Source: an optimization exercise on an open RTL-to-GDS flow (aim: small area and a short achievable clock period). Production flows keep margins and buffers that such runs may drop.
Only simulation tests tie the RTL to the original design; equivalence was not proved.
Some runs may be left out. An edit can pass the tests and still lose a function that they never use.

**config.mk**
```make
export PLATFORM = sky130hd
export DESIGN_NAME = alu_top
export DESIGN_NICKNAME = alu_top
export VERILOG_FILES = /design/flow/design.v
export SDC_FILE = /design/flow/constraint.sdc
export NUM_CORES = 4
export LEC_CHECK = 0
export CAP_MARGIN = 20
export CORE_MARGIN = 2
export CORE_UTILIZATION = 40
export SLEW_MARGIN = 20
```
**constraint.sdc**
```tcl
create_clock -name core_clock -period 24.0 [get_ports {clk}]
set_input_delay 4.8000 -clock core_clock [delete_from_list [all_inputs] [get_ports {clk}]]
set_output_delay 4.8000 -clock core_clock [all_outputs]
set_load 0.01 [all_outputs]
```
**design.v**
```verilog
module alu_top (
    input             clk,
    input      [7:0]  a_in,
    input      [7:0]  b_in,
    input      [3:0]  command_in,
    input             oe,
    output reg [15:0] d_out
);
    reg [7:0] a_q, b_q;
    reg [3:0] cmd_q;
    reg       oe_q;
    wire [15:0] alu_out;
    always @(posedge clk) begin
        a_q   <= a_in;
        b_q   <= b_in;
        cmd_q <= command_in;
        oe_q  <= oe;
        d_out <= alu_out;
    end
    alu u_alu (.a_in(a_q), .b_in(b_q), .command_in(cmd_q), .oe(oe_q), .d_out(alu_out));
endmodule

module alu ( input [7:0]a_in,b_in,input [3:0]command_in,input oe,output [15:0]d_out);
	parameter 	ADD = 4'b0000,
				INC = 4'b0001,
				SUB =  4'b0010,
				DEC = 4'b0011,
				MUL = 4'b0100,
				DIV = 4'b0101,
				SHL = 4'b0110,
				SHR = 4'b0111,
				AND = 4'b1000,
				OR = 4'b1001,
				INV = 4'b1010,
				NAND = 4'b1011,
				NOR = 4'b1100,
				XOR = 4'b1101,
				XNOR = 4'b1110,
				BUF = 4'b1111;
	reg [15:0] out;
	always@(command_in,a_in,b_in)
		begin
			case(command_in)
				ADD : out = a_in+b_in;
				INC : out = a_in+1'b1;
				SUB : out = a_in-b_in;
				DEC : out = a_in-1'b1;
				MUL : out = a_in*b_in;
				DIV : out = (b_in == 8'd0) ? 16'hFFFF : a_in/b_in;
				SHL : out = a_in<<1;
				SHR : out = a_in>>1;
				AND : out = a_in&&b_in;
				OR : out = a_in||b_in;
				INV : out = !(a_in);
				NAND : out = ~(a_in&b_in);
				NOR : out = ~(a_in|b_in);
				XOR : out = a_in^b_in;
				XNOR : out = a_in~^b_in;
				BUF : out = a_in;
			endcase
		end
	assign d_out = (oe) ? out : 16'h0000;
endmodule  
```
**run.sh**
```bash
#!/bin/bash
# synth_recipe.tcl (not shown) runs the flow's synth.tcl, then flattens the netlist and writes it again
# the make line also repeats each setting of config.mk as NAME=value (left out here)
make -C /OpenROAD-flow-scripts/flow DESIGN_CONFIG=/design/flow/config.mk WORK_HOME=/design/flow/orfs CLKGATE_MAP_FILE= SYNTH_SCRIPT=/design/flow/synth_recipe.tcl finish
```
==> impl_metrics.tcl, run 1 <==
set metrics [dict create \
    multi_input_area_um2 9430 \
    ant_nets 0 \
    synthTopCellsByArea "ha_1, fa_1, dfxtp_1" \
    cts_resized 19 \
    dp_slack_ps -662 \
    synth.area.mux_share_pct 5.12 \
    holdPathStages 1 \
    drive_gt1_share_pct 18.2 \
    syn_avg_cell_area_um2 7.59 \
    met2WireLength_mm 14.6 \
    crit_start "b_q[2]$_DFF_P_" \
    wl_met1_mm 14.7 \
    finalHoldViolations 0 \
    first_pass_iters 6 \
    synthArstFlopShare_pct 0 \
    use_met3_pct 1.97 \
    fillers 2434 \
    via_count 10100 \
    status "timing/DRC/antenna clean" \
    gp_congestion 0.944 \
    start_kind "flip-flop" \
]
[run 1: final cells by class]
| class | instances | share of cell area (%) |
|---|---|---|
| Multi-Input combinational cell | 1140 | 77.0 |
| Tap cell | 324 | 3.31 |
| Sequential cell | 37 | 6.10 |
| Inverter | 100 | 3.19 |
| Timing Repair Buffer | 135 | 9.25 |
| Clock inverter | 3 | 0.174 |
| Clock buffer | 5 | 1.02 |
[run 1: per-stage QoR]
stage                     TNS, ps  std cells  utilization [%]  area (um2)
after floorplan                 0       1320                -       10200
after global placement       -150       1674             45.2       11000
after detailed placement     -662       1674             45.2       11000
after CTS                       0       1698             46.8       11400
after global routing         -412       1744             50.2       12300
final                           0       1744             50.2       12300
[run 1: worst max-delay path: cells and delay by family, from the launching register on]
family | cells | cell delay, ps
buffers and inverters | 5 | 710
adder cells (fa/ha/maj) | 13 | 3690
AO/OA/AOI/OAI | 64 | 12140
flip-flops | 1 | 370
AND/OR/NAND/NOR | 31 | 3960
multiplexers | 8 | 2140
[run 1: registers in the layout, summed over array words and instances, names as in the netlist]
signal / flops
d_out: 16
cmd_q: 4
oe_q: 1
b_q: 8
a_q: 8
==> run_1/ff_map.png <==
Drawn at 3 px/um. Other sequential cells in the stronger grey, the rest of the logic in the fainter grey.
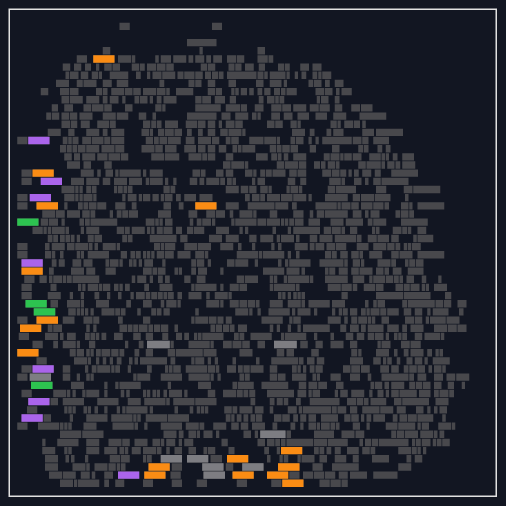
Green stands for `cmd_q`, placed flops 4, where west. Orange stands for `d_out`, placed flops 16. Purple stands for `a_q`, placed flops 8.
Another 9 sequential cells are not coloured.
register area: 747 um2
Seq/total area: 6.10%

==> run_1/cts.png <==
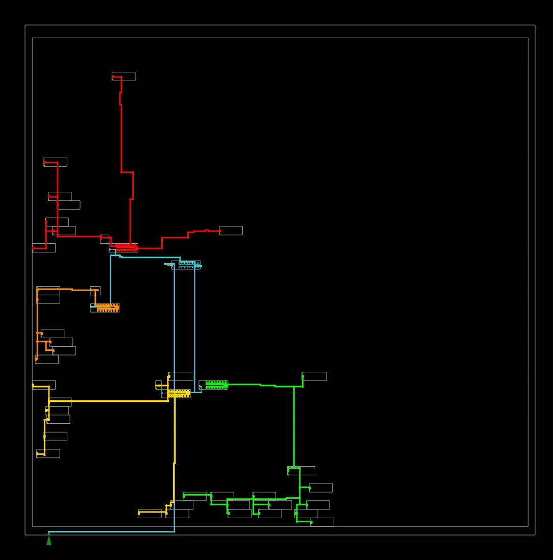
cts bufs inserted: 5
CTS H-tree depth: 2
clk root buf: clkbuf_16
FF+latch count: 37

==> run_1/gates.png <==
Drawn at 3 px/um.
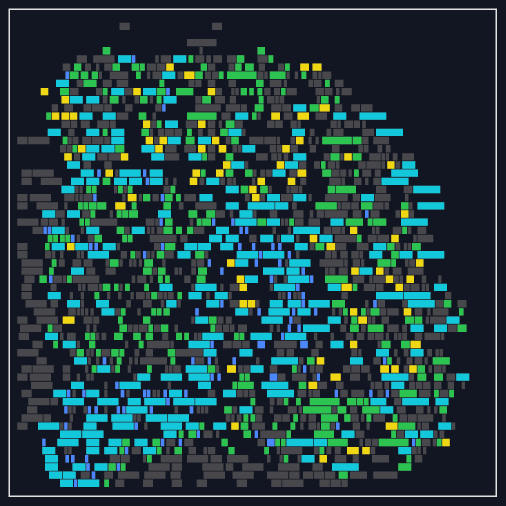
Blue stands for inv cells, cells 100, most used inv_1. Cyan stands for fa/ha/maj cells, cells 212, most used ha_1, where widely spread. Green stands for aoi and oai cells, cells 271, most used a21oi_1, where widely spread. Yellow stands for non-inverting ao/oa cells, cells 79, most used o21a_1.
commonest non-fill, non-tap cell in the layout: ha_1
multi-input combinational area share: 77.0%
Non-Filler Instances: 1,744

==> inputs of run 2 (changes only) <==
==> design.v (replaced) <==
module alu_top (
    input             clk,
    input      [7:0]  a_in,
    input      [7:0]  b_in,
    input      [3:0]  command_in,
    input             oe,
    output reg [15:0] d_out
);
    reg [7:0] a_q, b_q;
    reg [3:0] cmd_q;
    reg       oe_q;
    wire [15:0] alu_out;
    always @(posedge clk) begin
        a_q   <= a_in;
        b_q   <= b_in;
        cmd_q <= command_in;
        oe_q  <= oe;
        d_out <= alu_out;
    end
    alu u_alu (.a_in(a_q), .b_in(b_q), .command_in(cmd_q), .oe(oe_q), .d_out(alu_out));
endmodule

module alu ( input [7:0]a_in,b_in,input [3:0]command_in,input oe,output [15:0]d_out);
	wire [7:0] a = a_in;
	wire [7:0] b = b_in;
	wire [3:0] c = command_in;
	wire [7:0] y   = c[0] ? {8{c[1]}} : (b ^ {8{c[1]}});
	wire       cin = c[1] ^ c[0];
	wire [8:0] sum = {1'b0, a} + {1'b0, y} + {8'd0, cin};
	wire [15:0] prod = a * b;
	wire [7:0] q;
	wire [7:0] rem [0:8];
	assign rem[8] = 8'd0;
	genvar i;
	generate
		for (i = 7; i >= 0; i = i - 1) begin : g_div
			localparam W = 8 - i;
			wire [W-1:0] t;
			wire [W:0]   d;
			if (W == 1) begin : g_t1
				assign t = a[i];
			end else begin : g_tn
				assign t = {rem[i+1][W-2:0], a[i]};
			end
			assign d = {1'b0, t} - {1'b0, b[W-1:0]};
			if (W == 8) begin : g_q8
				assign q[i] = ~d[W];
			end else begin : g_qn
				assign q[i] = ~d[W] & ~(|b[7:W]);
			end
			if (W == 8) begin : g_r8
				assign rem[i] = q[i] ? d[W-1:0] : t;
			end else begin : g_rn
				assign rem[i] = {{(8-W){1'b0}}, (q[i] ? d[W-1:0] : t)};
			end
		end
	endgenerate
	wire bz = (b == 8'd0);
	reg [15:0] out;
	always @(*) begin
		case (c)
			4'd0, 4'd1: out = {7'd0, sum[8], sum[7:0]};
			4'd2, 4'd3: out = {{8{~sum[8]}}, sum[7:0]};
			4'd4: out = prod;
			4'd5: out = {{8{bz}}, q};
			4'd6: out = {7'd0, a, 1'b0};
			4'd7: out = {9'd0, a[7:1]};
			4'd8: out = {15'd0, (|a) & (|b)};
			4'd9: out = {15'd0, (|a) | (|b)};
			4'd10: out = {15'd0, ~(|a)};
			4'd11: out = {8'hFF, ~(a & b)};
			4'd12: out = {8'hFF, ~(a | b)};
			4'd13: out = {8'h00, a ^ b};
			4'd14: out = {8'hFF, ~(a ^ b)};
			default: out = {8'h00, a};
		endcase
	end
	assign d_out = oe ? out : 16'h0000;
endmodule
--- a/config.mk
+++ b/config.mk
@@ -7,2 +7,3 @@
 export LEC_CHECK = 0
+export ABC_AREA = 1
 export CAP_MARGIN = 20
==> run_2/ff_map.png <==
Drawn at 4 px/um. Other sequential cells in the stronger grey, the rest of the logic in the fainter grey.
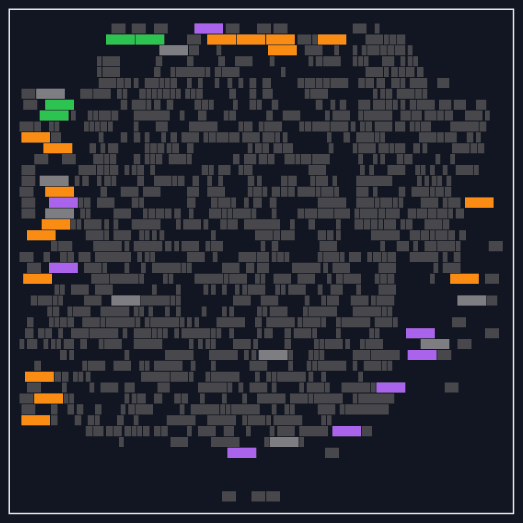
Orange stands for `d_out`, placed flops 16, where widely spread. Green stands for `cmd_q`, placed flops 4, where north-west. Purple stands for `a_q`, placed flops 8.
register area: 741 um2
Seq/total area: 11.2%

==> run_2/clock_wires.png <==
Drawn at 4 px/um.
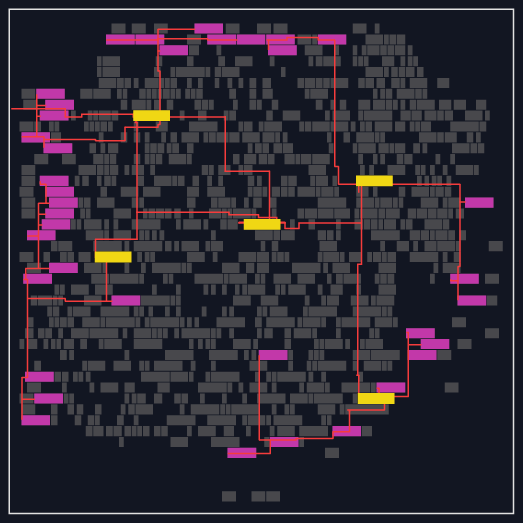
Magenta stands for flip-flops, count 37. Red stands for clock wires, length 736 um. Yellow stands for clock-net drivers, count 5.
There are 6 routed clock nets. Position of the flops: widely spread.
worst-skew pair later-pin latency: 300 ps
Final Skew: 5.16 ps

==> run_2/gates.png <==
Drawn at 4 px/um.
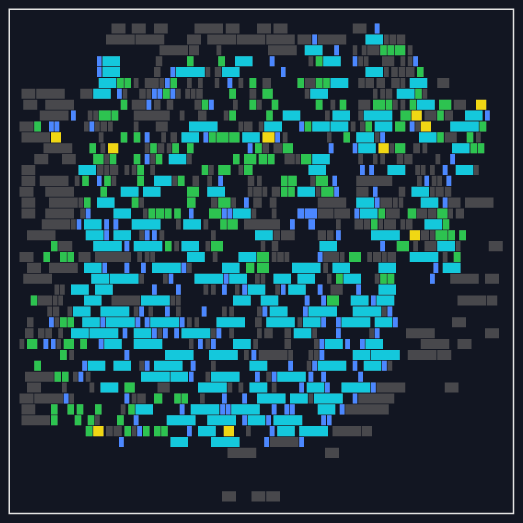
Yellow stands for non-inverting ao/oa cells, cells 10, most used o21a_1, where widely spread. Green stands for aoi and oai cells, cells 144, most used a21oi_1, where widely spread. Cyan stands for fa/ha/maj cells, cells 149, most used ha_1. Blue stands for inv cells, cells 156, most used inv_1.
multi-input combinational area share: 67.7%
Non-Filler Instances: 1,017
commonest non-fill, non-tap cell in the layout: nand2_1

==> run 2 against run 1 <==
Effect of this change: critical endpoint unchanged; sequential share of layout area is 5.1 points higher; still clean; largest cell class unchanged; global-route usage is 2.6 points lower.
==> impl_metrics.tcl, run 2 <==
set metrics [dict create \
    via_count 5219 \
    synthTopCellsByArea "ha_1, fa_1, dfxtp_1" \
    synth.area.mux_share_pct 0 \
    synthAdderAreaFrac_pct 37.1 \
    ys.warnings.count 2 \
    tns_ps 0 \
    holdPathStages 1 \
    busiest_layer "met2" \
    drive_gt1_share_pct 5.40 \
    status "timing/DRC/antenna clean" \
    fillers 1490 \
    largest_reg_flops 16 \
    min_to "d_out[11]$_SDFF_PN0_" \
    gp_congestion 0.925 \
    crit_path_max_incr_delay_ps 580 \
    synth-edff-count 0 \
    drtIter0Drc 383 \
    crit_start "a_q[7]$_DFF_P_" \
    synthArstFlopShare_pct 0 \
    grtUsageMet1_pct 28.9 \
    dp_slack_ps 14240 \
    largestRegisters "d_out: 16 flops, a_q: 8 flops, b_q: 8 flops" \
    cts_buffers 5 \
    min_period_ps 9870 \
    met2WireLength_mm 7.07 \
    cap_violations 0 \
    layout_common_cells "nand2_1, inv_1, ha_1" \
    syn_avg_cell_area_um2 7.35 \
    cp.arrival_ps 10060 \
    regMostFlops "d_out" \
    first_pass_iters 5 \
    root_buffer "clkbuf_16" \
    multi_input_area_um2 4460 \
    yosysMostFrequentCell "nand2_1" \
    ant_nets 0 \
    chipHeight_um 126 \
    endpoint_kind "flip-flop" \
    start_kind "flip-flop" \
    worst_pin_slew_ps 734 \
    cts_resized 0 \
    drv_slew 0 \
    grt_usage_pct 20.9 \
    top_layer_used "met4" \
    use_met3_pct 2.85 \
    post-route-cell-area_um2 6590 \
    wl_met1_mm 7.47 \
    clock_sinks 37 \
    finalHoldViolations 0 \
    htreeDepth 2 \
    core_area_um2 14500 \
    synth_compound_gate_area_share_pct 15.4 \
    place_area_um2 6420 \
    hold_path_startpoint "oe_q$_DFF_P_" \
    antenna_cells 0 \
]
-- run 2: through the flow --
| stage | instances | hold WS [ps] | util [%] |
|---|---|---|---|
| floorplan | 806 | 596 | - |
| global placement | 1009 | 619 | 44.3 |
| detailed placement | 1009 | 617 | 44.3 |
| CTS | 1017 | 626 | 45.5 |
| global route | 1017 | 660 | 45.5 |
| finish | 1017 | 630 | 45.5 |
-- run 2: cell type report --
cell class                      count  share of cell area (%)
Multi-Input combinational cell    592                    67.7
Sequential cell                    37                    11.2
Inverter                          156                    9.00
Timing Repair Buffer               40                    5.96
Tap cell                          184                    3.49
Clock buffer                        6                    1.96
Clock inverter                      2                   0.589
-- run 2: worst max-delay path: cells and delay by family, from the launching register on --
kind | cells | cell delay [ps]
buffers and inverters | 6 | 720
AOI/OAI and AO/OA | 21 | 3050
adders and majority gates | 8 | 2750
and+or+nand+nor | 22 | 2650
DFF | 1 | 580
-- run 2: cell families (layout without fill, tap and decap cells) --
logic type	Yosys count	after routing
xor+xnor	16	16
fa+ha+maj	149	149
compound gates	154	154
flops	37	37
buf+inv	177	204
simple gates	273	273
==> run 3: a larger rewrite; changed files in full <==
==> design.v <==
module alu_top (
    input             clk,
    input      [7:0]  a_in,
    input      [7:0]  b_in,
    input      [3:0]  command_in,
    input             oe,
    output reg [15:0] d_out
);
    reg [7:0] a_q, b_q;
    reg [3:0] cmd_q;
    reg       oe_q;
    wire [15:0] alu_out;
    always @(posedge clk) begin
        a_q   <= a_in;
        b_q   <= b_in;
        cmd_q <= command_in;
        oe_q  <= oe;
        d_out <= alu_out;
    end
    alu u_alu (.a_in(a_q), .b_in(b_q), .command_in(cmd_q), .oe(oe_q), .d_out(alu_out));
endmodule

module alu ( input [7:0]a_in,b_in,input [3:0]command_in,input oe,output [15:0]d_out);
	wire [15:0] prod;
	wire [7:0] q;
	mul u_mul (.a(a_in), .b(b_in), .p(prod));
	div u_div (.a(a_in), .b(b_in), .q(q));
	wire [7:0] a = a_in;
	wire [7:0] b = b_in;
	wire [3:0] c = command_in;
	wire s_ar  = oe & (c[3:2] == 2'b00);
	wire s_add = oe & (c[3:1] == 3'b000);
	wire s_sub = oe & (c[3:1] == 3'b001);
	wire s_mul = oe & (c == 4'd4);
	wire s_div = oe & (c == 4'd5);
	wire s_shl = oe & (c == 4'd6);
	wire s_shr = oe & (c == 4'd7);
	wire s_and = oe & (c == 4'd8);
	wire s_or  = oe & (c == 4'd9);
	wire s_inv = oe & (c == 4'd10);
	wire s_ff  = oe & ((c == 4'd11) | (c == 4'd12) | (c == 4'd14));
	wire t00 = oe & ((c == 4'd11) | (c == 4'd12) | (c == 4'd14));
	wire t01 = oe & ((c == 4'd11) | (c == 4'd13));
	wire t10 = oe & ((c == 4'd11) | (c == 4'd13) | (c == 4'd15));
	wire t11 = oe & ((c == 4'd14) | (c == 4'd15));
	wire [7:0] y   = c[0] ? {8{c[1]}} : (b ^ {8{c[1]}});
	wire       cin = c[1] ^ c[0];
	wire [8:0] sum = {1'b0, a} + {1'b0, y} + {8'd0, cin};
	wire bz = ~(|b);
	wire az = ~(|a);
	wire hi = s_ff | (s_sub & ~sum[8]) | (s_div & bz);
	wire [7:0] lg = ({8{t00}} & ~a & ~b) | ({8{t01}} & ~a & b) | ({8{t10}} & a & ~b) | ({8{t11}} & a & b);
	wire [7:0] lo = ({8{s_ar}} & sum[7:0]) | ({8{s_mul}} & prod[7:0]) | ({8{s_div}} & q)
	              | ({8{s_shl}} & {a[6:0], 1'b0}) | ({8{s_shr}} & {1'b0, a[7:1]}) | lg
	              | {7'd0, (s_and & ~az & ~bz) | (s_or & ~(az & bz)) | (s_inv & az)};
	assign d_out[7:0] = lo;
	assign d_out[8] = hi | (s_mul & prod[8]) | (s_add & sum[8]) | (s_shl & a[7]);
	assign d_out[15:9] = {7{hi}} | ({7{s_mul}} & prod[15:9]);
endmodule
module fa (input x, y, z, output s, c);
	assign s = x ^ y ^ z;
	assign c = (x & y) | (z & (x ^ y));
endmodule
module ha (input x, y, output s, c);
	assign s = x ^ y;
	assign c = x & y;
endmodule
module mul (input [7:0] a, b, output [15:0] p);
	wire [7:0] pp [0:7];
	genvar i, j;
	generate
		for (i = 0; i < 8; i = i + 1) begin : g_pp
			assign pp[i] = a & {8{b[i]}};
		end
	endgenerate
	wire [6:0] s [1:7];
	wire [6:0] c [1:7];
	generate
		for (j = 0; j < 7; j = j + 1) begin : g_r1
			ha h (.x(pp[0][j+1]), .y(pp[1][j]), .s(s[1][j]), .c(c[1][j]));
		end
		for (i = 2; i < 8; i = i + 1) begin : g_row
			for (j = 0; j < 7; j = j + 1) begin : g_col
				wire top = (j == 6) ? pp[i-1][7] : s[i-1][j+1];
				fa f (.x(top), .y(pp[i][j]), .z(c[i-1][j]), .s(s[i][j]), .c(c[i][j]));
			end
		end
	endgenerate
	assign p[0] = pp[0][0];
	generate
		for (i = 1; i < 8; i = i + 1) begin : g_lo
			assign p[i] = s[i][0];
		end
	endgenerate
	wire [7:0] rc;
	ha hf (.x(s[7][1]), .y(c[7][0]), .s(p[8]), .c(rc[0]));
	generate
		for (j = 1; j < 7; j = j + 1) begin : g_fin
			wire top = (j == 6) ? pp[7][7] : s[7][j+1];
			fa f (.x(top), .y(c[7][j]), .z(rc[j-1]), .s(p[8+j]), .c(rc[j]));
		end
	endgenerate
	assign p[15] = rc[6];
endmodule
module div (input [7:0] a, b, output [7:0] q);
	wire [9:0] b1 = {2'b00, b};
	wire [9:0] b2 = {1'b0, b, 1'b0};
	wire [9:0] b3 = b1 + b2;
	wire [7:0] rem [0:4];
	assign rem[4] = 8'd0;
	genvar k;
	generate
		for (k = 3; k >= 0; k = k - 1) begin : g_st
			localparam I = 2*k;
			localparam W = 8 - I;
			wire [W-1:0] t;
			if (W == 2) begin : g_t2
				assign t = a[I+1:I];
			end else begin : g_tn
				assign t = {rem[k+1][W-3:0], a[I+1:I]};
			end
			wire [10:0] d1 = {11'd0, t} - {1'b0, b1};
			wire [10:0] d2 = {11'd0, t} - {1'b0, b2};
			wire [10:0] d3 = {11'd0, t} - {1'b0, b3};
			wire ge1 = ~d1[10], ge2 = ~d2[10], ge3 = ~d3[10];
			assign q[I+1] = ge2;
			assign q[I] = ge3 | (ge1 & ~ge2);
			wire [W-1:0] r = ge3 ? d3[W-1:0] : ge2 ? d2[W-1:0] : ge1 ? d1[W-1:0] : t;
			if (W == 8) begin : g_r8
				assign rem[k] = r;
			end else begin : g_rn
				assign rem[k] = {{(8-W){1'b0}}, r};
			end
		end
	endgenerate
endmodule
==> config.mk <==
export PLATFORM = sky130hd
export DESIGN_NAME = alu_top
export DESIGN_NICKNAME = alu_top
export VERILOG_FILES = /design/flow/design.v
export SDC_FILE = /design/flow/constraint.sdc
export NUM_CORES = 4
export LEC_CHECK = 0
export ABC_AREA = 1
export CAP_MARGIN = 20
export CORE_MARGIN = 2
export CORE_UTILIZATION = 40
export CTS_BUF_LIST = sky130_fd_sc_hd__clkbuf_8
export SLEW_MARGIN = 20
==> run_3/gates.png <==
Drawn at 4 px/um.
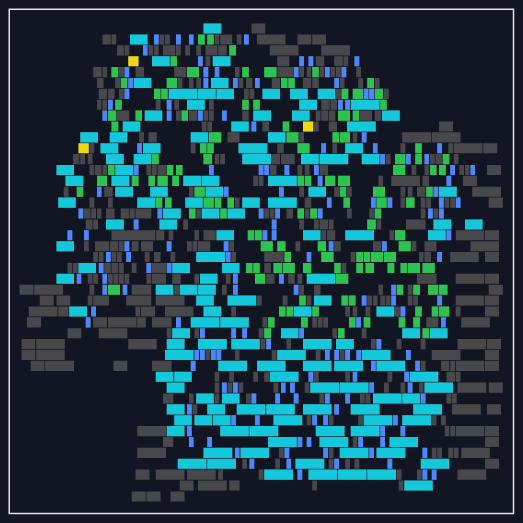
Green stands for aoi and oai cells, cells 127, most used a21oi_1. Blue stands for inv cells, cells 165, most used inv_1. Cyan stands for fa/ha/maj cells, cells 147, most used ha_1. Yellow stands for non-inverting ao/oa cells, cells 3, most used a21o_1.
multi-input combinational area share: 68.1%
Non-Filler Instances: 1,029

==> run_3/pinout.png <==
Drawn at 4 px/um. Pins as bars across the die edge, other pins in grey.
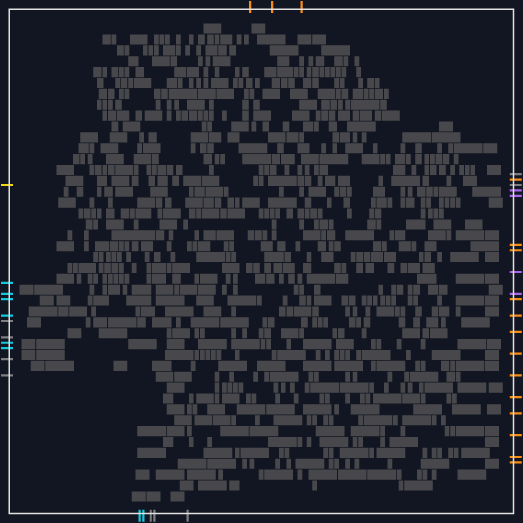
Cyan stands for `b_in`, pins 8, direction input, edge 6 west, 2 south. Purple stands for `command_in`, pins 4, direction input, edge east. Yellow stands for `clk`, pins 1, direction input, edge west. Orange stands for `d_out`, pins 16, direction output, edge 13 east, 3 north.
die width: 126 um
die span in y: 126 um
Port Buf Inserts: 37

==> run_3/ff_map.png <==
Drawn at 4 px/um. Other sequential cells in the stronger grey, the rest of the logic in the fainter grey.
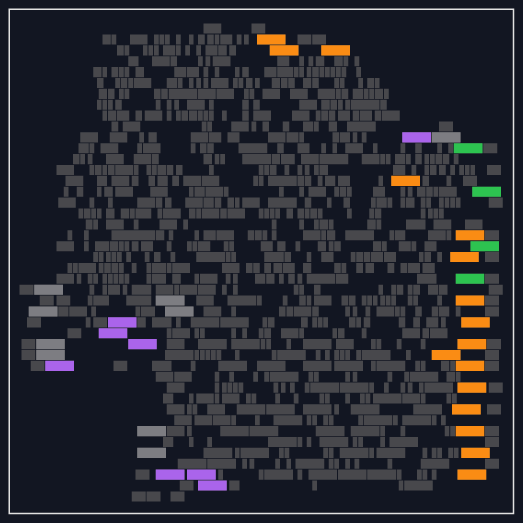
Seq/total area: 11.2%
Final Core Density: 45.6%

==> run 3 against run 2 <==
Effect of this change: flip-flop and latch count did not move; via count decreased by 0.38%; utilization is 0.10 points higher; cell count rose by 1.2%; die area is essentially flat; sequential share of layout area hardly changed; clock skew is 12 ps higher; routed wire length decreased by 0.34%; register-to-register slack better by 2400 ps; critical path depth decreased by 35; first-iteration DRC count up 9.1%; worst setup slack better by 2400 ps.
==> impl_metrics.tcl, run 3 <==
set metrics [dict create \
    htreeDepth 2 \
    worst_pin_slew_ps 962 \
    largestRegisters "d_out: 16 flops, a_q: 8 flops, b_q: 8 flops" \
    place.detailed.instances 1021 \
    core_area_um2 14500 \
    hold_ws_ps 612 \
    layout_common_cells "nand2_1, inv_1, ha_1" \
    holdPathStages 2 \
    final_common_cell "nand2_1" \
    grt_usage_pct 20.6 \
    synth_compound_gate_area_share_pct 13.1 \
    dp_slack_ps 16510 \
    drv_slew 0 \
    top_layer_used "met4" \
    via_count 5199 \
    busiest_layer "met2" \
    min_period_ps 7470 \
    tns_ps 0 \
    place_area_um2 6490 \
    post-route-cell-area_um2 6600 \
    synth-edff-count 0 \
    cap_violations 0 \
    ant_nets 0 \
    use_met3_pct 3.48 \
    ys.warnings.count 3 \
    cp.arrival_ps 7710 \
    endpoint_kind "flip-flop" \
    synth.area.mux_share_pct 0 \
    regMostFlops "d_out" \
    clock_latency_ps 310 \
    status "timing/DRC/antenna clean" \
    hold_path_startpoint "oe_q$_DFF_P_" \
    synthTopCellsByArea "fa_1, ha_1, dfxtp_1" \
    largest_reg_flops 16 \
    first_pass_iters 5 \
    cts_buffers 5 \
    wl_met1_mm 7.50 \
    min_to "d_out[0]$_DFF_P_" \
]
run 3: worst max path at each step:
stage          slack [ps]           start           endpoint
2_1_floorplan       16810  b_q[1]$_DFF_P_  d_out[14]$_DFF_P_
3_3_place_gp        16530  a_q[7]$_DFF_P_  d_out[14]$_DFF_P_
3_5_place_dp        16510  a_q[7]$_DFF_P_  d_out[14]$_DFF_P_
4_1_cts             16500  a_q[7]$_DFF_P_  d_out[14]$_DFF_P_
5_1_grt             15930  b_q[7]$_DFF_P_   d_out[0]$_DFF_P_
6_report            16530  a_q[7]$_DFF_P_  d_out[14]$_DFF_P_
run 3: critical path: stages (launching register included):
cell and delay [ps]:
dfxtp_1 780, ha_1 260, ha_1 140, inv_1 50
fa_1 470, inv_1 60, fa_1 500, fa_1 510
fa_1 540, inv_1 50, fa_1 500, fa_1 550
inv_1 40, ha_1 200, fa_1 380, fa_1 390
fa_1 390, fa_1 400, fa_1 370, inv_1 90
fa_1 400, or2_2 290, nand2_1 60
run 3: layout make-up:
cell class / count / area (um2)
clock inverter: 2 / 33.8
tap: 184 / 230
multi-input combinational: 594 / 4500
sequential: 37 / 741
fill: 1496 / 7880
clock buffer: 6 / 82.6
inverter: 165 / 619
timing repair buffer: 41 / 400
==> inputs of run 4 (changes only) <==
--- a/config.mk
+++ b/config.mk
@@ -12,2 +12,4 @@
 export CTS_BUF_LIST = sky130_fd_sc_hd__clkbuf_8
+export CTS_CLUSTER_DIAMETER = 500
+export CTS_CLUSTER_SIZE = 40
 export SLEW_MARGIN = 20
==> run_4/placed.png <==
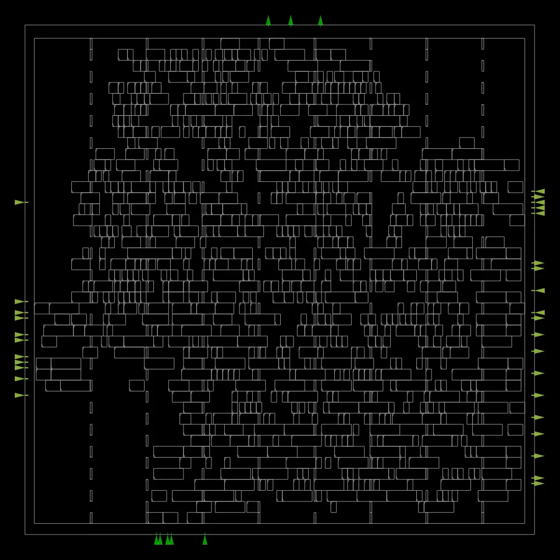
Taps Inserted: 184
site row count: 44

==> run_4/clock_wires.png <==
Drawn at 4 px/um.
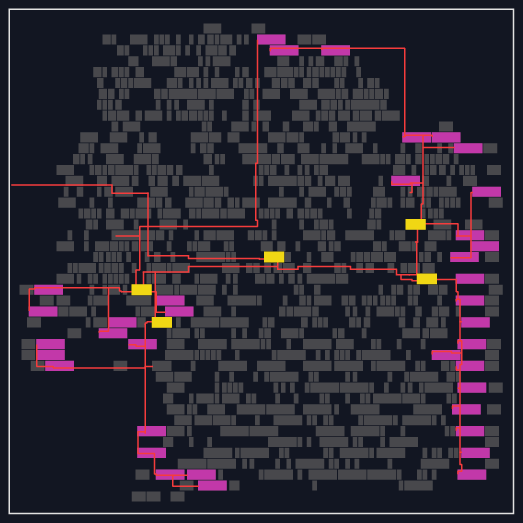
Yellow stands for clock-net drivers, count 5. Magenta stands for flip-flops, count 37. Red stands for clock wires, length 688 um.
Position of the flops: widely spread.
worst-skew pair later-pin latency: 310 ps

==> run_4/cts.png <==
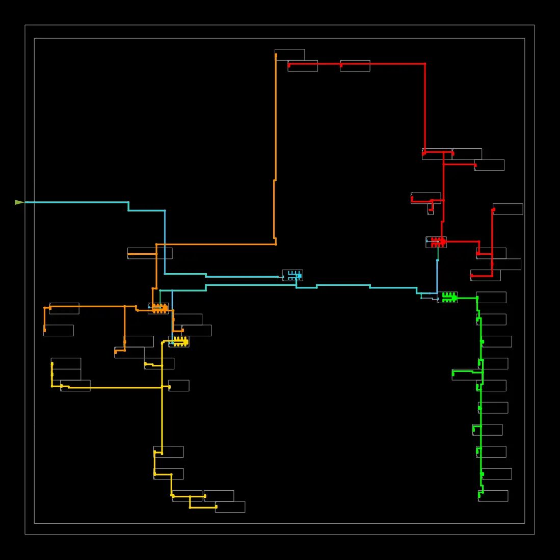
clock sinks: 37
clk root buf: clkbuf_8

==> run 4 against run 3 <==
Effect of this change: critical path depth is the same; final area is the same; via count is the same; fmax is the same; critical endpoint unchanged; highest routed layer unchanged.
==> impl_metrics.tcl, run 4 <==
set metrics [dict create \
    status "timing/DRC/antenna clean" \
    drv_slew 0 \
    place_area_um2 6490 \
    hold_ws_ps 612 \
    htreeDepth 2 \
    crit_start "a_q[7]$_DFF_P_" \
    synth-edff-count 0 \
    cp.arrival_ps 7710 \
    cap_violations 0 \
    post-route-cell-area_um2 6600 \
    first_pass_iters 5 \
    regMostFlops "d_out" \
    ant_nets 0 \
    core_area_um2 14500 \
    worst_pin_slew_ps 962 \
    fillers 1496 \
    ys.warnings.count 3 \
    chipHeight_um 126 \
    cts_buffers 5 \
    multi_input_area_um2 4500 \
    seq_area_um2 741 \
    die_w_um 126 \
    synthTopCellsByArea "fa_1, ha_1, dfxtp_1" \
    tns_ps 0 \
    dp_slack_ps 16510 \
    final_common_cell "nand2_1" \
    layout_common_cells "nand2_1, inv_1, ha_1" \
    endpoint_kind "flip-flop" \
    min_period_ps 7470 \
]
run 4: layout make-up:
class,instances,share of cell area (%)
multi-input cells,594,68.1
flip-flops and latches,37,11.2
inverters,165,9.38
repair buffers,41,6.06
well taps,184,3.49
clock buffers,6,1.25
clock inverters,2,0.512
run 4: routing by layer:
metal / vias to the layer above / track usage (%) / part of all wire [%]
li1: 2636 / - / -
met1: 2344 / 29.7 / 48
met2: 189 / 32.9 / 44
met3: 30 / 3.48 / 6.8
met4: 0 / 3.99 / 1.6
met5: - / 0 / 0
run 4: critical path, cell delays in order, from the launching register on:
cell and delay (ps):
dfxtp_1 780, ha_1 260, ha_1 140, inv_1 50, fa_1 470, inv_1 60, fa_1 500, fa_1 510
fa_1 540, inv_1 50, fa_1 500, fa_1 550, inv_1 40, ha_1 200, fa_1 380, fa_1 390
fa_1 390, fa_1 400, fa_1 370, inv_1 90, fa_1 400, or2_2 290, nand2_1 60
run 4: path summary, 6_finish.rpt:
path	endpoint	slack, ps	cells after the start
max	d_out[14]$_DFF_P_	16530	22
min	d_out[0]$_DFF_P_	610	2
max reg2reg	d_out[14]$_DFF_P_	16530	22
min reg2reg	d_out[0]$_DFF_P_	610	2
==> inputs of run 5 (changes only) <==
--- a/config.mk
+++ b/config.mk
@@ -11,5 +11,2 @@
 export CORE_UTILIZATION = 40
-export CTS_BUF_LIST = sky130_fd_sc_hd__clkbuf_8
-export CTS_CLUSTER_DIAMETER = 500
-export CTS_CLUSTER_SIZE = 40
 export SLEW_MARGIN = 20
==> run_5/clock_wires.png <==
Drawn at 4 px/um.
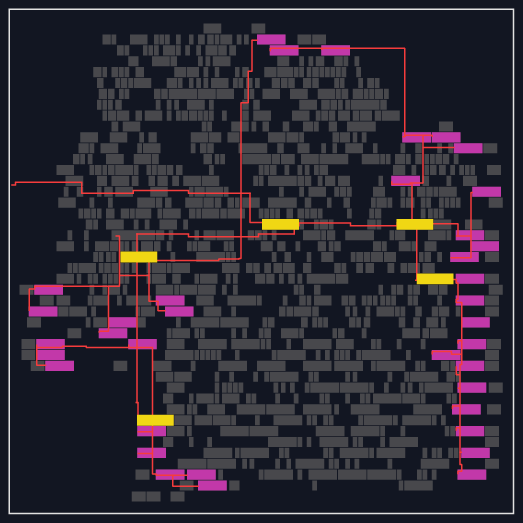
Yellow stands for clock-net drivers, count 5. Red stands for clock wires, length 688 um. Magenta stands for flip-flops, count 37.
There are 6 routed clock nets.
Final Skew: 12.5 ps
worst-skew pair later-pin latency: 300 ps

==> run_5/ff_map.png <==
Drawn at 4 px/um. Other sequential cells in the stronger grey, the rest of the logic in the fainter grey.
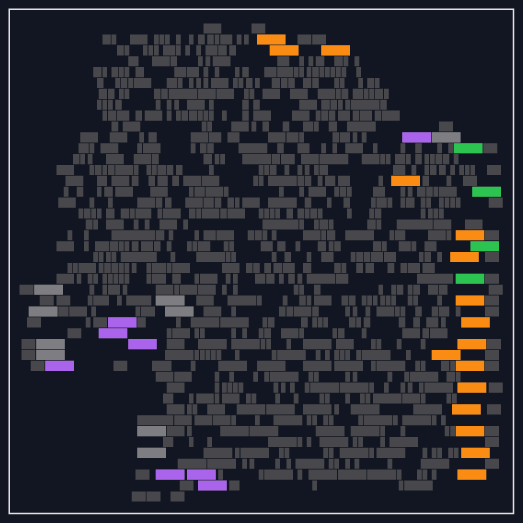
Orange stands for `d_out`, placed flops 16. Green stands for `cmd_q`, placed flops 4, where east. Purple stands for `a_q`, placed flops 8.
Another 9 sequential cells are not coloured.
Seq/total area: 11.1%

==> run_5/placed.png <==
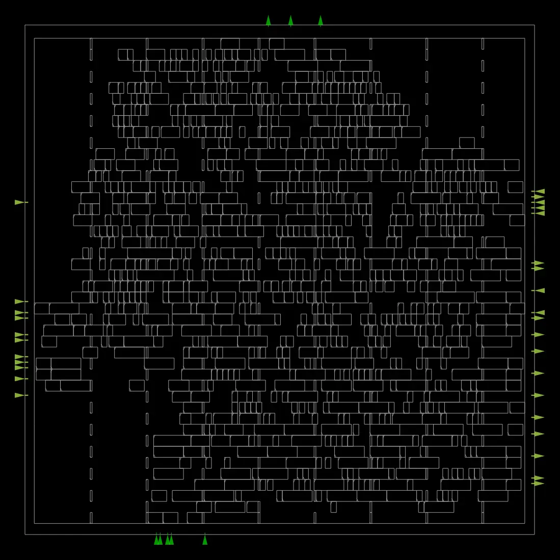
core area: 14,500 um2
Fill cells: 1,485

==> run 5 against run 4 <==
Effect of this change: clock skew fell by 4.6 ps; sequential share of layout area fell by 0.095 points; final area rose by 0.85%; worst setup slack got worse by 1.4 ps; worst hold slack got worse by 2.2 ps; utilization rose by 0.39 points; synthesized cell count did not move.
==> impl_metrics.tcl, run 5 <==
set metrics [dict create \
    multi_input_area_um2 4500 \
    clockNetworkAreaShare_pct 2.59 \
    endpoint_kind "flip-flop" \
    met2WireLength_mm 6.91 \
    post-route-cell-area_um2 6660 \
    chipHeight_um 126 \
    dominant_cells "multi-input combinational cells" \
    min_period_ps 7470 \
    use_met2_pct 33.2 \
    num_tap_cells 184 \
    ant_nets 0 \
    critPathBufInv 5 \
    crit_path_max_incr_delay_ps 780 \
    use_met3_pct 3.48 \
    dp_slack_ps 16510 \
    root_buffer "clkbuf_16" \
    r2r-end "d_out[14]$_DFF_P_" \
    wl_met3_um 949 \
    final_common_cell "nand2_1" \
    r2r_slack_ps 16530 \
    crit_family "adder cells" \
    nNonClkBuffers 41 \
    synth-edff-count 0 \
    status "timing/DRC/antenna clean" \
    inv_count 165 \
    layout_common_cells "nand2_1, inv_1, ha_1" \
    synth_top_area_share_pct 19.9 \
    multi_input_area_share_pct 67.5 \
    clock_sinks 37 \
    seq_cells 37 \
    tns_ps 0 \
    cts_buffers 5 \
    wl_met1_mm 7.62 \
    top_layer_used "met4" \
    seq_area_um2 741 \
    busiest_layer "met2" \
    rows 44 \
    place_area_um2 6490 \
    hold_ws_ps 610 \
    drv_slew 0 \
    buffer_area_share_pct 6.01 \
    crit_chain "ha_1 > ha_1 > inv_1 > fa_1 > inv_1 > fa_1 > fa_1 > fa_1 > inv_1 > fa_1 > fa_1 > inv_1 > ha_1 > fa_1 > fa_1 > fa_1 > fa_1 > fa_1 > inv_1 > fa_1 > or2_2 > nand2_1" \
    clock_buffers 7 \
    min_to "d_out[0]$_DFF_P_" \
    cp.arrival_ps 7700 \
    cpMostUsedCell "fa_1" \
    htreeDepth 2 \
    die_w_um 126 \
    regMostFlops "d_out" \
    ctsHoldBuffers 0 \
    grt_max_degree 21 \
    holdPathStages 2 \
    reg2reg_depth 22 \
]
-- run 5: cell types whose count changed in the layout (fill, tap and decap cells not counted), sizes merged --
cell / change
inv: -1
clkbuf: +1
-- run 5: cells by family (layout without fill, tap and decap cells) --
kind of cell / count (synthesis) / in the layout / share of synthesized area (%)
compound gates: 130 / 130 / 13.1
xor+xnor: 11 / 11 / 1.63
fa+ha+maj: 147 / 147 / 38.5
buf+inv: 182 / 214 / 11.6
flops: 37 / 37 / 12.5
simple gates: 306 / 306 / 22.6
-- run 5: worst max path at each step --
| stage | startpoint | to | slack, ps | cells past startpoint |
|---|---|---|---|---|
| floorplan | b_q[1]$_DFF_P_ | d_out[14]$_DFF_P_ | 16810 | 24 |
| global placement | a_q[7]$_DFF_P_ | d_out[14]$_DFF_P_ | 16530 | 22 |
| finish | a_q[7]$_DFF_P_ | d_out[14]$_DFF_P_ | 16530 | 22 |
| global route | b_q[7]$_DFF_P_ | d_out[0]$_DFF_P_ | 15930 | 42 |
| CTS | a_q[7]$_DFF_P_ | d_out[14]$_DFF_P_ | 16510 | 22 |
| detailed placement | a_q[7]$_DFF_P_ | d_out[14]$_DFF_P_ | 16510 | 22 |
==> inputs of run 6 (changes only) <==
--- a/design.v
+++ b/design.v
@@ -30,29 +30,37 @@
 	wire [3:0] c = command_in;
-	wire s_ar  = oe & (c[3:2] == 2'b00);
-	wire s_add = oe & (c[3:1] == 3'b000);
-	wire s_sub = oe & (c[3:1] == 3'b001);
-	wire s_mul = oe & (c == 4'd4);
-	wire s_div = oe & (c == 4'd5);
-	wire s_shl = oe & (c == 4'd6);
-	wire s_shr = oe & (c == 4'd7);
-	wire s_and = oe & (c == 4'd8);
-	wire s_or  = oe & (c == 4'd9);
-	wire s_inv = oe & (c == 4'd10);
-	wire s_ff  = oe & ((c == 4'd11) | (c == 4'd12) | (c == 4'd14));
-	wire t00 = oe & ((c == 4'd11) | (c == 4'd12) | (c == 4'd14));
-	wire t01 = oe & ((c == 4'd11) | (c == 4'd13));
-	wire t10 = oe & ((c == 4'd11) | (c == 4'd13) | (c == 4'd15));
-	wire t11 = oe & ((c == 4'd14) | (c == 4'd15));
-	wire [7:0] y   = c[0] ? {8{c[1]}} : (b ^ {8{c[1]}});
-	wire       cin = c[1] ^ c[0];
-	wire [8:0] sum = {1'b0, a} + {1'b0, y} + {8'd0, cin};
+	wire [15:0] dc = 16'd1 << c;
+	wire t00 = dc[2] | dc[3] | dc[11] | dc[12] | dc[14];
+	wire t01 = dc[0] | dc[3] | dc[11] | dc[13];
+	wire t10 = dc[2] | dc[3] | dc[6] | dc[12] | dc[14];
+	wire t11 = dc[0] | dc[3] | dc[6] | dc[11] | dc[12] | dc[13];
+	wire cen = dc[0] | dc[1] | dc[2] | dc[3] | dc[6];
+	wire cin = dc[1] | dc[2];
+	wire [7:0] y;
+	wire [8:0] cy;
+	wire [7:0] sum;
+	assign cy[0] = cin;
+	genvar k;
+	generate
+		for (k = 0; k < 8; k = k + 1) begin : g_add
+			assign y[k] = a[k] ? (b[k] ? t11 : t10) : (b[k] ? t01 : t00);
+			wire ck = (k == 0) ? cy[0] : (cy[k] & cen);
+			assign sum[k] = a[k] ^ y[k] ^ ck;
+			assign cy[k+1] = (a[k] & y[k]) | (ck & (a[k] ^ y[k]));
+		end
+	endgenerate
 	wire bz = ~(|b);
 	wire az = ~(|a);
-	wire hi = s_ff | (s_sub & ~sum[8]) | (s_div & bz);
-	wire [7:0] lg = ({8{t00}} & ~a & ~b) | ({8{t01}} & ~a & b) | ({8{t10}} & a & ~b) | ({8{t11}} & a & b);
-	wire [7:0] lo = ({8{s_ar}} & sum[7:0]) | ({8{s_mul}} & prod[7:0]) | ({8{s_div}} & q)
-	              | ({8{s_shl}} & {a[6:0], 1'b0}) | ({8{s_shr}} & {1'b0, a[7:1]}) | lg
-	              | {7'd0, (s_and & ~az & ~bz) | (s_or & ~(az & bz)) | (s_inv & az)};
+	wire s_sum = oe & (dc[0] | dc[1] | dc[2] | dc[3] | dc[6] | dc[11] | dc[12] | dc[13] | dc[14] | dc[15]);
+	wire s_co  = oe & (dc[0] | dc[1] | dc[6]);
+	wire s_sub = oe & (dc[2] | dc[3]);
+	wire s_mul = oe & dc[4];
+	wire s_div = oe & dc[5];
+	wire s_shr = oe & dc[7];
+	wire s_ff  = oe & (dc[11] | dc[12] | dc[14]);
+	wire hi = s_ff | (s_sub & ~cy[8]) | (s_div & bz);
+	wire b0 = oe & ((dc[8] & ~az & ~bz) | (dc[9] & ~(az & bz)) | (dc[10] & az));
+	wire [7:0] lo = ({8{s_sum}} & sum) | ({8{s_mul}} & prod[7:0]) | ({8{s_div}} & q)
+	              | ({8{s_shr}} & {1'b0, a[7:1]}) | {7'd0, b0};
 	assign d_out[7:0] = lo;
-	assign d_out[8] = hi | (s_mul & prod[8]) | (s_add & sum[8]) | (s_shl & a[7]);
+	assign d_out[8] = hi | (s_mul & prod[8]) | (s_co & cy[8]);
 	assign d_out[15:9] = {7{hi}} | ({7{s_mul}} & prod[15:9]);
--- a/config.mk
+++ b/config.mk
@@ -11,2 +11,3 @@
 export CORE_UTILIZATION = 40
-export SLEW_MARGIN = 20
+export CTS_BUF_LIST = sky130_fd_sc_hd__clkbuf_8
+export SLEW_MARGIN = 60
==> run_6/clock_wires.png <==
Drawn at 4 px/um.
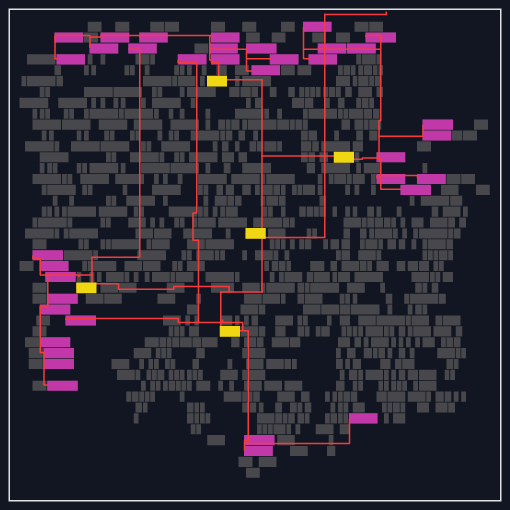
Red stands for clock wires, length 760 um. Yellow stands for clock-net drivers, count 5. Magenta stands for flip-flops, count 37.
There are 6 routed clock nets.
Final Skew: 20.3 ps
worst-skew pair later-pin latency: 330 ps

==> run_6/cts.png <==
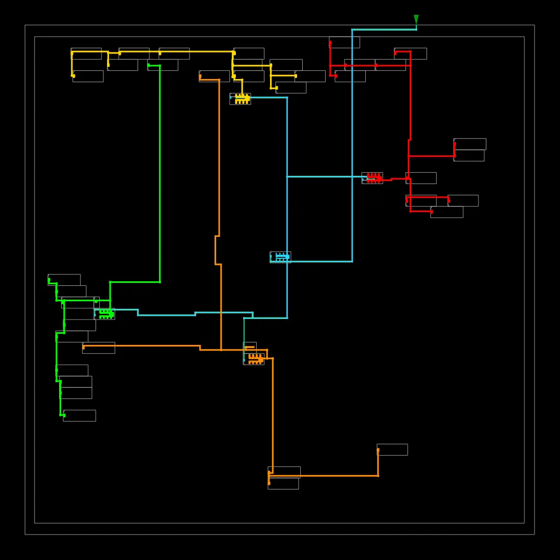

==> run_6/pinout.png <==
Drawn at 4 px/um. Pins as bars across the die edge, other pins in grey.
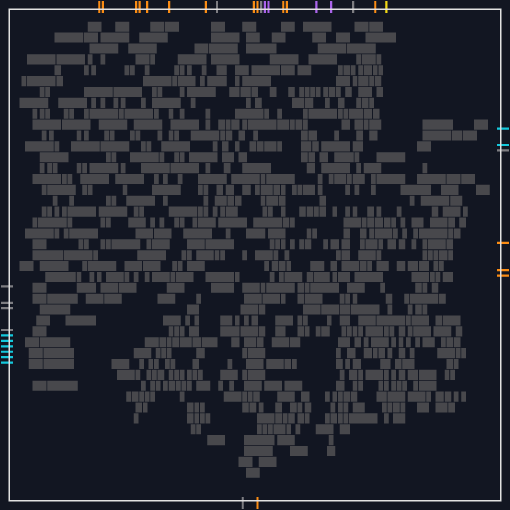
Cyan stands for `b_in`, pins 8, direction input, edge 6 west, 2 east. Purple stands for `command_in`, pins 4, direction input, edge north. Orange stands for `d_out`, pins 16, direction output, edge 12 north, 3 east, 1 south. Yellow stands for `clk`, pins 1, direction input, edge north.
All pins by edge: 20 north, 10 west, 6 east, 2 south.
die span in y: 122 um
die width: 122 um

==> run 6 against run 5 <==
Effect of this change: still clean on timing, DRC and antenna; non-clock buffer count decreased by 3; flip-flop and latch count is the same; final area decreased by 5.6%; clock skew up 7.8 ps; utilization fell by 0.34 points; cell count fell by 7.0%; synthesized cell count fell by 7.9%; register-to-register slack better by 320 ps; fmax grew 4.5%; critical path type unchanged; highest routed layer unchanged.
==> impl_metrics.tcl, run 6 <==
set metrics [dict create \
    ctsHoldBuffers 0 \
    synth.cell_area_um2 5620 \
    cts_buffers 5 \
    critPathBufInv 1 \
    drv_slew 0 \
    wl_met1_mm 6.68 \
    regMostFlops "d_out" \
    wl_met3_um 775 \
    use_met2_pct 35.5 \
    clock_buffers 5 \
    post-route-cell-area_um2 6290 \
    synth_top_area_share_pct 23.2 \
    synth-edff-count 0 \
    grt-ovfl-total 0 \
    ant_nets 0 \
    htreeDepth 2 \
    layout_common_cells "nand2_1, inv_1, ha_1" \
    synth_common_cells "nand2_1, inv_1, ha_1, fa_1" \
    status "timing/DRC/antenna clean" \
    seq_cells 37 \
    inv_count 134 \
    grt_max_degree 20 \
    via_count 4976 \
    num_tap_cells 180 \
    nNonClkBuffers 38 \
    clock_sinks 37 \
    multi_input_area_share_pct 69.1 \
    use_met3_pct 2.65 \
    buffer_area_share_pct 6.01 \
    seq_area_um2 758 \
    clockNetworkAreaShare_pct 1.29 \
    core_area_um2 13800 \
    cpMostUsedCell "fa_1" \
    fillers 1408 \
    root_buffer "clkbuf_8" \
    tns_ps 0 \
    drc_errors 0 \
    synthArstFlopShare_pct 0 \
    place_area_um2 6190 \
    final_common_cell "nand2_1" \
    cap_violations 0 \
    crit_family "simple AND/OR/NAND/NOR gates" \
    rows 43 \
    multi_input_area_um2 4340 \
    crit_path_max_incr_delay_ps 500 \
    cp.arrival_ps 7330 \
    endpoint_kind "flip-flop" \
    seq_share_pct 12.1 \
    viasPerCell 5.20 \
    top_layer_used "met4" \
]
-- run 6: per-stage QoR --
step / utilization, % / cells / setup slack [ps] / hold slack, ps
2_1_floorplan: - / 749 / 17090 / 523
3_3_place_gp: 44.7 / 950 / 16590 / 616
3_5_place_dp: 45.0 / 950 / 16800 / 614
4_1_cts: 45.5 / 957 / 16770 / 630
5_1_grt: 45.6 / 957 / 16410 / 650
6_report: 45.6 / 957 / 16850 / 621
-- run 6: path summary, 6_finish.rpt --
path         slack (ps)                 to              from  cells after the start
max               16850  d_out[15]$_DFF_P_  cmd_q[2]$_DFF_P_                     25
min                 620   d_out[8]$_DFF_P_      oe_q$_DFF_P_                      2
max reg2reg       16850  d_out[15]$_DFF_P_  cmd_q[2]$_DFF_P_                     25
min reg2reg         620   d_out[8]$_DFF_P_      oe_q$_DFF_P_                      2
-- run 6: cells by family after synthesis --
family | share of synthesized area [%]
and+or+nand+nor | 23.1
AOI/OAI and AO/OA | 11.5
xor gates and xnor gates | 1.72
adders and majority gates | 40.3
buffers and inverters | 10.1
DFF | 13.2
-- run 6: worst min-delay path, stage by stage (launching register included) --
cell	delay, ps
dfxtp_1	380
nand2_1	90
o211ai_1	90
==> inputs of run 7 (changes only) <==
--- a/config.mk
+++ b/config.mk
@@ -12,2 +12,2 @@
 export CTS_BUF_LIST = sky130_fd_sc_hd__clkbuf_8
-export SLEW_MARGIN = 60
+export SLEW_MARGIN = 80
==> run_7/placed.png <==
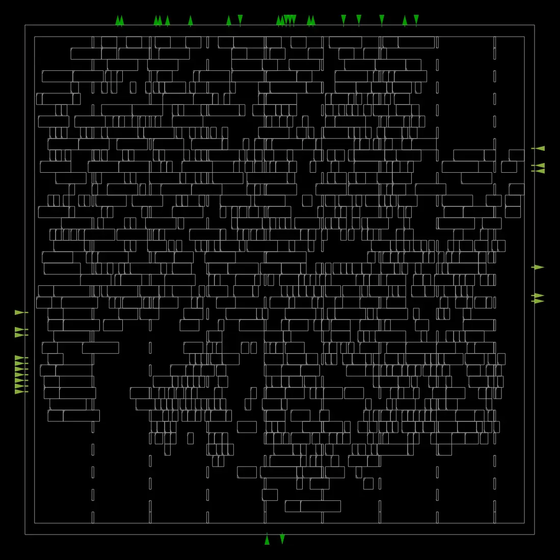
Seq/total area: 12.2%
Final Core Density: 47.7%
core area: 13,800 um2

==> run_7/cts.png <==
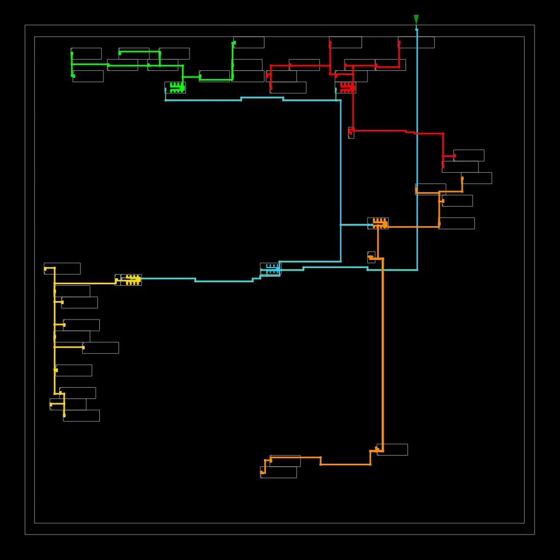

==> run_7/gates.png <==
Drawn at 4 px/um.
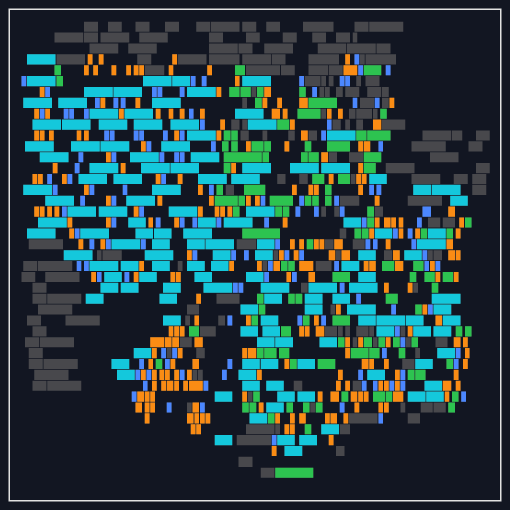
Blue stands for inv cells, cells 134, most used inv_1. Cyan stands for fa/ha/maj cells, cells 142, most used ha_1. Orange stands for nand cells, cells 233, most used nand2_1. Green stands for aoi and oai cells, cells 106, most used a21oi_1.
Non-Filler Instances: 968
multi-input combinational area share: 69.0%

==> run 7 against run 6 <==
Effect of this change: worst setup slack improved by 1.3 ps; first-iteration DRC count decreased by 3.7%; via count increased by 0.86%; global-route usage increased by 0.65 points; cell count increased by 1.1%; synthesized area unchanged; die area unchanged.
==> impl_metrics.tcl, run 7 <==
set metrics [dict create \
    drv_slew 0 \
    synth-edff-count 0 \
    ctsHoldBuffers 0 \
    clock_latency_ps 320 \
    grt-ovfl-total 0 \
    cp.arrival_ps 7320 \
    htreeDepth 2 \
    cap_violations 0 \
    critPathBufInv 2 \
    place_area_um2 6430 \
    holdPathStages 2 \
    fillers 1396 \
    synth_compound_gate_area_share_pct 11.5 \
    status "timing/DRC/antenna clean" \
    die_w_um 122 \
    final_common_cell "nand2_1" \
    synth.area.mux_share_pct 0 \
    crit_family "adder cells" \
    crit_path_max_incr_delay_ps 540 \
    setup_slack_ps 16850 \
    endpoint_kind "flip-flop" \
    clock_sinks 37 \
    chipHeight_um 122 \
    dp_slack_ps 16830 \
    grt_max_degree 20 \
    synthXorXnorAreaFrac_pct 1.72 \
    synth_top_area_share_pct 23.2 \
    regMostFlops "d_out" \
    clock_skew_ps 18.6 \
    layout_common_cells "nand2_1, inv_1, ha_1" \
    synth_top_family_by_area "adder cells" \
    cpMostUsedCell "fa_1" \
    synthAdderAreaFrac_pct 40.3 \
]
## run 7: cell counts after synthesis
No cell type changed its count.
## run 7: worst paths after layout
kind / startpoint / end
hold / removal: oe_q$_DFF_P_ / d_out[8]$_DFF_P_
hold reg to reg: oe_q$_DFF_P_ / d_out[8]$_DFF_P_
setup reg to reg: cmd_q[3]$_DFF_P_ / d_out[8]$_DFF_P_
setup / recovery: cmd_q[3]$_DFF_P_ / d_out[8]$_DFF_P_
## run 7: per-layer routing
metal / up-vias / global-route usage, % / share of wire (%)
met4: 0 / 8.55 / 3.8
li1: 2462 / - / -
met1: 2368 / 29.1 / 44
met2: 160 / 35.3 / 46
met3: 29 / 3.67 / 5.9
met5: - / 0 / 0
## run 7: final cells by class
type | count | area share, %
multi-input cells | 561 | 69.0
clock buffers | 5 | 1.05
flip-flops and latches | 37 | 12.2
clock inverters | 3 | 0.190
well taps | 180 | 3.43
inverters | 134 | 7.69
repair buffers | 48 | 6.49
==> inputs of run 8 (changes only) <==
--- a/config.mk
+++ b/config.mk
@@ -11,3 +11,2 @@
 export CORE_UTILIZATION = 40
-export CTS_BUF_LIST = sky130_fd_sc_hd__clkbuf_8
-export SLEW_MARGIN = 80
+export SLEW_MARGIN = 20
==> run_8/placed.png <==
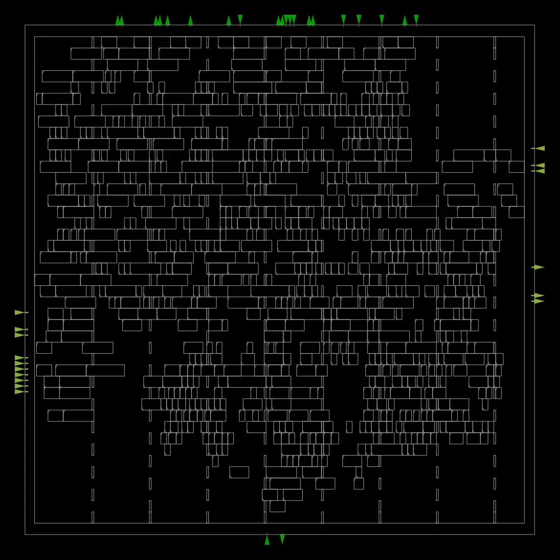
Taps Inserted: 180
site row count: 43
Seq/total area: 11.7%
Final Core Density: 45.9%
Fill cells: 1,390

==> run_8/gates.png <==
Drawn at 4 px/um.
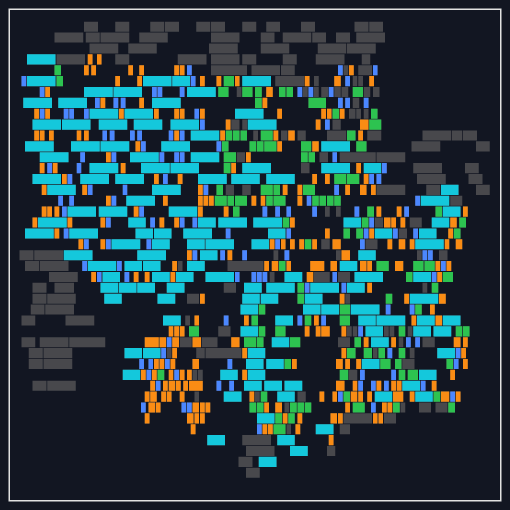
Non-Filler Instances: 958
multi-input combinational area share: 68.2%

==> run_8/ff_map.png <==
Drawn at 4 px/um. Other sequential cells in the stronger grey, the rest of the logic in the fainter grey.
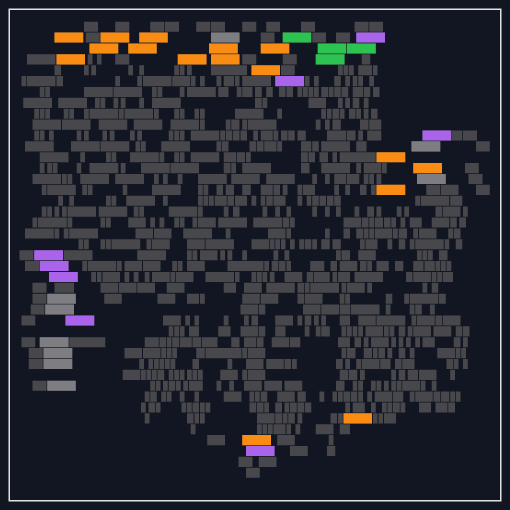
Purple stands for `a_q`, placed flops 8. Green stands for `cmd_q`, placed flops 4. Orange stands for `d_out`, placed flops 16.

==> run 8 against run 7 <==
Effect of this change: count of clock-buffer cells in the layout is 2 higher; non-clock buffer count is 10 lower; global-route usage is 0.62 points lower; worst hold slack better by 8.1 ps; die area stayed put; fmax is 3.4% lower; routed wire length is 1.8% lower; sequential share of layout area is 0.46 points lower; final area is 3.9% lower; still clean on timing, DRC and antenna.
==> impl_metrics.tcl, run 8 <==
set metrics [dict create \
    status "timing/DRC/antenna clean" \
    ctsHoldBuffers 0 \
    critPathBufInv 5 \
    met2WireLength_mm 6.92 \
    endpoint_kind "flip-flop" \
    crit_family "adder cells" \
    crit_start "b_q[0]$_DFF_P_" \
    regMostFlops "d_out" \
    seq_cells 37 \
    place_area_um2 6150 \
    clockNetworkAreaShare_pct 2.56 \
    wl_met3_um 749 \
    dominant_cells "multi-input combinational cells" \
    clock_buffers 7 \
    top_layer_used "met4" \
    synth-edff-count 0 \
    use_met2_pct 34.9 \
    core_area_um2 13800 \
    drv_slew 0 \
    crit_path_max_incr_delay_ps 890 \
    multi_input_cells 561 \
    use_met3_pct 3.16 \
    grtUsageMet1_pct 27.1 \
    inv_count 134 \
    synthXorXnorAreaFrac_pct 1.72 \
    dp_slack_ps 16570 \
    grt_max_degree 20 \
    grt-ovfl-total 0 \
    clock_latency_ps 300 \
    hold_path_startpoint "oe_q$_DFF_P_" \
    die_w_um 122 \
    cp.arrival_ps 7610 \
    layout_common_cells "nand2_1, inv_1, ha_1" \
    cpMostUsedCell "fa_1" \
    synth.area.mux_share_pct 0 \
    buffer_area_share_pct 5.98 \
    synth_top_area_share_pct 23.2 \
    cap_violations 0 \
    rr_startpoint "b_q[0]$_DFF_P_" \
    setup_slack_ps 16600 \
    chipHeight_um 122 \
]
run 8: cell count changes in the layout (fill, tap and decap cells not counted), moves of 4 or more:
| cell | delta |
|---|---|
| buf_1 | -5 |
| clkbuf_16 | +5 |
| dfxtp_1 | +18 |
| dfxtp_4 | -15 |
| inv_1 | +5 |
| inv_2 | -5 |
| nor3_1 | +4 |
| o21ai_0 | +4 |
| o311ai_0 | +6 |
run 8: worst register-to-register path: stages, from the launching register on:
cell and delay [ps]:
dfxtp_1 890, ha_1 290, ha_1 140, inv_1 50, fa_1 470, inv_1 60
fa_1 510, fa_1 520, fa_1 540, inv_1 50, fa_1 500, fa_1 540
inv_1 40, ha_1 200, fa_1 380, fa_1 380, fa_1 380, fa_1 390
fa_1 370, inv_1 70, fa_1 390, o21ai_0 150
run 8: worst paths after layout:
path                            end  depth (start not counted)
hold / removal     d_out[8]$_DFF_P_                          2
setup reg to reg  d_out[14]$_DFF_P_                         21
setup / recovery  d_out[14]$_DFF_P_                         21
hold reg to reg    d_out[8]$_DFF_P_                          2
==> inputs of run 9 (changes only) <==
==> flow/run.sh (new file) <==
#!/bin/bash
# The standard layout, with the port buffers that global placement inserts
# made of the smallest plain buffer instead of the default choice.
set -euo pipefail
export BUFFER_PORTS_ARGS="-buffer_cell sky130_fd_sc_hd__buf_1"
bash standard.sh finish > standard_flow.log 2>&1
==> standard.sh (new file) <==
#!/bin/bash
# synth_recipe.tcl (not shown) runs the flow's synth.tcl, then flattens the netlist and writes it again
# the make line also repeats each setting of config.mk as NAME=value (left out here)
make -C /OpenROAD-flow-scripts/flow DESIGN_CONFIG=/design/flow/config.mk WORK_HOME=/design/flow/orfs CLKGATE_MAP_FILE= SYNTH_SCRIPT=/design/flow/synth_recipe.tcl "${@:-finish}"
--- a/config.mk
+++ b/config.mk
@@ -11,2 +11,3 @@
 export CORE_UTILIZATION = 40
-export SLEW_MARGIN = 20
+export CTS_BUF_LIST = sky130_fd_sc_hd__clkbuf_8
+export SLEW_MARGIN = 60
removed: run.sh
==> run_9/ff_map.png <==
Drawn at 4 px/um. Other sequential cells in the stronger grey, the rest of the logic in the fainter grey.
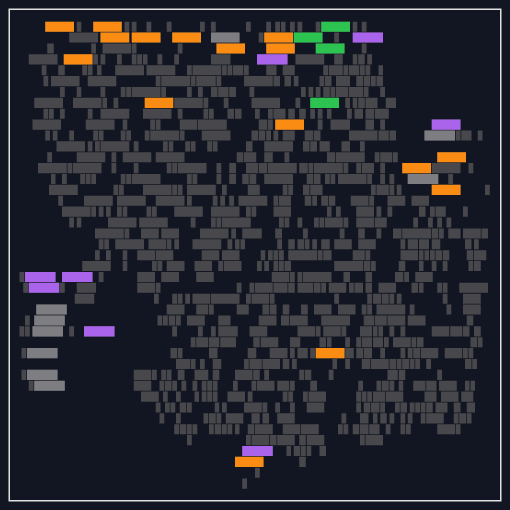
Orange stands for `d_out`, placed flops 16. Purple stands for `a_q`, placed flops 8, where widely spread. Green stands for `cmd_q`, placed flops 4.
Another 9 sequential cells are not coloured.
Final Core Density: 44.1%
Seq/total area: 12.5%
register area: 759 um2

==> run_9/gates.png <==
Drawn at 4 px/um.
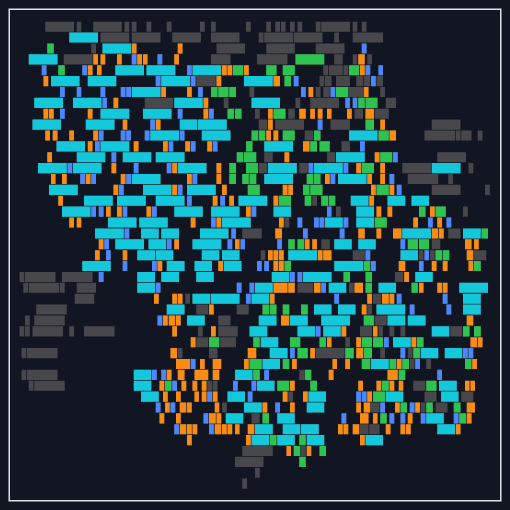
Cyan stands for fa/ha/maj cells, cells 142, most used ha_1. Blue stands for inv cells, cells 134, most used inv_1, where widely spread. Orange stands for nand cells, cells 233, most used nand2_1, where widely spread. Green stands for aoi and oai cells, cells 106, most used a21oi_1.
multi-input combinational area share: 71.3%
Non-Filler Instances: 959

==> run_9/placed.png <==
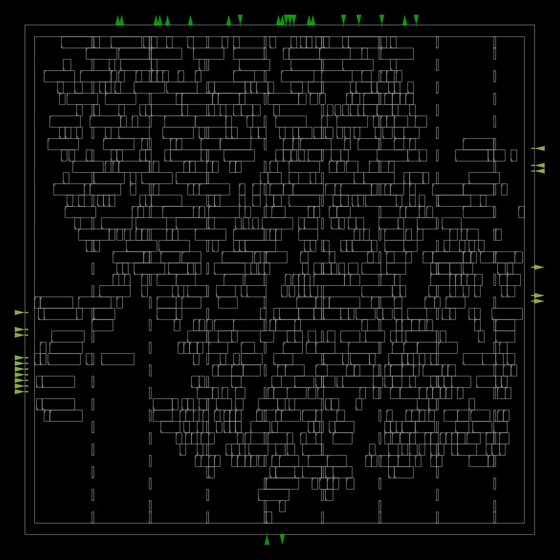
Fill cells: 1,468

==> run 9 against run 8 <==
Effect of this change: via count decreased by 3.7%; utilization decreased by 1.7 points; register-to-register slack improved by 240 ps; worst setup slack improved by 240 ps; routed wire length decreased by 0.14%; fmax increased by 3.4%; count of clock-buffer cells in the layout unchanged; critical endpoint unchanged.
==> impl_metrics.tcl, run 9 <==
set metrics [dict create \
    status "timing/DRC/antenna clean" \
    area_delta_synth_final_pct 8.24 \
    hold_ws_ps 644 \
    hold_path_startpoint "oe_q$_DFF_P_" \
    synthArstFlopShare_pct 0 \
    finalHoldViolations 0 \
    layout_common_cells "nand2_1, inv_1, ha_1" \
    ys.warnings.count 3 \
    reg2reg_depth 21 \
    die_w_um 122 \
    endpoint "d_out[14]$_DFF_P_" \
    chipHeight_um 122 \
    critPathBufInv 5 \
    drtIter0Drc 306 \
    clock_latency_ps 320 \
    synth-edff-count 0 \
    ant_nets 0 \
    cpMostUsedCell "fa_1" \
    synthTopCellsByArea "fa_1, ha_1, dfxtp_1" \
    setup_slack_ps 16850 \
    crit_path_max_incr_delay_ps 630 \
    dp_slack_ps 16670 \
    path_depth 21 \
    endpoint_kind "flip-flop" \
    r2r-end "d_out[14]$_DFF_P_" \
    rr_startpoint "b_q[0]$_DFF_P_" \
    cap_violations 0 \
    port_buffers 37 \
    place_area_um2 5960 \
    grt-ovfl-total 0 \
    yosys.area.top_type "fa_1" \
    crit_family "adder cells" \
    largestRegisters "d_out: 16 flops, a_q: 8 flops, b_q: 8 flops" \
    crit_start "b_q[0]$_DFF_P_" \
    drv_slew 0 \
    ctsHoldBuffers 0 \
    synth_top_area_share_pct 23.2 \
    grt_max_degree 20 \
    cp.arrival_ps 7390 \
    core_area_um2 13800 \
    htreeDepth 2 \
    holdPathStages 2 \
    rows 43 \
    min_to "d_out[8]$_DFF_P_" \
]
-- run 9: cell types whose count changed in the layout (fill, tap and decap cells not counted), sizes merged --
cell           previous run  this run
clkdlybuf4s50            37         0
buf                       1        39
-- run 9: layout make-up --
cell class	count	area [um2]	share of cell area, %
Multi-Input combinational cell	561	4330	71.3
Sequential cell	37	759	12.5
Inverter	134	503	8.27
Tap cell	180	225	3.70
Timing Repair Buffer	39	154	2.53
Clock buffer	7	96.3	1.58
Clock inverter	1	8.76	0.144
-- run 9: routing by layer --
layer  up-vias  part of all wire [%]  global-route usage [%]  routed length, um
li1       2435                     -                       -                  -
met1      2276                    46                    28.0               6720
met2       104                    48                    36.0               7150
met3        14                   4.6                    2.79                682
met4         0                   1.4                    4.60                203
met5         -                     0                       0                  0
-- run 9: kinds of logic after synthesis --
kind of cell,share of synthesized area (%)
compound gates,11.5
xor+xnor,1.72
fa+ha+maj,40.3
buf+inv,10.1
flops,13.2
simple gates,23.1
==> inputs of run 10 (changes only) <==
--- a/design.v
+++ b/design.v
@@ -38,14 +38,11 @@
 	wire [7:0] y;
-	wire [8:0] cy;
-	wire [7:0] sum;
-	assign cy[0] = cin;
 	genvar k;
 	generate
-		for (k = 0; k < 8; k = k + 1) begin : g_add
+		for (k = 0; k < 8; k = k + 1) begin : g_y
 			assign y[k] = a[k] ? (b[k] ? t11 : t10) : (b[k] ? t01 : t00);
-			wire ck = (k == 0) ? cy[0] : (cy[k] & cen);
-			assign sum[k] = a[k] ^ y[k] ^ ck;
-			assign cy[k+1] = (a[k] & y[k]) | (ck & (a[k] ^ y[k]));
 		end
 	endgenerate
+	wire [8:0] full = {1'b0, a} + {1'b0, y} + {8'd0, cin};
+	wire [7:0] sum = cen ? full[7:0] : (a ^ y);
+	wire [8:0] cy = {full[8], 8'd0};
 	wire bz = ~(|b);
@@ -102,11 +99,3 @@
 	endgenerate
-	wire [7:0] rc;
-	ha hf (.x(s[7][1]), .y(c[7][0]), .s(p[8]), .c(rc[0]));
-	generate
-		for (j = 1; j < 7; j = j + 1) begin : g_fin
-			wire top = (j == 6) ? pp[7][7] : s[7][j+1];
-			fa f (.x(top), .y(c[7][j]), .z(rc[j-1]), .s(p[8+j]), .c(rc[j]));
-		end
-	endgenerate
-	assign p[15] = rc[6];
+	assign p[15:8] = {1'b0, pp[7][7], s[7][6:1]} + {1'b0, c[7][6:0]};
 endmodule
@@ -115,3 +104,2 @@
 	wire [9:0] b2 = {1'b0, b, 1'b0};
-	wire [9:0] b3 = b1 + b2;
 	wire [7:0] rem [0:4];
@@ -129,6 +117,10 @@
 			end
-			wire [10:0] d1 = {11'd0, t} - {1'b0, b1};
-			wire [10:0] d2 = {11'd0, t} - {1'b0, b2};
-			wire [10:0] d3 = {11'd0, t} - {1'b0, b3};
-			wire ge1 = ~d1[10], ge2 = ~d2[10], ge3 = ~d3[10];
+			wire f1 = (b <= ((1 << W) - 1));
+			wire f2 = (b <= ((1 << W) - 1) / 2);
+			wire f3 = (b <= ((1 << W) - 1) / 3);
+			wire [W:0] d1 = {1'b0, t} - {1'b0, b1[W-1:0]};
+			wire [W:0] d2 = {1'b0, t} - {1'b0, b2[W-1:0]};
+			wire [W-1:0] m3 = {b[W-2:0], 1'b0} + b[W-2:0];
+			wire [W:0] d3 = {1'b0, t} - {1'b0, m3};
+			wire ge1 = ~d1[W] & f1, ge2 = ~d2[W] & f2, ge3 = ~d3[W] & f3;
 			assign q[I+1] = ge2;
==> run_10/gates.png <==
Drawn at 4 px/um.
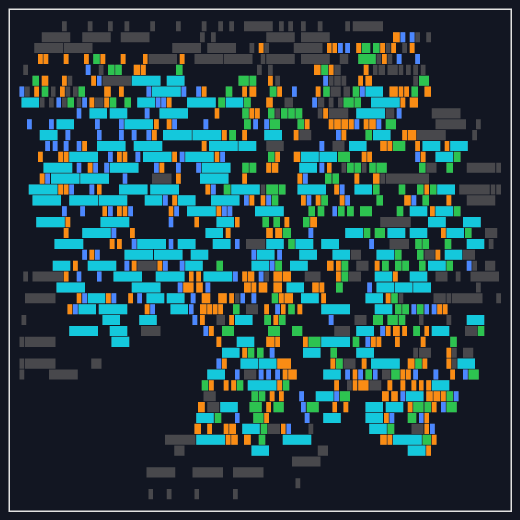
Blue stands for inv cells, cells 142, most used inv_1. Cyan stands for fa/ha/maj cells, cells 148, most used ha_1. Green stands for aoi and oai cells, cells 140, most used a21oi_1. Orange stands for nand cells, cells 247, most used nand2_1, where widely spread.
Non-Filler Instances: 1,034
multi-input combinational area share: 71.4%

==> run_10/cts.png <==
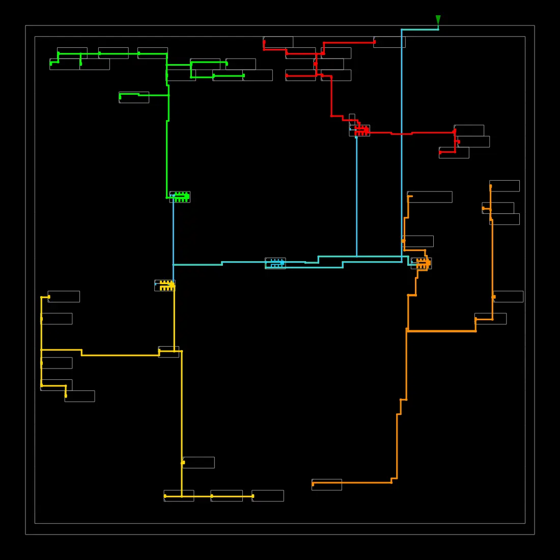

==> run_10/clock_wires.png <==
Drawn at 4 px/um.
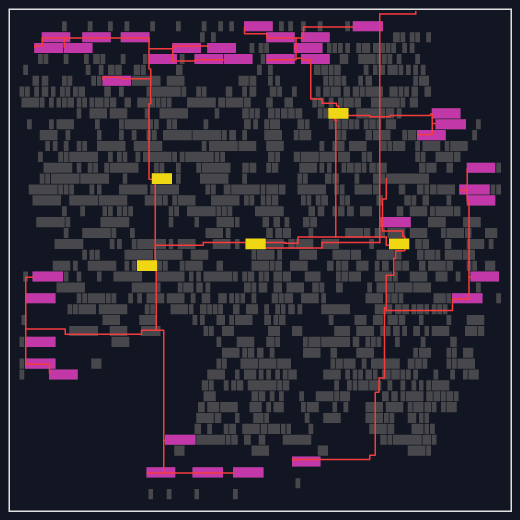
Final Skew: 11.9 ps

==> run 10 against run 9 <==
Effect of this change: still clean; highest routed layer unchanged; routed wire length rose by 9.0%; die area increased by 4.3%; synthesized area is 4.5% higher; register-to-register slack improved by 910 ps; critical endpoint is now d_out[0]$_DFF_P_; count of clock-buffer cells in the layout is 1 lower.
==> impl_metrics.tcl, run 10 <==
set metrics [dict create \
    status "timing/DRC/antenna clean" \
    buffer_area_share_pct 2.89 \
    synthTopCellsByArea "ha_1, fa_1, dfxtp_1" \
    num_tap_cells 184 \
    endpoint_kind "flip-flop" \
    dp_slack_ps 17740 \
    nNonClkBuffers 43 \
    seq_cells 37 \
    crit_start "b_q[2]$_DFF_P_" \
    port_buffers 37 \
    htreeDepth 2 \
    hold_path_startpoint "oe_q$_DFF_P_" \
    fillers 1541 \
    area_delta_synth_final_pct 8.34 \
    core_area_um2 14400 \
    rr_startpoint "b_q[2]$_DFF_P_" \
    chipHeight_um 125 \
    synth.area.mux_share_pct 0 \
    rows 44 \
    synth_compound_gate_area_share_pct 13.6 \
    ctsHoldBuffers 0 \
    ys.warnings.count 3 \
    finalHoldViolations 0 \
    synthArstFlopShare_pct 0 \
    synth_top_area_share_pct 20.0 \
    yosys.area_share.simple_pct 22.2 \
    seq_area_um2 756 \
    synth-edff-count 0 \
    layout_common_cells "nand2_1, inv_1, ha_1" \
    critPathBufInv 4 \
    drtIter0Drc 399 \
]
-- run 10: kinds of logic (layout without fill, tap and decap cells) --
| group | count (synthesis) | after routing |
|---|---|---|
| AOI/OAI and AO/OA | 142 | 142 |
| adders and majority gates | 148 | 148 |
| xor gates and xnor gates | 19 | 19 |
| buffers and inverters | 159 | 193 |
| and+or+nand+nor | 311 | 311 |
| DFF | 37 | 37 |
-- run 10: worst paths after layout --
path	endpoint	slack, ps	cells after the start
setup / recovery	d_out[0]$_DFF_P_	17760	36
hold / removal	d_out[0]$_DFF_P_	630	2
setup reg to reg	d_out[0]$_DFF_P_	17760	36
hold reg to reg	d_out[0]$_DFF_P_	630	2
-- run 10: per-layer routing --
layer  vias up  share of wire [%]  track usage [%]
met1      2455                 45             28.5
met3        28                5.2             2.48
met5         -                  0                0
met2       142                 47             36.2
met4         0                2.7             7.12
li1       2680                  -                -
-- run 10: tightest hold or removal path, stage by stage (launching register included) --
cell     delay (ps)
dfxtp_1         380
o21ai_0         110
nand4_1          80
==> inputs of run 11 (changes only) <==
==> run.sh (new file) <==
#!/bin/bash
# synth_recipe.tcl (not shown) runs the flow's synth.tcl, then flattens the netlist and writes it again
# the make line also repeats each setting of config.mk as NAME=value (left out here)
make -C /OpenROAD-flow-scripts/flow DESIGN_CONFIG=/design/flow/config.mk WORK_HOME=/design/flow/orfs CLKGATE_MAP_FILE= SYNTH_SCRIPT=/design/flow/synth_recipe.tcl finish
removed: flow/run.sh
removed: standard.sh
==> run_11/clock_wires.png <==
Drawn at 4 px/um.
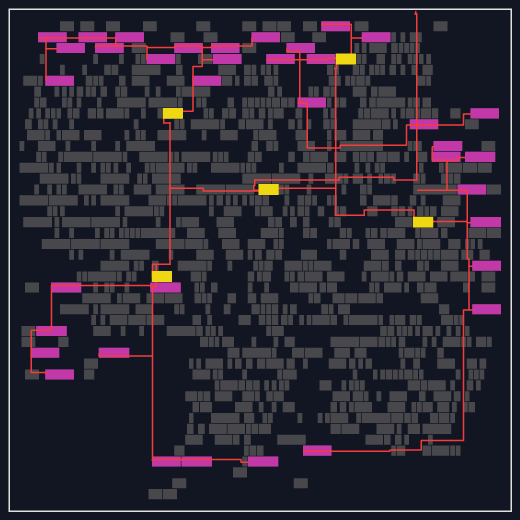
Red stands for clock wires, length 766 um. Magenta stands for flip-flops, count 37. Yellow stands for clock-net drivers, count 5.
There are 6 routed clock nets. Position of the flops: widely spread.
Final Skew: 10.0 ps
worst-skew pair later-pin latency: 320 ps

==> run_11/gates.png <==
Drawn at 4 px/um.
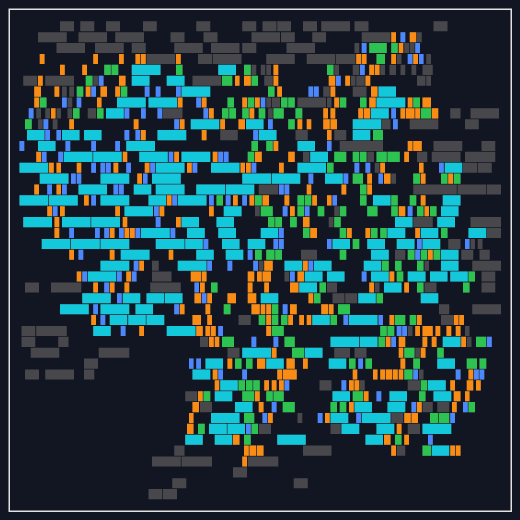
Orange stands for nand cells, cells 247, most used nand2_1, where widely spread. Blue stands for inv cells, cells 142, most used inv_1. Cyan stands for fa/ha/maj cells, cells 148, most used ha_1. Green stands for aoi and oai cells, cells 140, most used a21oi_1.
Non-Filler Instances: 1,037
multi-input combinational area share: 68.6%

==> run_11/pinout.png <==
Drawn at 4 px/um. Pins as bars across the die edge, other pins in grey.
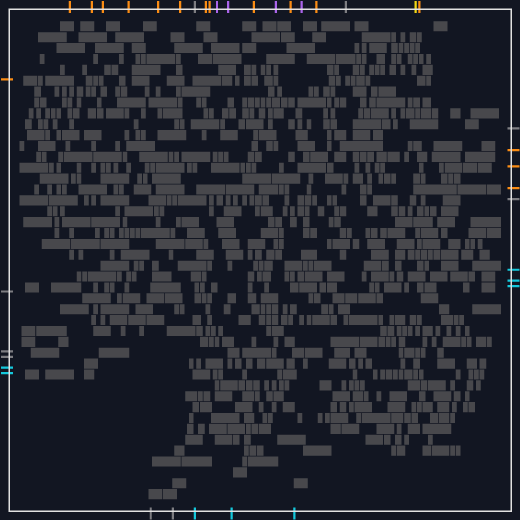
die span in y: 125 um
die width: 125 um

==> run 11 against run 10 <==
Effect of this change: still clean; via count grew 0.55%; sequential share of layout area down 0.57 points; die area stayed put; fmax is 1.8% higher; first-iteration DRC count up 16%; synthesized area unchanged; count of clock-buffer cells in the layout fell by 1; non-clock buffer count is 3 higher; critical path type unchanged.
==> impl_metrics.tcl, run 11 <==
set metrics [dict create \
    cpMostUsedCell "nand2_1" \
    syn_avg_cell_area_um2 7.19 \
    synthArstFlopShare_pct 0 \
    hold_path_startpoint "oe_q$_DFF_P_" \
    layout_common_cells "nand2_1, inv_1, ha_1" \
    synth-edff-count 0 \
    reg2reg_depth 38 \
    min_to "d_out[0]$_DFF_P_" \
    cpMaxStageDelayCell "inv_1" \
    crit_start "b_q[2]$_DFF_P_" \
    drtIter0Drc 464 \
    drc_errors 0 \
    holdPathStages 2 \
    finalHoldViolations 0 \
    htreeDepth 2 \
    start_kind "flip-flop" \
    ctsHoldBuffers 0 \
    endpoint "d_out[0]$_DFF_P_" \
    endpoint_kind "flip-flop" \
    final_common_cell "nand2_1" \
    worst_pin_slew_ps 547 \
    r2r_slack_ps 17870 \
    root_buffer "clkbuf_8" \
    area_delta_synth_final_pct 13.0 \
    rows 44 \
    status "timing/DRC/antenna clean" \
    rr_startpoint "b_q[2]$_DFF_P_" \
    drive_gt1_share_pct 5.86 \
    rsz0062_at_grt "no" \
    wl_mm 16.1 \
    synthTopCellsByArea "ha_1, fa_1, dfxtp_1" \
    dp_slack_ps 17830 \
    synth_top_area_share_pct 20.0 \
    core_area_um2 14400 \
    grt_max_degree 19 \
    r2r-end "d_out[0]$_DFF_P_" \
    cts_setup_buffers 0 \
    place.detailed.instances 1029 \
    ys.warnings.count 3 \
    synth_common_cells "nand2_1, inv_1, ha_1, a21oi_1, fa_1" \
    path_depth 38 \
    port_buffers 37 \
    antenna_found_initial 0 \
    critPathBufInv 5 \
    first_global_vias 5247 \
    synth_cell_types 39 \
]
## run 11: changes by cell type in the layout (fill, tap and decap cells not counted), moves of 4 or more
cell and change:
clkdlybuf4s50_1 +37, dfxtp_2 -4, buf_1 -37, dfxtp_1 +4
## run 11: kinds of logic after synthesis
family / Yosys count / synth area share, %
simple gates: 311 / 22.2
buf+inv: 159 / 10.3
fa+ha+maj: 148 / 38.5
compound gates: 142 / 13.6
flops: 37 / 12.6
xor+xnor: 19 / 2.84
## run 11: cell type report
type                            count  area, um2
Clock buffer                        5       68.8
Clock inverter                      3       65.1
Fill cell                        1491       7790
Inverter                          142        533
Multi-Input combinational cell    620       4550
Sequential cell                    37        751
Tap cell                          184        230
Timing Repair Buffer               46        435
## run 11: worst min-delay path, cell delays in order, from the launching register on
cell	delay, ps
dfxtp_1	370
o21ai_0	110
nand4_1	90
## run 11: per-layer routing
| layer | up-vias | global-route usage (%) | wire, um |
|---|---|---|---|
| li1 | 2686 | - | - |
| met1 | 2467 | 28.9 | 7320 |
| met2 | 152 | 34.9 | 7490 |
| met3 | 29 | 2.65 | 810 |
| met4 | 0 | 7.25 | 469 |
| met5 | - | 0 | 0 |
==> inputs of run 12 (changes only) <==
==> flow/run.sh (new file) <==
#!/bin/bash
# The standard layout with two changes: synthesis leaves arithmetic to ABC
# instead of extracting full/half adder cells (ADDER_MAP_FILE empty), and
# the port buffers that global placement inserts use the smallest buffer.
set -euo pipefail
export BUFFER_PORTS_ARGS="-buffer_cell sky130_fd_sc_hd__buf_1"
bash standard.sh ADDER_MAP_FILE= finish > standard_flow.log 2>&1
==> standard.sh (new file) <==
#!/bin/bash
# synth_recipe.tcl (not shown) runs the flow's synth.tcl, then flattens the netlist and writes it again
# the make line also repeats each setting of config.mk as NAME=value (left out here)
make -C /OpenROAD-flow-scripts/flow DESIGN_CONFIG=/design/flow/config.mk WORK_HOME=/design/flow/orfs CLKGATE_MAP_FILE= SYNTH_SCRIPT=/design/flow/synth_recipe.tcl "${@:-finish}"
removed: run.sh
==> run_12/clock_wires.png <==
Drawn at 4 px/um.
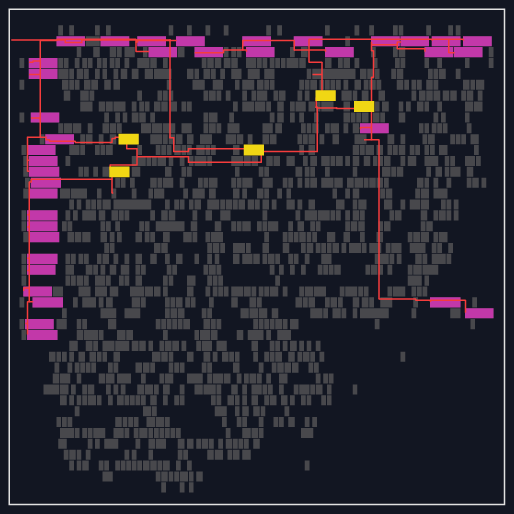
Red stands for clock wires, length 590 um. Yellow stands for clock-net drivers, count 5. Magenta stands for flip-flops, count 37.
There are 6 routed clock nets.
Final Skew: 7.01 ps

==> run_12/placed.png <==
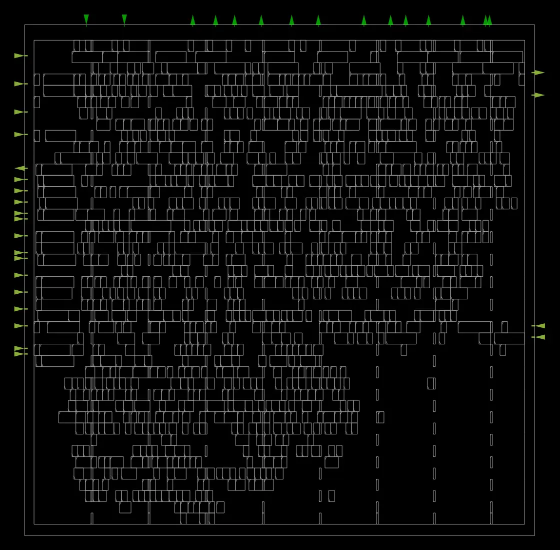
Fill cells: 1,592
Non-Filler Instances: 1,275
core area: 13,900 um2

==> run_12/cts.png <==
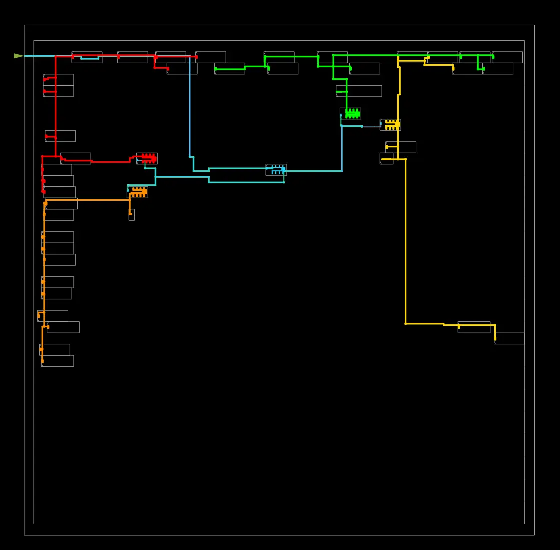

==> run 12 against run 11 <==
Effect of this change: utilization fell by 2.2 points; non-clock buffer count fell by 3; clock skew fell by 3.0 ps; count of clock-buffer cells in the layout did not move; critical path type is now reg -> out; highest routed layer unchanged; first-iteration DRC count rose by 22%.
==> impl_metrics.tcl, run 12 <==
set metrics [dict create \
    multi_input_area_um2 4340 \
    rows 43 \
    drive_gt1_share_pct 8.95 \
    root_buffer "clkbuf_8" \
    ctsHoldBuffers 0 \
    cts_setup_buffers 0 \
    critPathBufInv 1 \
    synth_compound_gate_area_share_pct 15.1 \
    synth.area.mux_share_pct 0 \
    synth_common_cells "nand2_1, nand3_1, inv_1, nor2_1, o21ai_0" \
    wl_mm 18.1 \
    grtUsageMet1_pct 32.4 \
    yosys.area_share.simple_pct 57.0 \
    synth_cell_types 54 \
    chipHeight_um 123 \
    cpMaxStageDelayCell "dfxtp_1" \
    clock_latency_ps 300 \
    synthXorXnorAreaFrac_pct 3.38 \
    final_common_cell "nand2_1" \
    synthArstFlopShare_pct 0 \
    busiest_layer "met2" \
    top_layer_used "met4" \
    die_w_um 123 \
    synthAdderAreaFrac_pct 0.373 \
    antenna_found_initial 0 \
    worst_pin_slew_ps 604 \
    endpoint_kind "output pin" \
    synth-edff-count 0 \
    layout_common_cells "nand2_1, nand3_1, inv_1" \
    area_delta_synth_final_pct 6.60 \
    met2WireLength_mm 8.02 \
    wl_met1_mm 8.34 \
    status "timing/DRC/antenna clean" \
    synth_top_area_share_pct 25.8 \
    synth_top_family_by_area "simple AND/OR/NAND/NOR gates" \
]
-- run 12: changes by cell type after synthesis, sizes merged, moves of 17 or more --
cell   delta
fa       -54
inv      -20
nand3   +110
a21oi    -27
ha       -94
nor2     +24
buf      +17
nand2   +220
-- run 12: worst paths after layout --
check | slack (ps) | startpoint | endpoint | cells after the start
setup / recovery | 18420 | d_out[14]$_DFF_P_ | d_out[14] | 1
hold / removal | 620 | oe_q$_DFF_P_ | d_out[8]$_DFF_P_ | 2
setup reg to reg | 19260 | b_q[2]$_DFF_P_ | d_out[0]$_DFF_P_ | 32
hold reg to reg | 620 | oe_q$_DFF_P_ | d_out[8]$_DFF_P_ | 2
-- run 12: cell type report --
cell class / count / area share, %
flip-flops and latches: 37 / 12.4
well taps: 180 / 3.70
clock buffers: 5 / 1.13
inverters: 124 / 7.65
clock inverters: 3 / 0.700
multi-input cells: 883 / 71.4
repair buffers: 43 / 3.02
-- run 12: stage by stage --
step	cells	setup WS, ps
after floorplan	1077	18870
after CTS	1275	18400
after detailed placement	1267	18730
final	1275	18420
after global routing	1275	18380
after global placement	1267	18760
-- run 12: tightest hold or removal path, cell delays in order, from the launching register on --
cell and delay, ps:
dfxtp_1 330, nand4_1 150, nand3_1 80
==> inputs of run 13 (changes only) <==
==> flow/run.sh (replaced) <==
#!/bin/bash
# The standard layout with three changes:
#  - synthesis leaves arithmetic to ABC instead of extracting full/half adder
#    cells (ADDER_MAP_FILE empty);
#  - ABC maps with flow/abc_area.script, which sizes gates against a delay
#    target instead of upsizing every path as far as it goes;
#  - the port buffers that global placement inserts use the smallest buffer.
set -euo pipefail
rm -rf scripts_abc
cp -r "$FLOW_HOME/scripts" scripts_abc
cp flow/abc_area.script scripts_abc/abc_area.script
export SCRIPTS_DIR="$PWD/scripts_abc"
export BUFFER_PORTS_ARGS="-buffer_cell sky130_fd_sc_hd__buf_1"
bash standard.sh ADDER_MAP_FILE= finish > standard_flow.log 2>&1
==> flow/abc_area.script (new file) <==
strash
dch
map -B 0.9
topo
stime -c
upsize -c -D 3500
dnsize -c -D 3500
==> run_13/clock_wires.png <==
Drawn at 4 px/um.
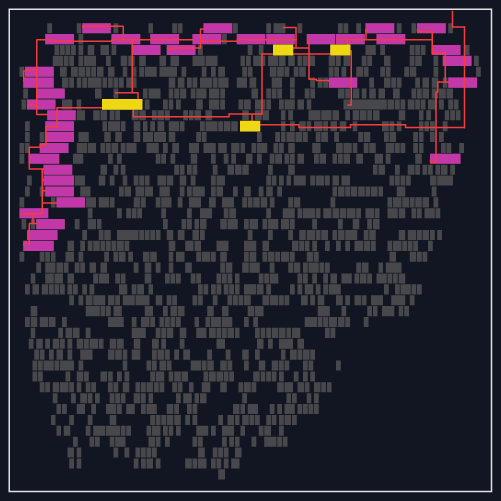
Red stands for clock wires, length 512 um. Yellow stands for clock-net drivers, count 5. Magenta stands for flip-flops, count 37.
There are 6 routed clock nets.
Final Skew: 7.41 ps

==> run_13/gates.png <==
Drawn at 4 px/um.
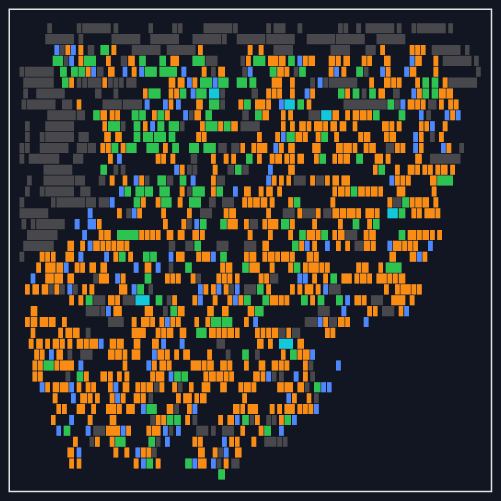
multi-input combinational area share: 70.5%

==> run_13/pinout.png <==
Drawn at 4 px/um. Pins as bars across the die edge, other pins in grey.
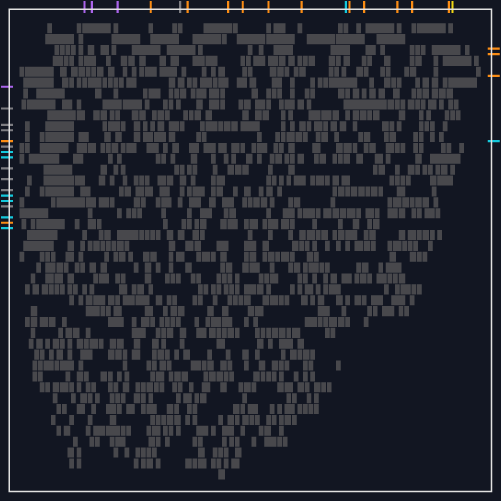
Cyan stands for `b_in`, pins 8, direction input, edge 6 west, 1 north, 1 east. Purple stands for `command_in`, pins 4, direction input, edge 3 north, 1 west. Yellow stands for `clk`, pins 1, direction input, edge north. Orange stands for `d_out`, pins 16, direction output, edge 11 north, 3 east, 2 west.
All pins by edge: 17 west, 17 north, 4 east.
die span in y: 120 um
die width: 120 um

==> run 13 against run 12 <==
Effect of this change: clock skew hardly changed; largest cell class unchanged; utilization grew 1.4 points; worst hold slack got worse by 7.1 ps; synthesized cell count fell by 3.1%; non-clock buffer count is 4 higher; sequential share of layout area rose by 0.17 points; synthesized area shrank 5.4%; count of clock-buffer cells in the layout stayed put.
==> impl_metrics.tcl, run 13 <==
set metrics [dict create \
    buffer_area_share_pct 3.58 \
    num_tap_cells 176 \
    synth-edff-count 0 \
    fillers 1523 \
    synthArstFlopShare_pct 0 \
    antenna_found_initial 0 \
    core_area_um2 13200 \
    clockNetworkAreaShare_pct 1.87 \
    critPathBufInv 1 \
    reg2reg_depth 33 \
    area_delta_synth_final_pct 10.6 \
    final_common_cell "nand2_1" \
    holdPathStages 2 \
    multi_input_cells 883 \
    layout_common_cells "nand2_1, nand3_1, clkinv_1" \
    crit_start "d_out[3]$_DFF_P_" \
    wl_mm 17.8 \
    rr_startpoint "b_q[6]$_DFF_P_" \
    ctsHoldBuffers 0 \
    r2r-end "d_out[0]$_DFF_P_" \
    clock_buffers 5 \
    rows 42 \
    synth_cell_types 43 \
    inv_count 124 \
    setup_slack_ps 18440 \
    nNonClkBuffers 47 \
    drive_gt1_share_pct 6.37 \
    status "timing/DRC/antenna clean" \
    dominant_cells "multi-input combinational cells" \
    endpoint "d_out[3]" \
    min_to "d_out[8]$_DFF_P_" \
    cts_setup_buffers 0 \
    dp_slack_ps 18760 \
    endpoint_kind "output pin" \
    hold_path_startpoint "oe_q$_DFF_P_" \
    root_buffer "clkbuf_8" \
    seq_share_pct 12.5 \
]
## run 13: cell count changes after synthesis, sizes merged
| cell | change |
|---|---|
| clkbuf | -14 |
| clkinv | +107 |
| inv | -107 |
| buf | -19 |
## run 13: cells by family after synthesis
kind of cell,synth area share (%)
AO/OA/AOI/OAI,15.8
XOR/XNOR,3.57
adder cells (fa/ha/maj),0.394
buffers and inverters,8.67
flip-flops,13.7
AND/OR/NAND/NOR,57.8
## run 13: routing by layer
metal / vias to the layer above / part of all wire, %
li1: 3615 / -
met4: 0 / 2.1
met3: 29 / 7.9
met5: - / 0
met2: 261 / 44
met1: 3128 / 46
## run 13: metrics by stage
step / cells / cell area [um2]
3_5_place_dp: 1267 / 5850
5_1_grt: 1275 / 5970
3_3_place_gp: 1267 / 5830
4_1_cts: 1275 / 5960
2_1_floorplan: 1044 / 5400
6_report: 1275 / 5970
==> inputs of run 14 (changes only) <==
==> flow/abc_area.script (replaced) <==
strash
dch
map -B 0.9
topo
stime -c
upsize -c -D 3750
dnsize -c -D 3750
==> run_14/gates.png <==
Drawn at 4 px/um.
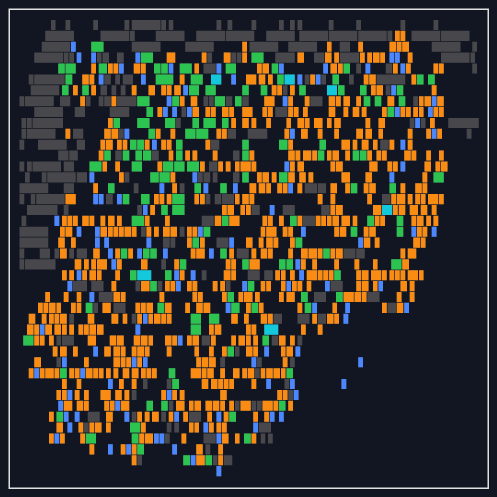
Blue stands for inv cells, cells 124, most used clkinv_1, where widely spread. Green stands for aoi and oai cells, cells 137, most used o21ai_0. Cyan stands for non-inverting ao/oa cells, cells 6, most used o21a_1. Orange stands for nand cells, cells 609, most used nand2_1, where widely spread.
Non-Filler Instances: 1,276
multi-input combinational area share: 70.3%

==> run_14/ff_map.png <==
Drawn at 4 px/um. Other sequential cells in the stronger grey, the rest of the logic in the fainter grey.
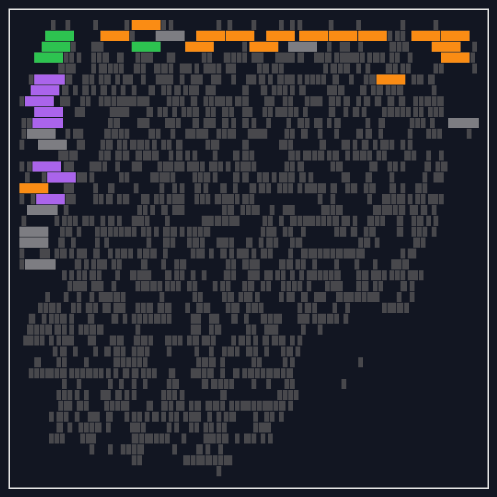
Orange stands for `d_out`, placed flops 16. Green stands for `cmd_q`, placed flops 4, where north-west. Purple stands for `a_q`, placed flops 8, where north-west.
Final Core Density: 44.7%

==> run_14/pinout.png <==
Drawn at 4 px/um. Pins as bars across the die edge, other pins in grey.
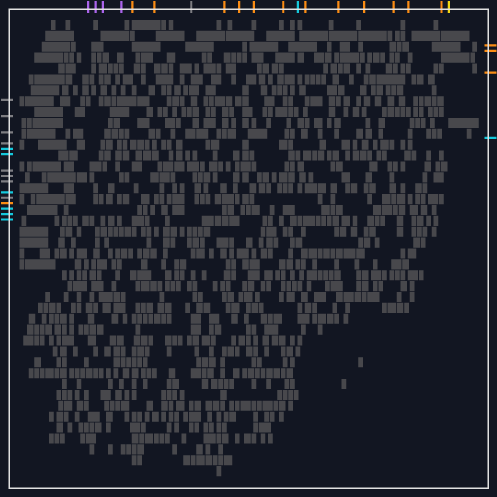
die span in y: 119 um
die width: 119 um

==> run 14 against run 13 <==
Effect of this change: still clean on timing, DRC and antenna; synthesized area shrank 1.4%; flip-flop and latch count did not move; final area shrank 1.6%; register-to-register slack lost 340 ps; worst setup slack improved by 4.5 ps.
==> impl_metrics.tcl, run 14 <==
set metrics [dict create \
    hold_path_startpoint "oe_q$_DFF_P_" \
    final_common_cell "nand2_1" \
    cts_setup_buffers 0 \
    tns_ps 0 \
    core_area_um2 13100 \
    dp_slack_ps 18760 \
    place.detailed.instances 1268 \
    ys.warnings.count 3 \
    root_buffer "clkbuf_8" \
    rr_startpoint "b_q[2]$_DFF_P_" \
    met2WireLength_mm 7.89 \
    endpoint_kind "output pin" \
    holdPathStages 2 \
    min_to "d_out[8]$_DFF_P_" \
    wl_per_cell_um 13.8 \
    top_layer_used "met4" \
    place_area_um2 5780 \
    grt_max_degree 25 \
    synth-edff-count 0 \
    synth_cell_types 36 \
    wl_met1_mm 7.98 \
    synth_seq_cells 37 \
    crit_path_max_incr_delay_ps 320 \
    wl_mm 17.6 \
    max_freq_mhz 180 \
    ctsHoldBuffers 0 \
    grtUsageMet1_pct 34.2 \
    largestRegisters "d_out: 16 flops, a_q: 8 flops, b_q: 8 flops" \
    use_met2_pct 40.4 \
    reg2reg_depth 35 \
    antenna_found_initial 0 \
    area_delta_synth_final_pct 10.3 \
    antenna_cells 0 \
    critPathBufInv 1 \
    fillers 1498 \
    post-route-cell-area_um2 5870 \
    first_global_vias 6063 \
    status "timing/DRC/antenna clean" \
    wl_met3_mm 1.35 \
    layout_common_cells "nand2_1, nand3_1, clkinv_1" \
    setup_slack_ps 18440 \
    synthFlopType "dfxtp_1" \
    cp.required_ps 19200 \
    regMostFlops "d_out" \
    drive_gt1_share_pct 4.55 \
    rows 42 \
    r2r-end "d_out[0]$_DFF_P_" \
    clock_skew_ps 5.87 \
    synthArstFlopShare_pct 0 \
]
[run 14: worst max-delay path by stage]
stage / startpoint / end / slack [ps]
CTS: d_out[13]$_DFF_P_ / d_out[13] / 18430
floorplan: d_out[0]$_DFF_P_ / d_out[0] / 18870
global placement: d_out[0]$_DFF_P_ / d_out[0] / 18770
detailed placement: d_out[13]$_DFF_P_ / d_out[13] / 18760
global route: d_out[1]$_DFF_P_ / d_out[1] / 18410
finish: d_out[13]$_DFF_P_ / d_out[13] / 18440
[run 14: logic make-up after synthesis]
family | after synthesis | synth area share [%]
and+or+nand+nor | 716 | 57.6
adders and majority gates | 2 | 0.376
xor gates and xnor gates | 22 | 3.62
AOI/OAI and AO/OA | 143 | 15.8
DFF | 37 | 13.9
buffers and inverters | 124 | 8.74
[run 14: area by class of cell]
cell class	instances	area, um2	share of cell area [%]
clock buffers	5	68.8	1.17
clock inverters	3	21.3	0.362
repair buffers	48	221	3.77
well taps	176	220	3.75
multi-input cells	883	4130	70.3
inverters	124	465	7.93
flip-flops and latches	37	747	12.7
==> inputs of run 15 (changes only) <==
==> flow/abc_area.script (replaced) <==
strash
dch -f
map -B 0.9
topo
stime -c
upsize -c -D 4000
dnsize -c -D 4000
==> run_15/cts.png <==
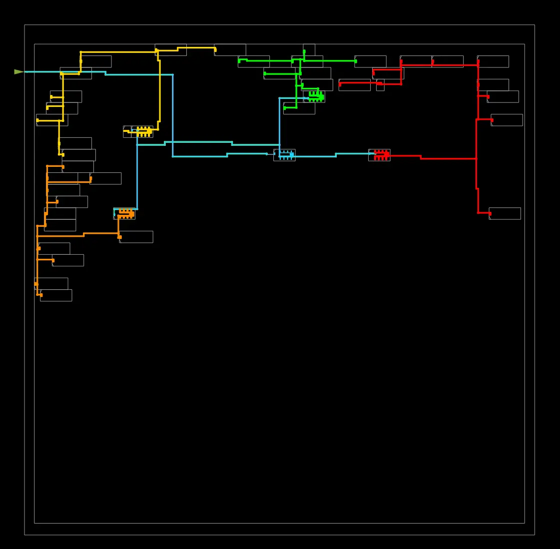

==> run_15/gates.png <==
Drawn at 4 px/um.
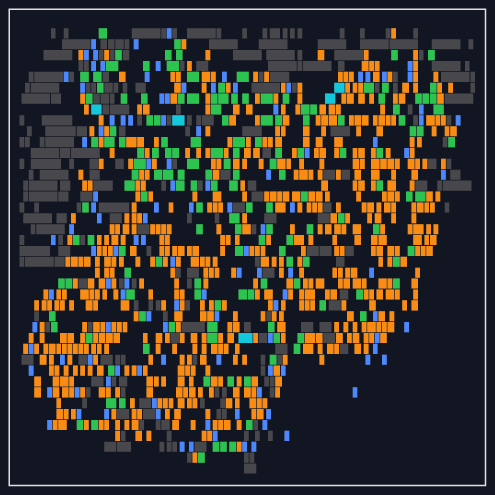
Green stands for aoi and oai cells, cells 153, most used o21ai_0. Blue stands for inv cells, cells 114, most used clkinv_1, where widely spread. Cyan stands for non-inverting ao/oa cells, cells 5, most used a21o_1, where north. Orange stands for nand cells, cells 577, most used nand2_1.
Non-Filler Instances: 1,261
multi-input combinational area share: 70.9%

==> run_15/pinout.png <==
Drawn at 4 px/um. Pins as bars across the die edge, other pins in grey.
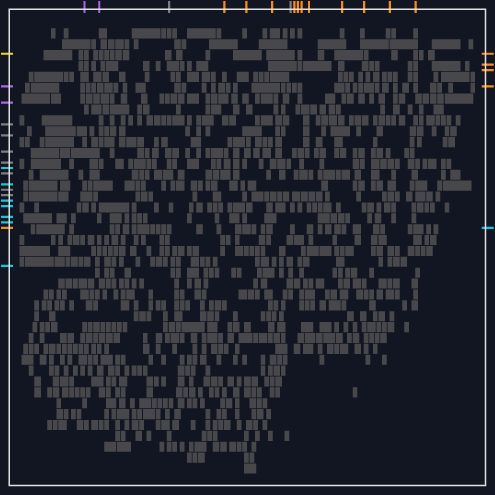
Yellow stands for `clk`, pins 1, direction input, edge west. Purple stands for `command_in`, pins 4, direction input, edge 2 west, 2 north. Orange stands for `d_out`, pins 16, direction output, edge 11 north, 4 east, 1 west. Cyan stands for `b_in`, pins 8, direction input, edge 7 west, 1 east.
die span in y: 119 um
die width: 119 um

==> run 15 against run 14 <==
Effect of this change: still clean on timing, DRC and antenna; via count barely moved; global-route usage rose by 1.5 points; flip-flop and latch count did not move; clock skew rose by 7.7 ps; die area fell by 1.1%; sequential share of layout area rose by 0.15 points; utilization rose by 0.93 points; non-clock buffer count fell by 1; worst hold slack improved by 49 ps; critical path type unchanged; critical endpoint is now d_out[15]; largest cell class unchanged; highest routed layer unchanged.
==> impl_metrics.tcl, run 15 <==
set metrics [dict create \
    cp.required_ps 19200 \
    core_area_um2 12700 \
    wl_per_cell_um 14.6 \
    antenna_cells 0 \
    synth-edff-count 0 \
    critPathBufInv 1 \
    final_core_util_pct 45.6 \
    multi_input_area_um2 4120 \
    drive_gt1_share_pct 4.22 \
    final_common_cell "nand2_1" \
    tns_ps 0 \
    setup_slack_ps 18440 \
    fillers 1508 \
    status "timing/DRC/antenna clean" \
    area_delta_synth_final_pct 10.3 \
    endpoint_kind "output pin" \
    clock_skew_ps 13.6 \
    wl_mm 18.4 \
    max_freq_mhz 180 \
    rows 41 \
    grtUsageMet1_pct 34.6 \
    antenna_found_initial 0 \
    crit_path_max_incr_delay_ps 310 \
    place.detailed.instances 1253 \
    root_buffer "clkbuf_8" \
]
## run 15: final timing paths
kind | startpoint | end | slack, ps | cells past startpoint
hold reg to reg | oe_q$_DFF_P_ | d_out[8]$_DFF_P_ | 680 | 4
hold / removal | oe_q$_DFF_P_ | d_out[8]$_DFF_P_ | 680 | 4
setup / recovery | d_out[15]$_DFF_P_ | d_out[15] | 18440 | 1
setup reg to reg | b_q[1]$_DFF_P_ | d_out[1]$_DFF_P_ | 19100 | 31
## run 15: logic make-up after synthesis
group	after synthesis	share of synthesized area, %
adders and majority gates	1	0.190
AOI/OAI and AO/OA	158	16.8
xor gates and xnor gates	31	5.16
buffers and inverters	114	8.13
and+or+nand+nor	693	55.6
DFF	37	14.1
## run 15: cell type report
| cell class | count | share of cell area (%) |
|---|---|---|
| clock inverters | 3 | 0.302 |
| inverters | 114 | 7.37 |
| well taps | 172 | 3.71 |
| repair buffers | 47 | 3.69 |
| multi-input cells | 883 | 70.9 |
| flip-flops and latches | 37 | 12.9 |
| clock buffers | 5 | 1.19 |
## run 15: metal layers
layer	up-vias	part of all wire, %	wire [um]
met5	-	0	0
met1	3067	44	8160
li1	3576	-	-
met4	0	3.3	602
met3	49	8.9	1640
met2	303	43	8010
==> inputs of run 16 (changes only) <==
==> flow/abc_area.script (replaced) <==
strash
dc2
dch -f
map -B 0.9
topo
stime -c
upsize -c -D 4000
dnsize -c -D 4000
==> run_16/clock_wires.png <==
Drawn at 4 px/um.
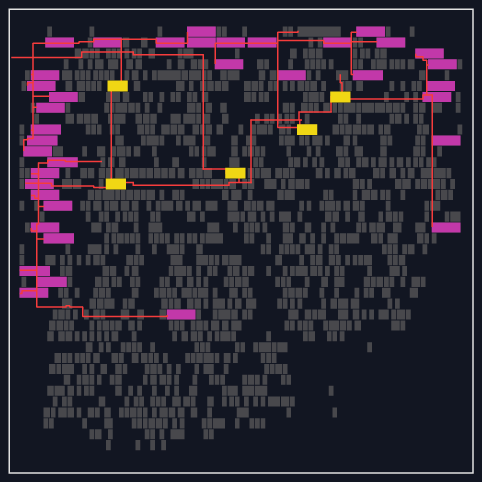
Yellow stands for clock-net drivers, count 5. Red stands for clock wires, length 596 um. Magenta stands for flip-flops, count 37.
There are 6 routed clock nets.
worst-skew pair later-pin latency: 310 ps

==> run_16/ff_map.png <==
Drawn at 4 px/um. Other sequential cells in the stronger grey, the rest of the logic in the fainter grey.
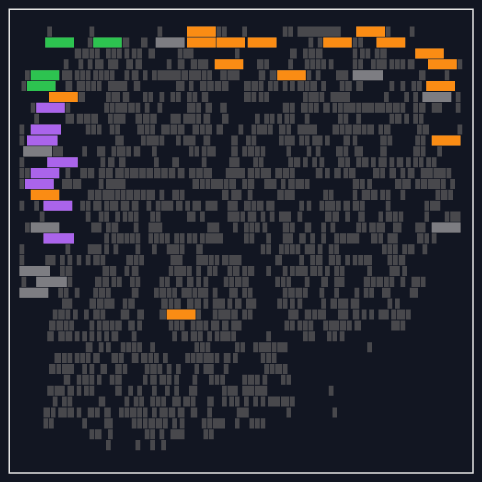
Final Core Density: 45.6%
Seq/total area: 13.6%
register area: 749 um2

==> run_16/pinout.png <==
Drawn at 4 px/um. Pins as bars across the die edge, other pins in grey.
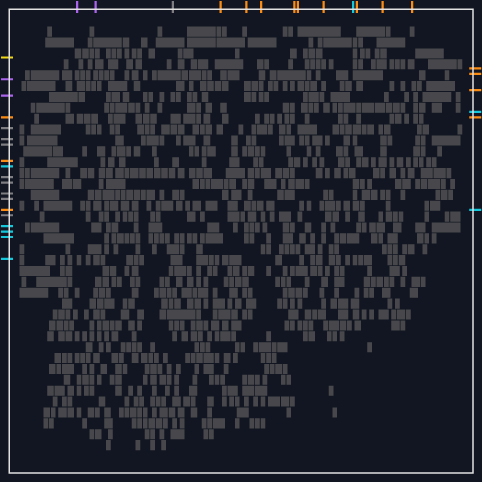
Yellow stands for `clk`, pins 1, direction input, edge west. Cyan stands for `b_in`, pins 8, direction input, edge 5 west, 2 east, 1 north. Orange stands for `d_out`, pins 16, direction output, edge 9 north, 4 east, 3 west. Purple stands for `command_in`, pins 4, direction input, edge 2 west, 2 north.
die span in y: 116 um
die width: 116 um

==> run 16 against run 15 <==
Effect of this change: global-route usage down 0.64 points; highest routed layer unchanged; routed wire length decreased by 10%; largest cell class unchanged; sequential share of layout area is 0.75 points higher; still clean on timing, DRC and antenna.
==> impl_metrics.tcl, run 16 <==
set metrics [dict create \
    r2r_slack_ps 18890 \
    root_buffer "clkbuf_8" \
    cap_violations 0 \
    grt_first_pass_wirelength_mm 27.5 \
    antenna_cells 0 \
    relSlewSlack_pct 63.1 \
    path_depth 1 \
    reg2reg_depth 34 \
    holdPathStages 2 \
    rr_startpoint "b_q[3]$_DFF_P_" \
    area_delta_synth_final_pct 10.5 \
    crit_chain "buf_1" \
    viasPerCell 5.44 \
    crit_start "d_out[0]$_DFF_P_" \
    r2r-end "d_out[1]$_DFF_P_" \
    tns_ps 0 \
    synth_compound_gate_area_share_pct 18.3 \
    synth-edff-count 0 \
    grtUsageMet1_pct 33.3 \
    max_freq_mhz 176 \
    status "timing/DRC/antenna clean" \
    hold_path_startpoint "oe_q$_DFF_P_" \
    fillers 1368 \
    synth.area.mux_share_pct 0 \
    largestRegisters "d_out: 16 flops, a_q: 8 flops, b_q: 8 flops" \
    antenna_found_initial 0 \
    grt-ovfl-total 0 \
    core_area_um2 12100 \
    crit_path_max_incr_delay_ps 400 \
    synthAdderAreaFrac_pct 0.402 \
    rsz0062_at_grt "no" \
    path_max_fanout 1 \
    synthXorXnorAreaFrac_pct 4.22 \
    use_met2_pct 42.7 \
    cp.required_ps 19200 \
    gp_congestion 0.943 \
    via_count 6403 \
    endpoint "d_out[0]" \
    wl_per_cell_um 14.1 \
    rows 40 \
    min_to "d_out[8]$_DFF_P_" \
    critPathBufInv 1 \
    synth_top_family_by_area "simple AND/OR/NAND/NOR gates" \
    yosys.area_share.simple_pct 53.3 \
    multi_input_area_um2 3810 \
    clock_skew_ps 13.1 \
    endpoint_kind "output pin" \
]
[run 16: cell type report]
cell class	count	share of cell area [%]
well taps	168	3.82
repair buffers	43	3.34
clock buffers	5	1.25
flip-flops and latches	37	13.6
inverters	117	7.98
multi-input cells	804	69.2
clock inverters	3	0.773
[run 16: through the flow]
stage               std cells  util, %  worst slack (ps)  instance area, um2
detailed placement       1169     44.7             18670                5390
global route             1177     45.6             18280                5500
floorplan                 958        -             18870                4980
global placement         1169     44.6             18660                5370
CTS                      1177     45.6             18310                5500
finish                   1177     45.6             18310                5500
[run 16: layer usage]
layer,vias to the layer above,part of all wire [%]
li1,3312,-
met1,2833,45
met2,219,45
met3,39,7.0
met4,0,3.0
met5,-,0
==> inputs of run 17 (changes only) <==
--- a/config.mk
+++ b/config.mk
@@ -10,3 +10,3 @@
 export CORE_MARGIN = 2
-export CORE_UTILIZATION = 40
+export CORE_UTILIZATION = 60
 export CTS_BUF_LIST = sky130_fd_sc_hd__clkbuf_8
==> run_17/placed.png <==
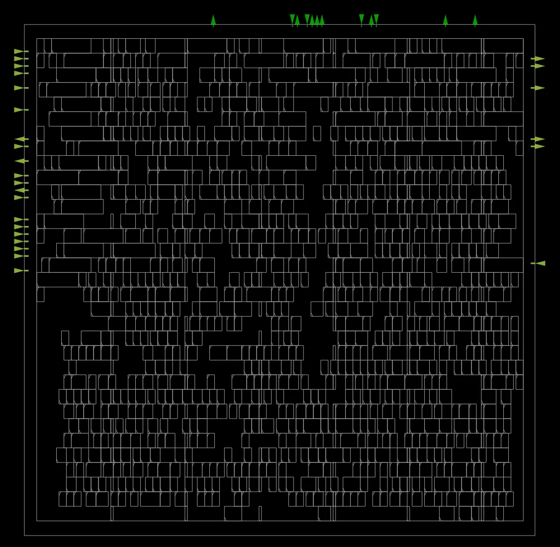
site row count: 33
Taps Inserted: 105
Non-Filler Instances: 1,113
core area: 8130 um2
Final Core Density: 66.3%

==> run_17/gates.png <==
Drawn at 4 px/um.
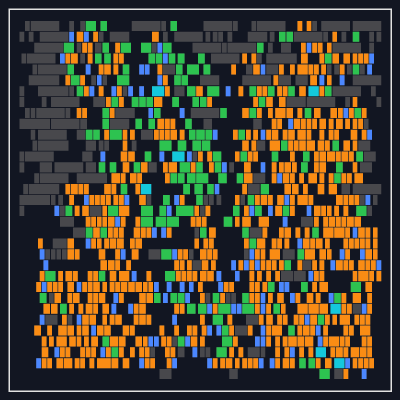
Cyan stands for non-inverting ao/oa cells, cells 7, most used o21a_1. Orange stands for nand cells, cells 556, most used nand2_1, where widely spread. Green stands for aoi and oai cells, cells 150, most used o21ai_0. Blue stands for inv cells, cells 117, most used clkinv_1, where widely spread.
multi-input combinational area share: 70.5%

==> run_17/clock_wires.png <==
Drawn at 4 px/um.
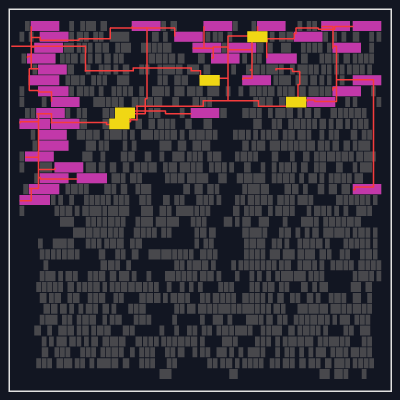
Final Skew: 6.43 ps
worst-skew pair later-pin latency: 290 ps

==> run 17 against run 16 <==
Effect of this change: still clean; clock skew is 6.7 ps lower; synthesized cell count is the same; via count up 5.7%; first-iteration DRC count rose by 33%; die area decreased by 32%; flip-flop and latch count unchanged; final area shrank 2.1%; register-to-register slack lost 50 ps; count of clock-buffer cells in the layout rose by 1; cell count decreased by 5.4%.
==> impl_metrics.tcl, run 17 <==
set metrics [dict create \
    largestRegisters "d_out: 16 flops, a_q: 8 flops, b_q: 8 flops" \
    antenna_cells 0 \
    crit_chain "buf_1" \
    relSlewSlack_pct 61.8 \
    path_max_fanout 1 \
    grt_max_degree 21 \
    critPathBufInv 1 \
    antenna_found_initial 0 \
    grt-ovfl-total 0 \
    tns_ps 0 \
    die_w_um 95.1 \
    status "timing/DRC/antenna clean" \
    place.detailed.instances 1105 \
    wl_per_cell_um 15.4 \
    nets 1029 \
    grt_first_pass_wirelength_mm 27.5 \
    io_pins 38 \
    drv_slew 0 \
    dp_slack_ps 18750 \
    cts_buffers 5 \
    post-route-cell-area_um2 5390 \
    rsz0062_at_grt "no" \
    viasPerCell 6.08 \
    wl_mm 17.1 \
    chipHeight_um 95.1 \
    drtIter0Drc 694 \
    endpoint_kind "output pin" \
    synthFlopType "dfxtp_1" \
    crit_path_max_incr_delay_ps 330 \
    cap_violations 0 \
    max_freq_mhz 179 \
    synthArstFlopShare_pct 0 \
    setup_slack_ps 18430 \
    synth_top_area_share_pct 29.2 \
    synth-edff-count 0 \
    cts_tree "done" \
    area_delta_synth_final_pct 8.24 \
    yosysMostFrequentCell "nand2_1" \
    root_buffer "clkbuf_8" \
    cp.required_ps 19200 \
    cpMaxStageDelayCell "dfxtp_1" \
    place_area_um2 5290 \
    timing.final.crit_share_pct 23.2 \
    gp_congestion 1.03 \
    via_count 6770 \
    layout_common_cells "nand2_1, nand3_1, clkinv_1" \
]
## run 17: cell counts after synthesis
No cell type changed its count.
## run 17: final timing paths
kind / startpoint / to / slack [ps] / cells past startpoint
worst min register to register: oe_q$_DFF_P_ / d_out[8]$_DFF_P_ / 560 / 2
worst max register to register: b_q[3]$_DFF_P_ / d_out[0]$_DFF_P_ / 18840 / 36
worst min-delay path: oe_q$_DFF_P_ / d_out[8]$_DFF_P_ / 560 / 2
worst max-delay path: d_out[14]$_DFF_P_ / d_out[14] / 18430 / 1
## run 17: cell type report
class / instances / area (um2)
sequential: 37 / 751
multi-input combinational: 804 / 3800
inverter: 117 / 439
tap: 105 / 131
clock buffer: 6 / 82.6
timing repair buffer: 42 / 173
clock inverter: 2 / 13.8
fill: 818 / 2740
## run 17: cell families after synthesis
logic type,Yosys count,synth area share [%]
simple gates,621,53.3
flops,37,14.9
xor+xnor,24,4.22
buf+inv,117,8.82
compound gates,157,18.3
fa+ha+maj,2,0.402
## run 17: layer usage
metal | wire length (um) | track usage [%] | vias up
met4 | 736 | 17.8 | 0
met1 | 6780 | 46.1 | 3009
met5 | 0 | 0 | -
li1 | - | - | 3312
met2 | 7790 | 63.4 | 363
met3 | 1810 | 8.70 | 86

==> port drivers added, routing unchanged <==
The flow's constraints put no driver on any port. The routed layouts listed below were extracted and timed again, unchanged, in two steps.
Step 1 sets driving cells, clkbuf_16 on the clock port and buf_2 on the other inputs (assumed; they add their load-dependent delay and slew).
Step 2 adds t to the input delays and takes it off the output delays; t is the mean of the earliest and latest rising clock arrival at the registers after step 1. Input paths then give back, and output paths get back, about the clock's delay inside the block.
Three values: ideal ports, drivers, drivers and shift; two values: the first two.
run | shift t [ns] | setup slack, ns | clock arrival spread, ns | worst slew at a driven data input, ns | cell pins on the clock port's net
run 1 | 0.338 | 0.882 / 0.882 / 0.882 | 0.013 / 0.013 | 0.04 | 1
run 2 | 0.338 | 14.133 / 14.133 / 14.133 | 0.005 / 0.005 | 0.04 | 1
run 3 | 0.338 | 16.532 / 16.532 / 16.532 | 0.017 / 0.017 | 0.04 | 1
run 4 | 0.338 | 16.532 / 16.532 / 16.532 | 0.017 / 0.017 | 0.04 | 1
run 5 | 0.324 | 16.531 / 16.531 / 16.531 | 0.013 / 0.012 | 0.04 | 1
run 6 | 0.353 | 16.849 / 16.849 / 16.849 | 0.021 / 0.021 | 0.03 | 1
run 7 | 0.345 | 16.850 / 16.850 / 16.850 | 0.018 / 0.019 | 0.03 | 1
run 8 | 0.333 | 16.602 / 16.602 / 16.602 | 0.013 / 0.013 | 0.03 | 1
run 9 | 0.351 | 16.847 / 16.847 / 16.847 | 0.018 / 0.019 | 0.04 | 1
run 10 | 0.348 | 17.762 / 17.762 / 17.762 | 0.012 / 0.012 | 0.03 | 1
run 11 | 0.348 | 17.875 / 17.875 / 17.875 | 0.010 / 0.010 | 0.03 | 1
run 12 | 0.329 | 18.419 / 18.386 / 18.715 | 0.008 / 0.008 | 0.03 | 1
run 13 | 0.320 | 18.437 / 18.404 / 18.724 | 0.007 / 0.008 | 0.03 | 1
run 14 | 0.323 | 18.441 / 18.410 / 18.733 | 0.006 / 0.006 | 0.03 | 1
run 15 | 0.330 | 18.441 / 18.410 / 18.739 | 0.013 / 0.013 | 0.04 | 1
run 16 | 0.336 | 18.309 / 18.276 / 18.612 | 0.013 / 0.014 | 0.03 | 1
run 17 | 0.316 | 18.428 / 18.401 / 18.717 | 0.007 / 0.006 | 0.04 | 1
After both steps every run listed still meets setup and hold.
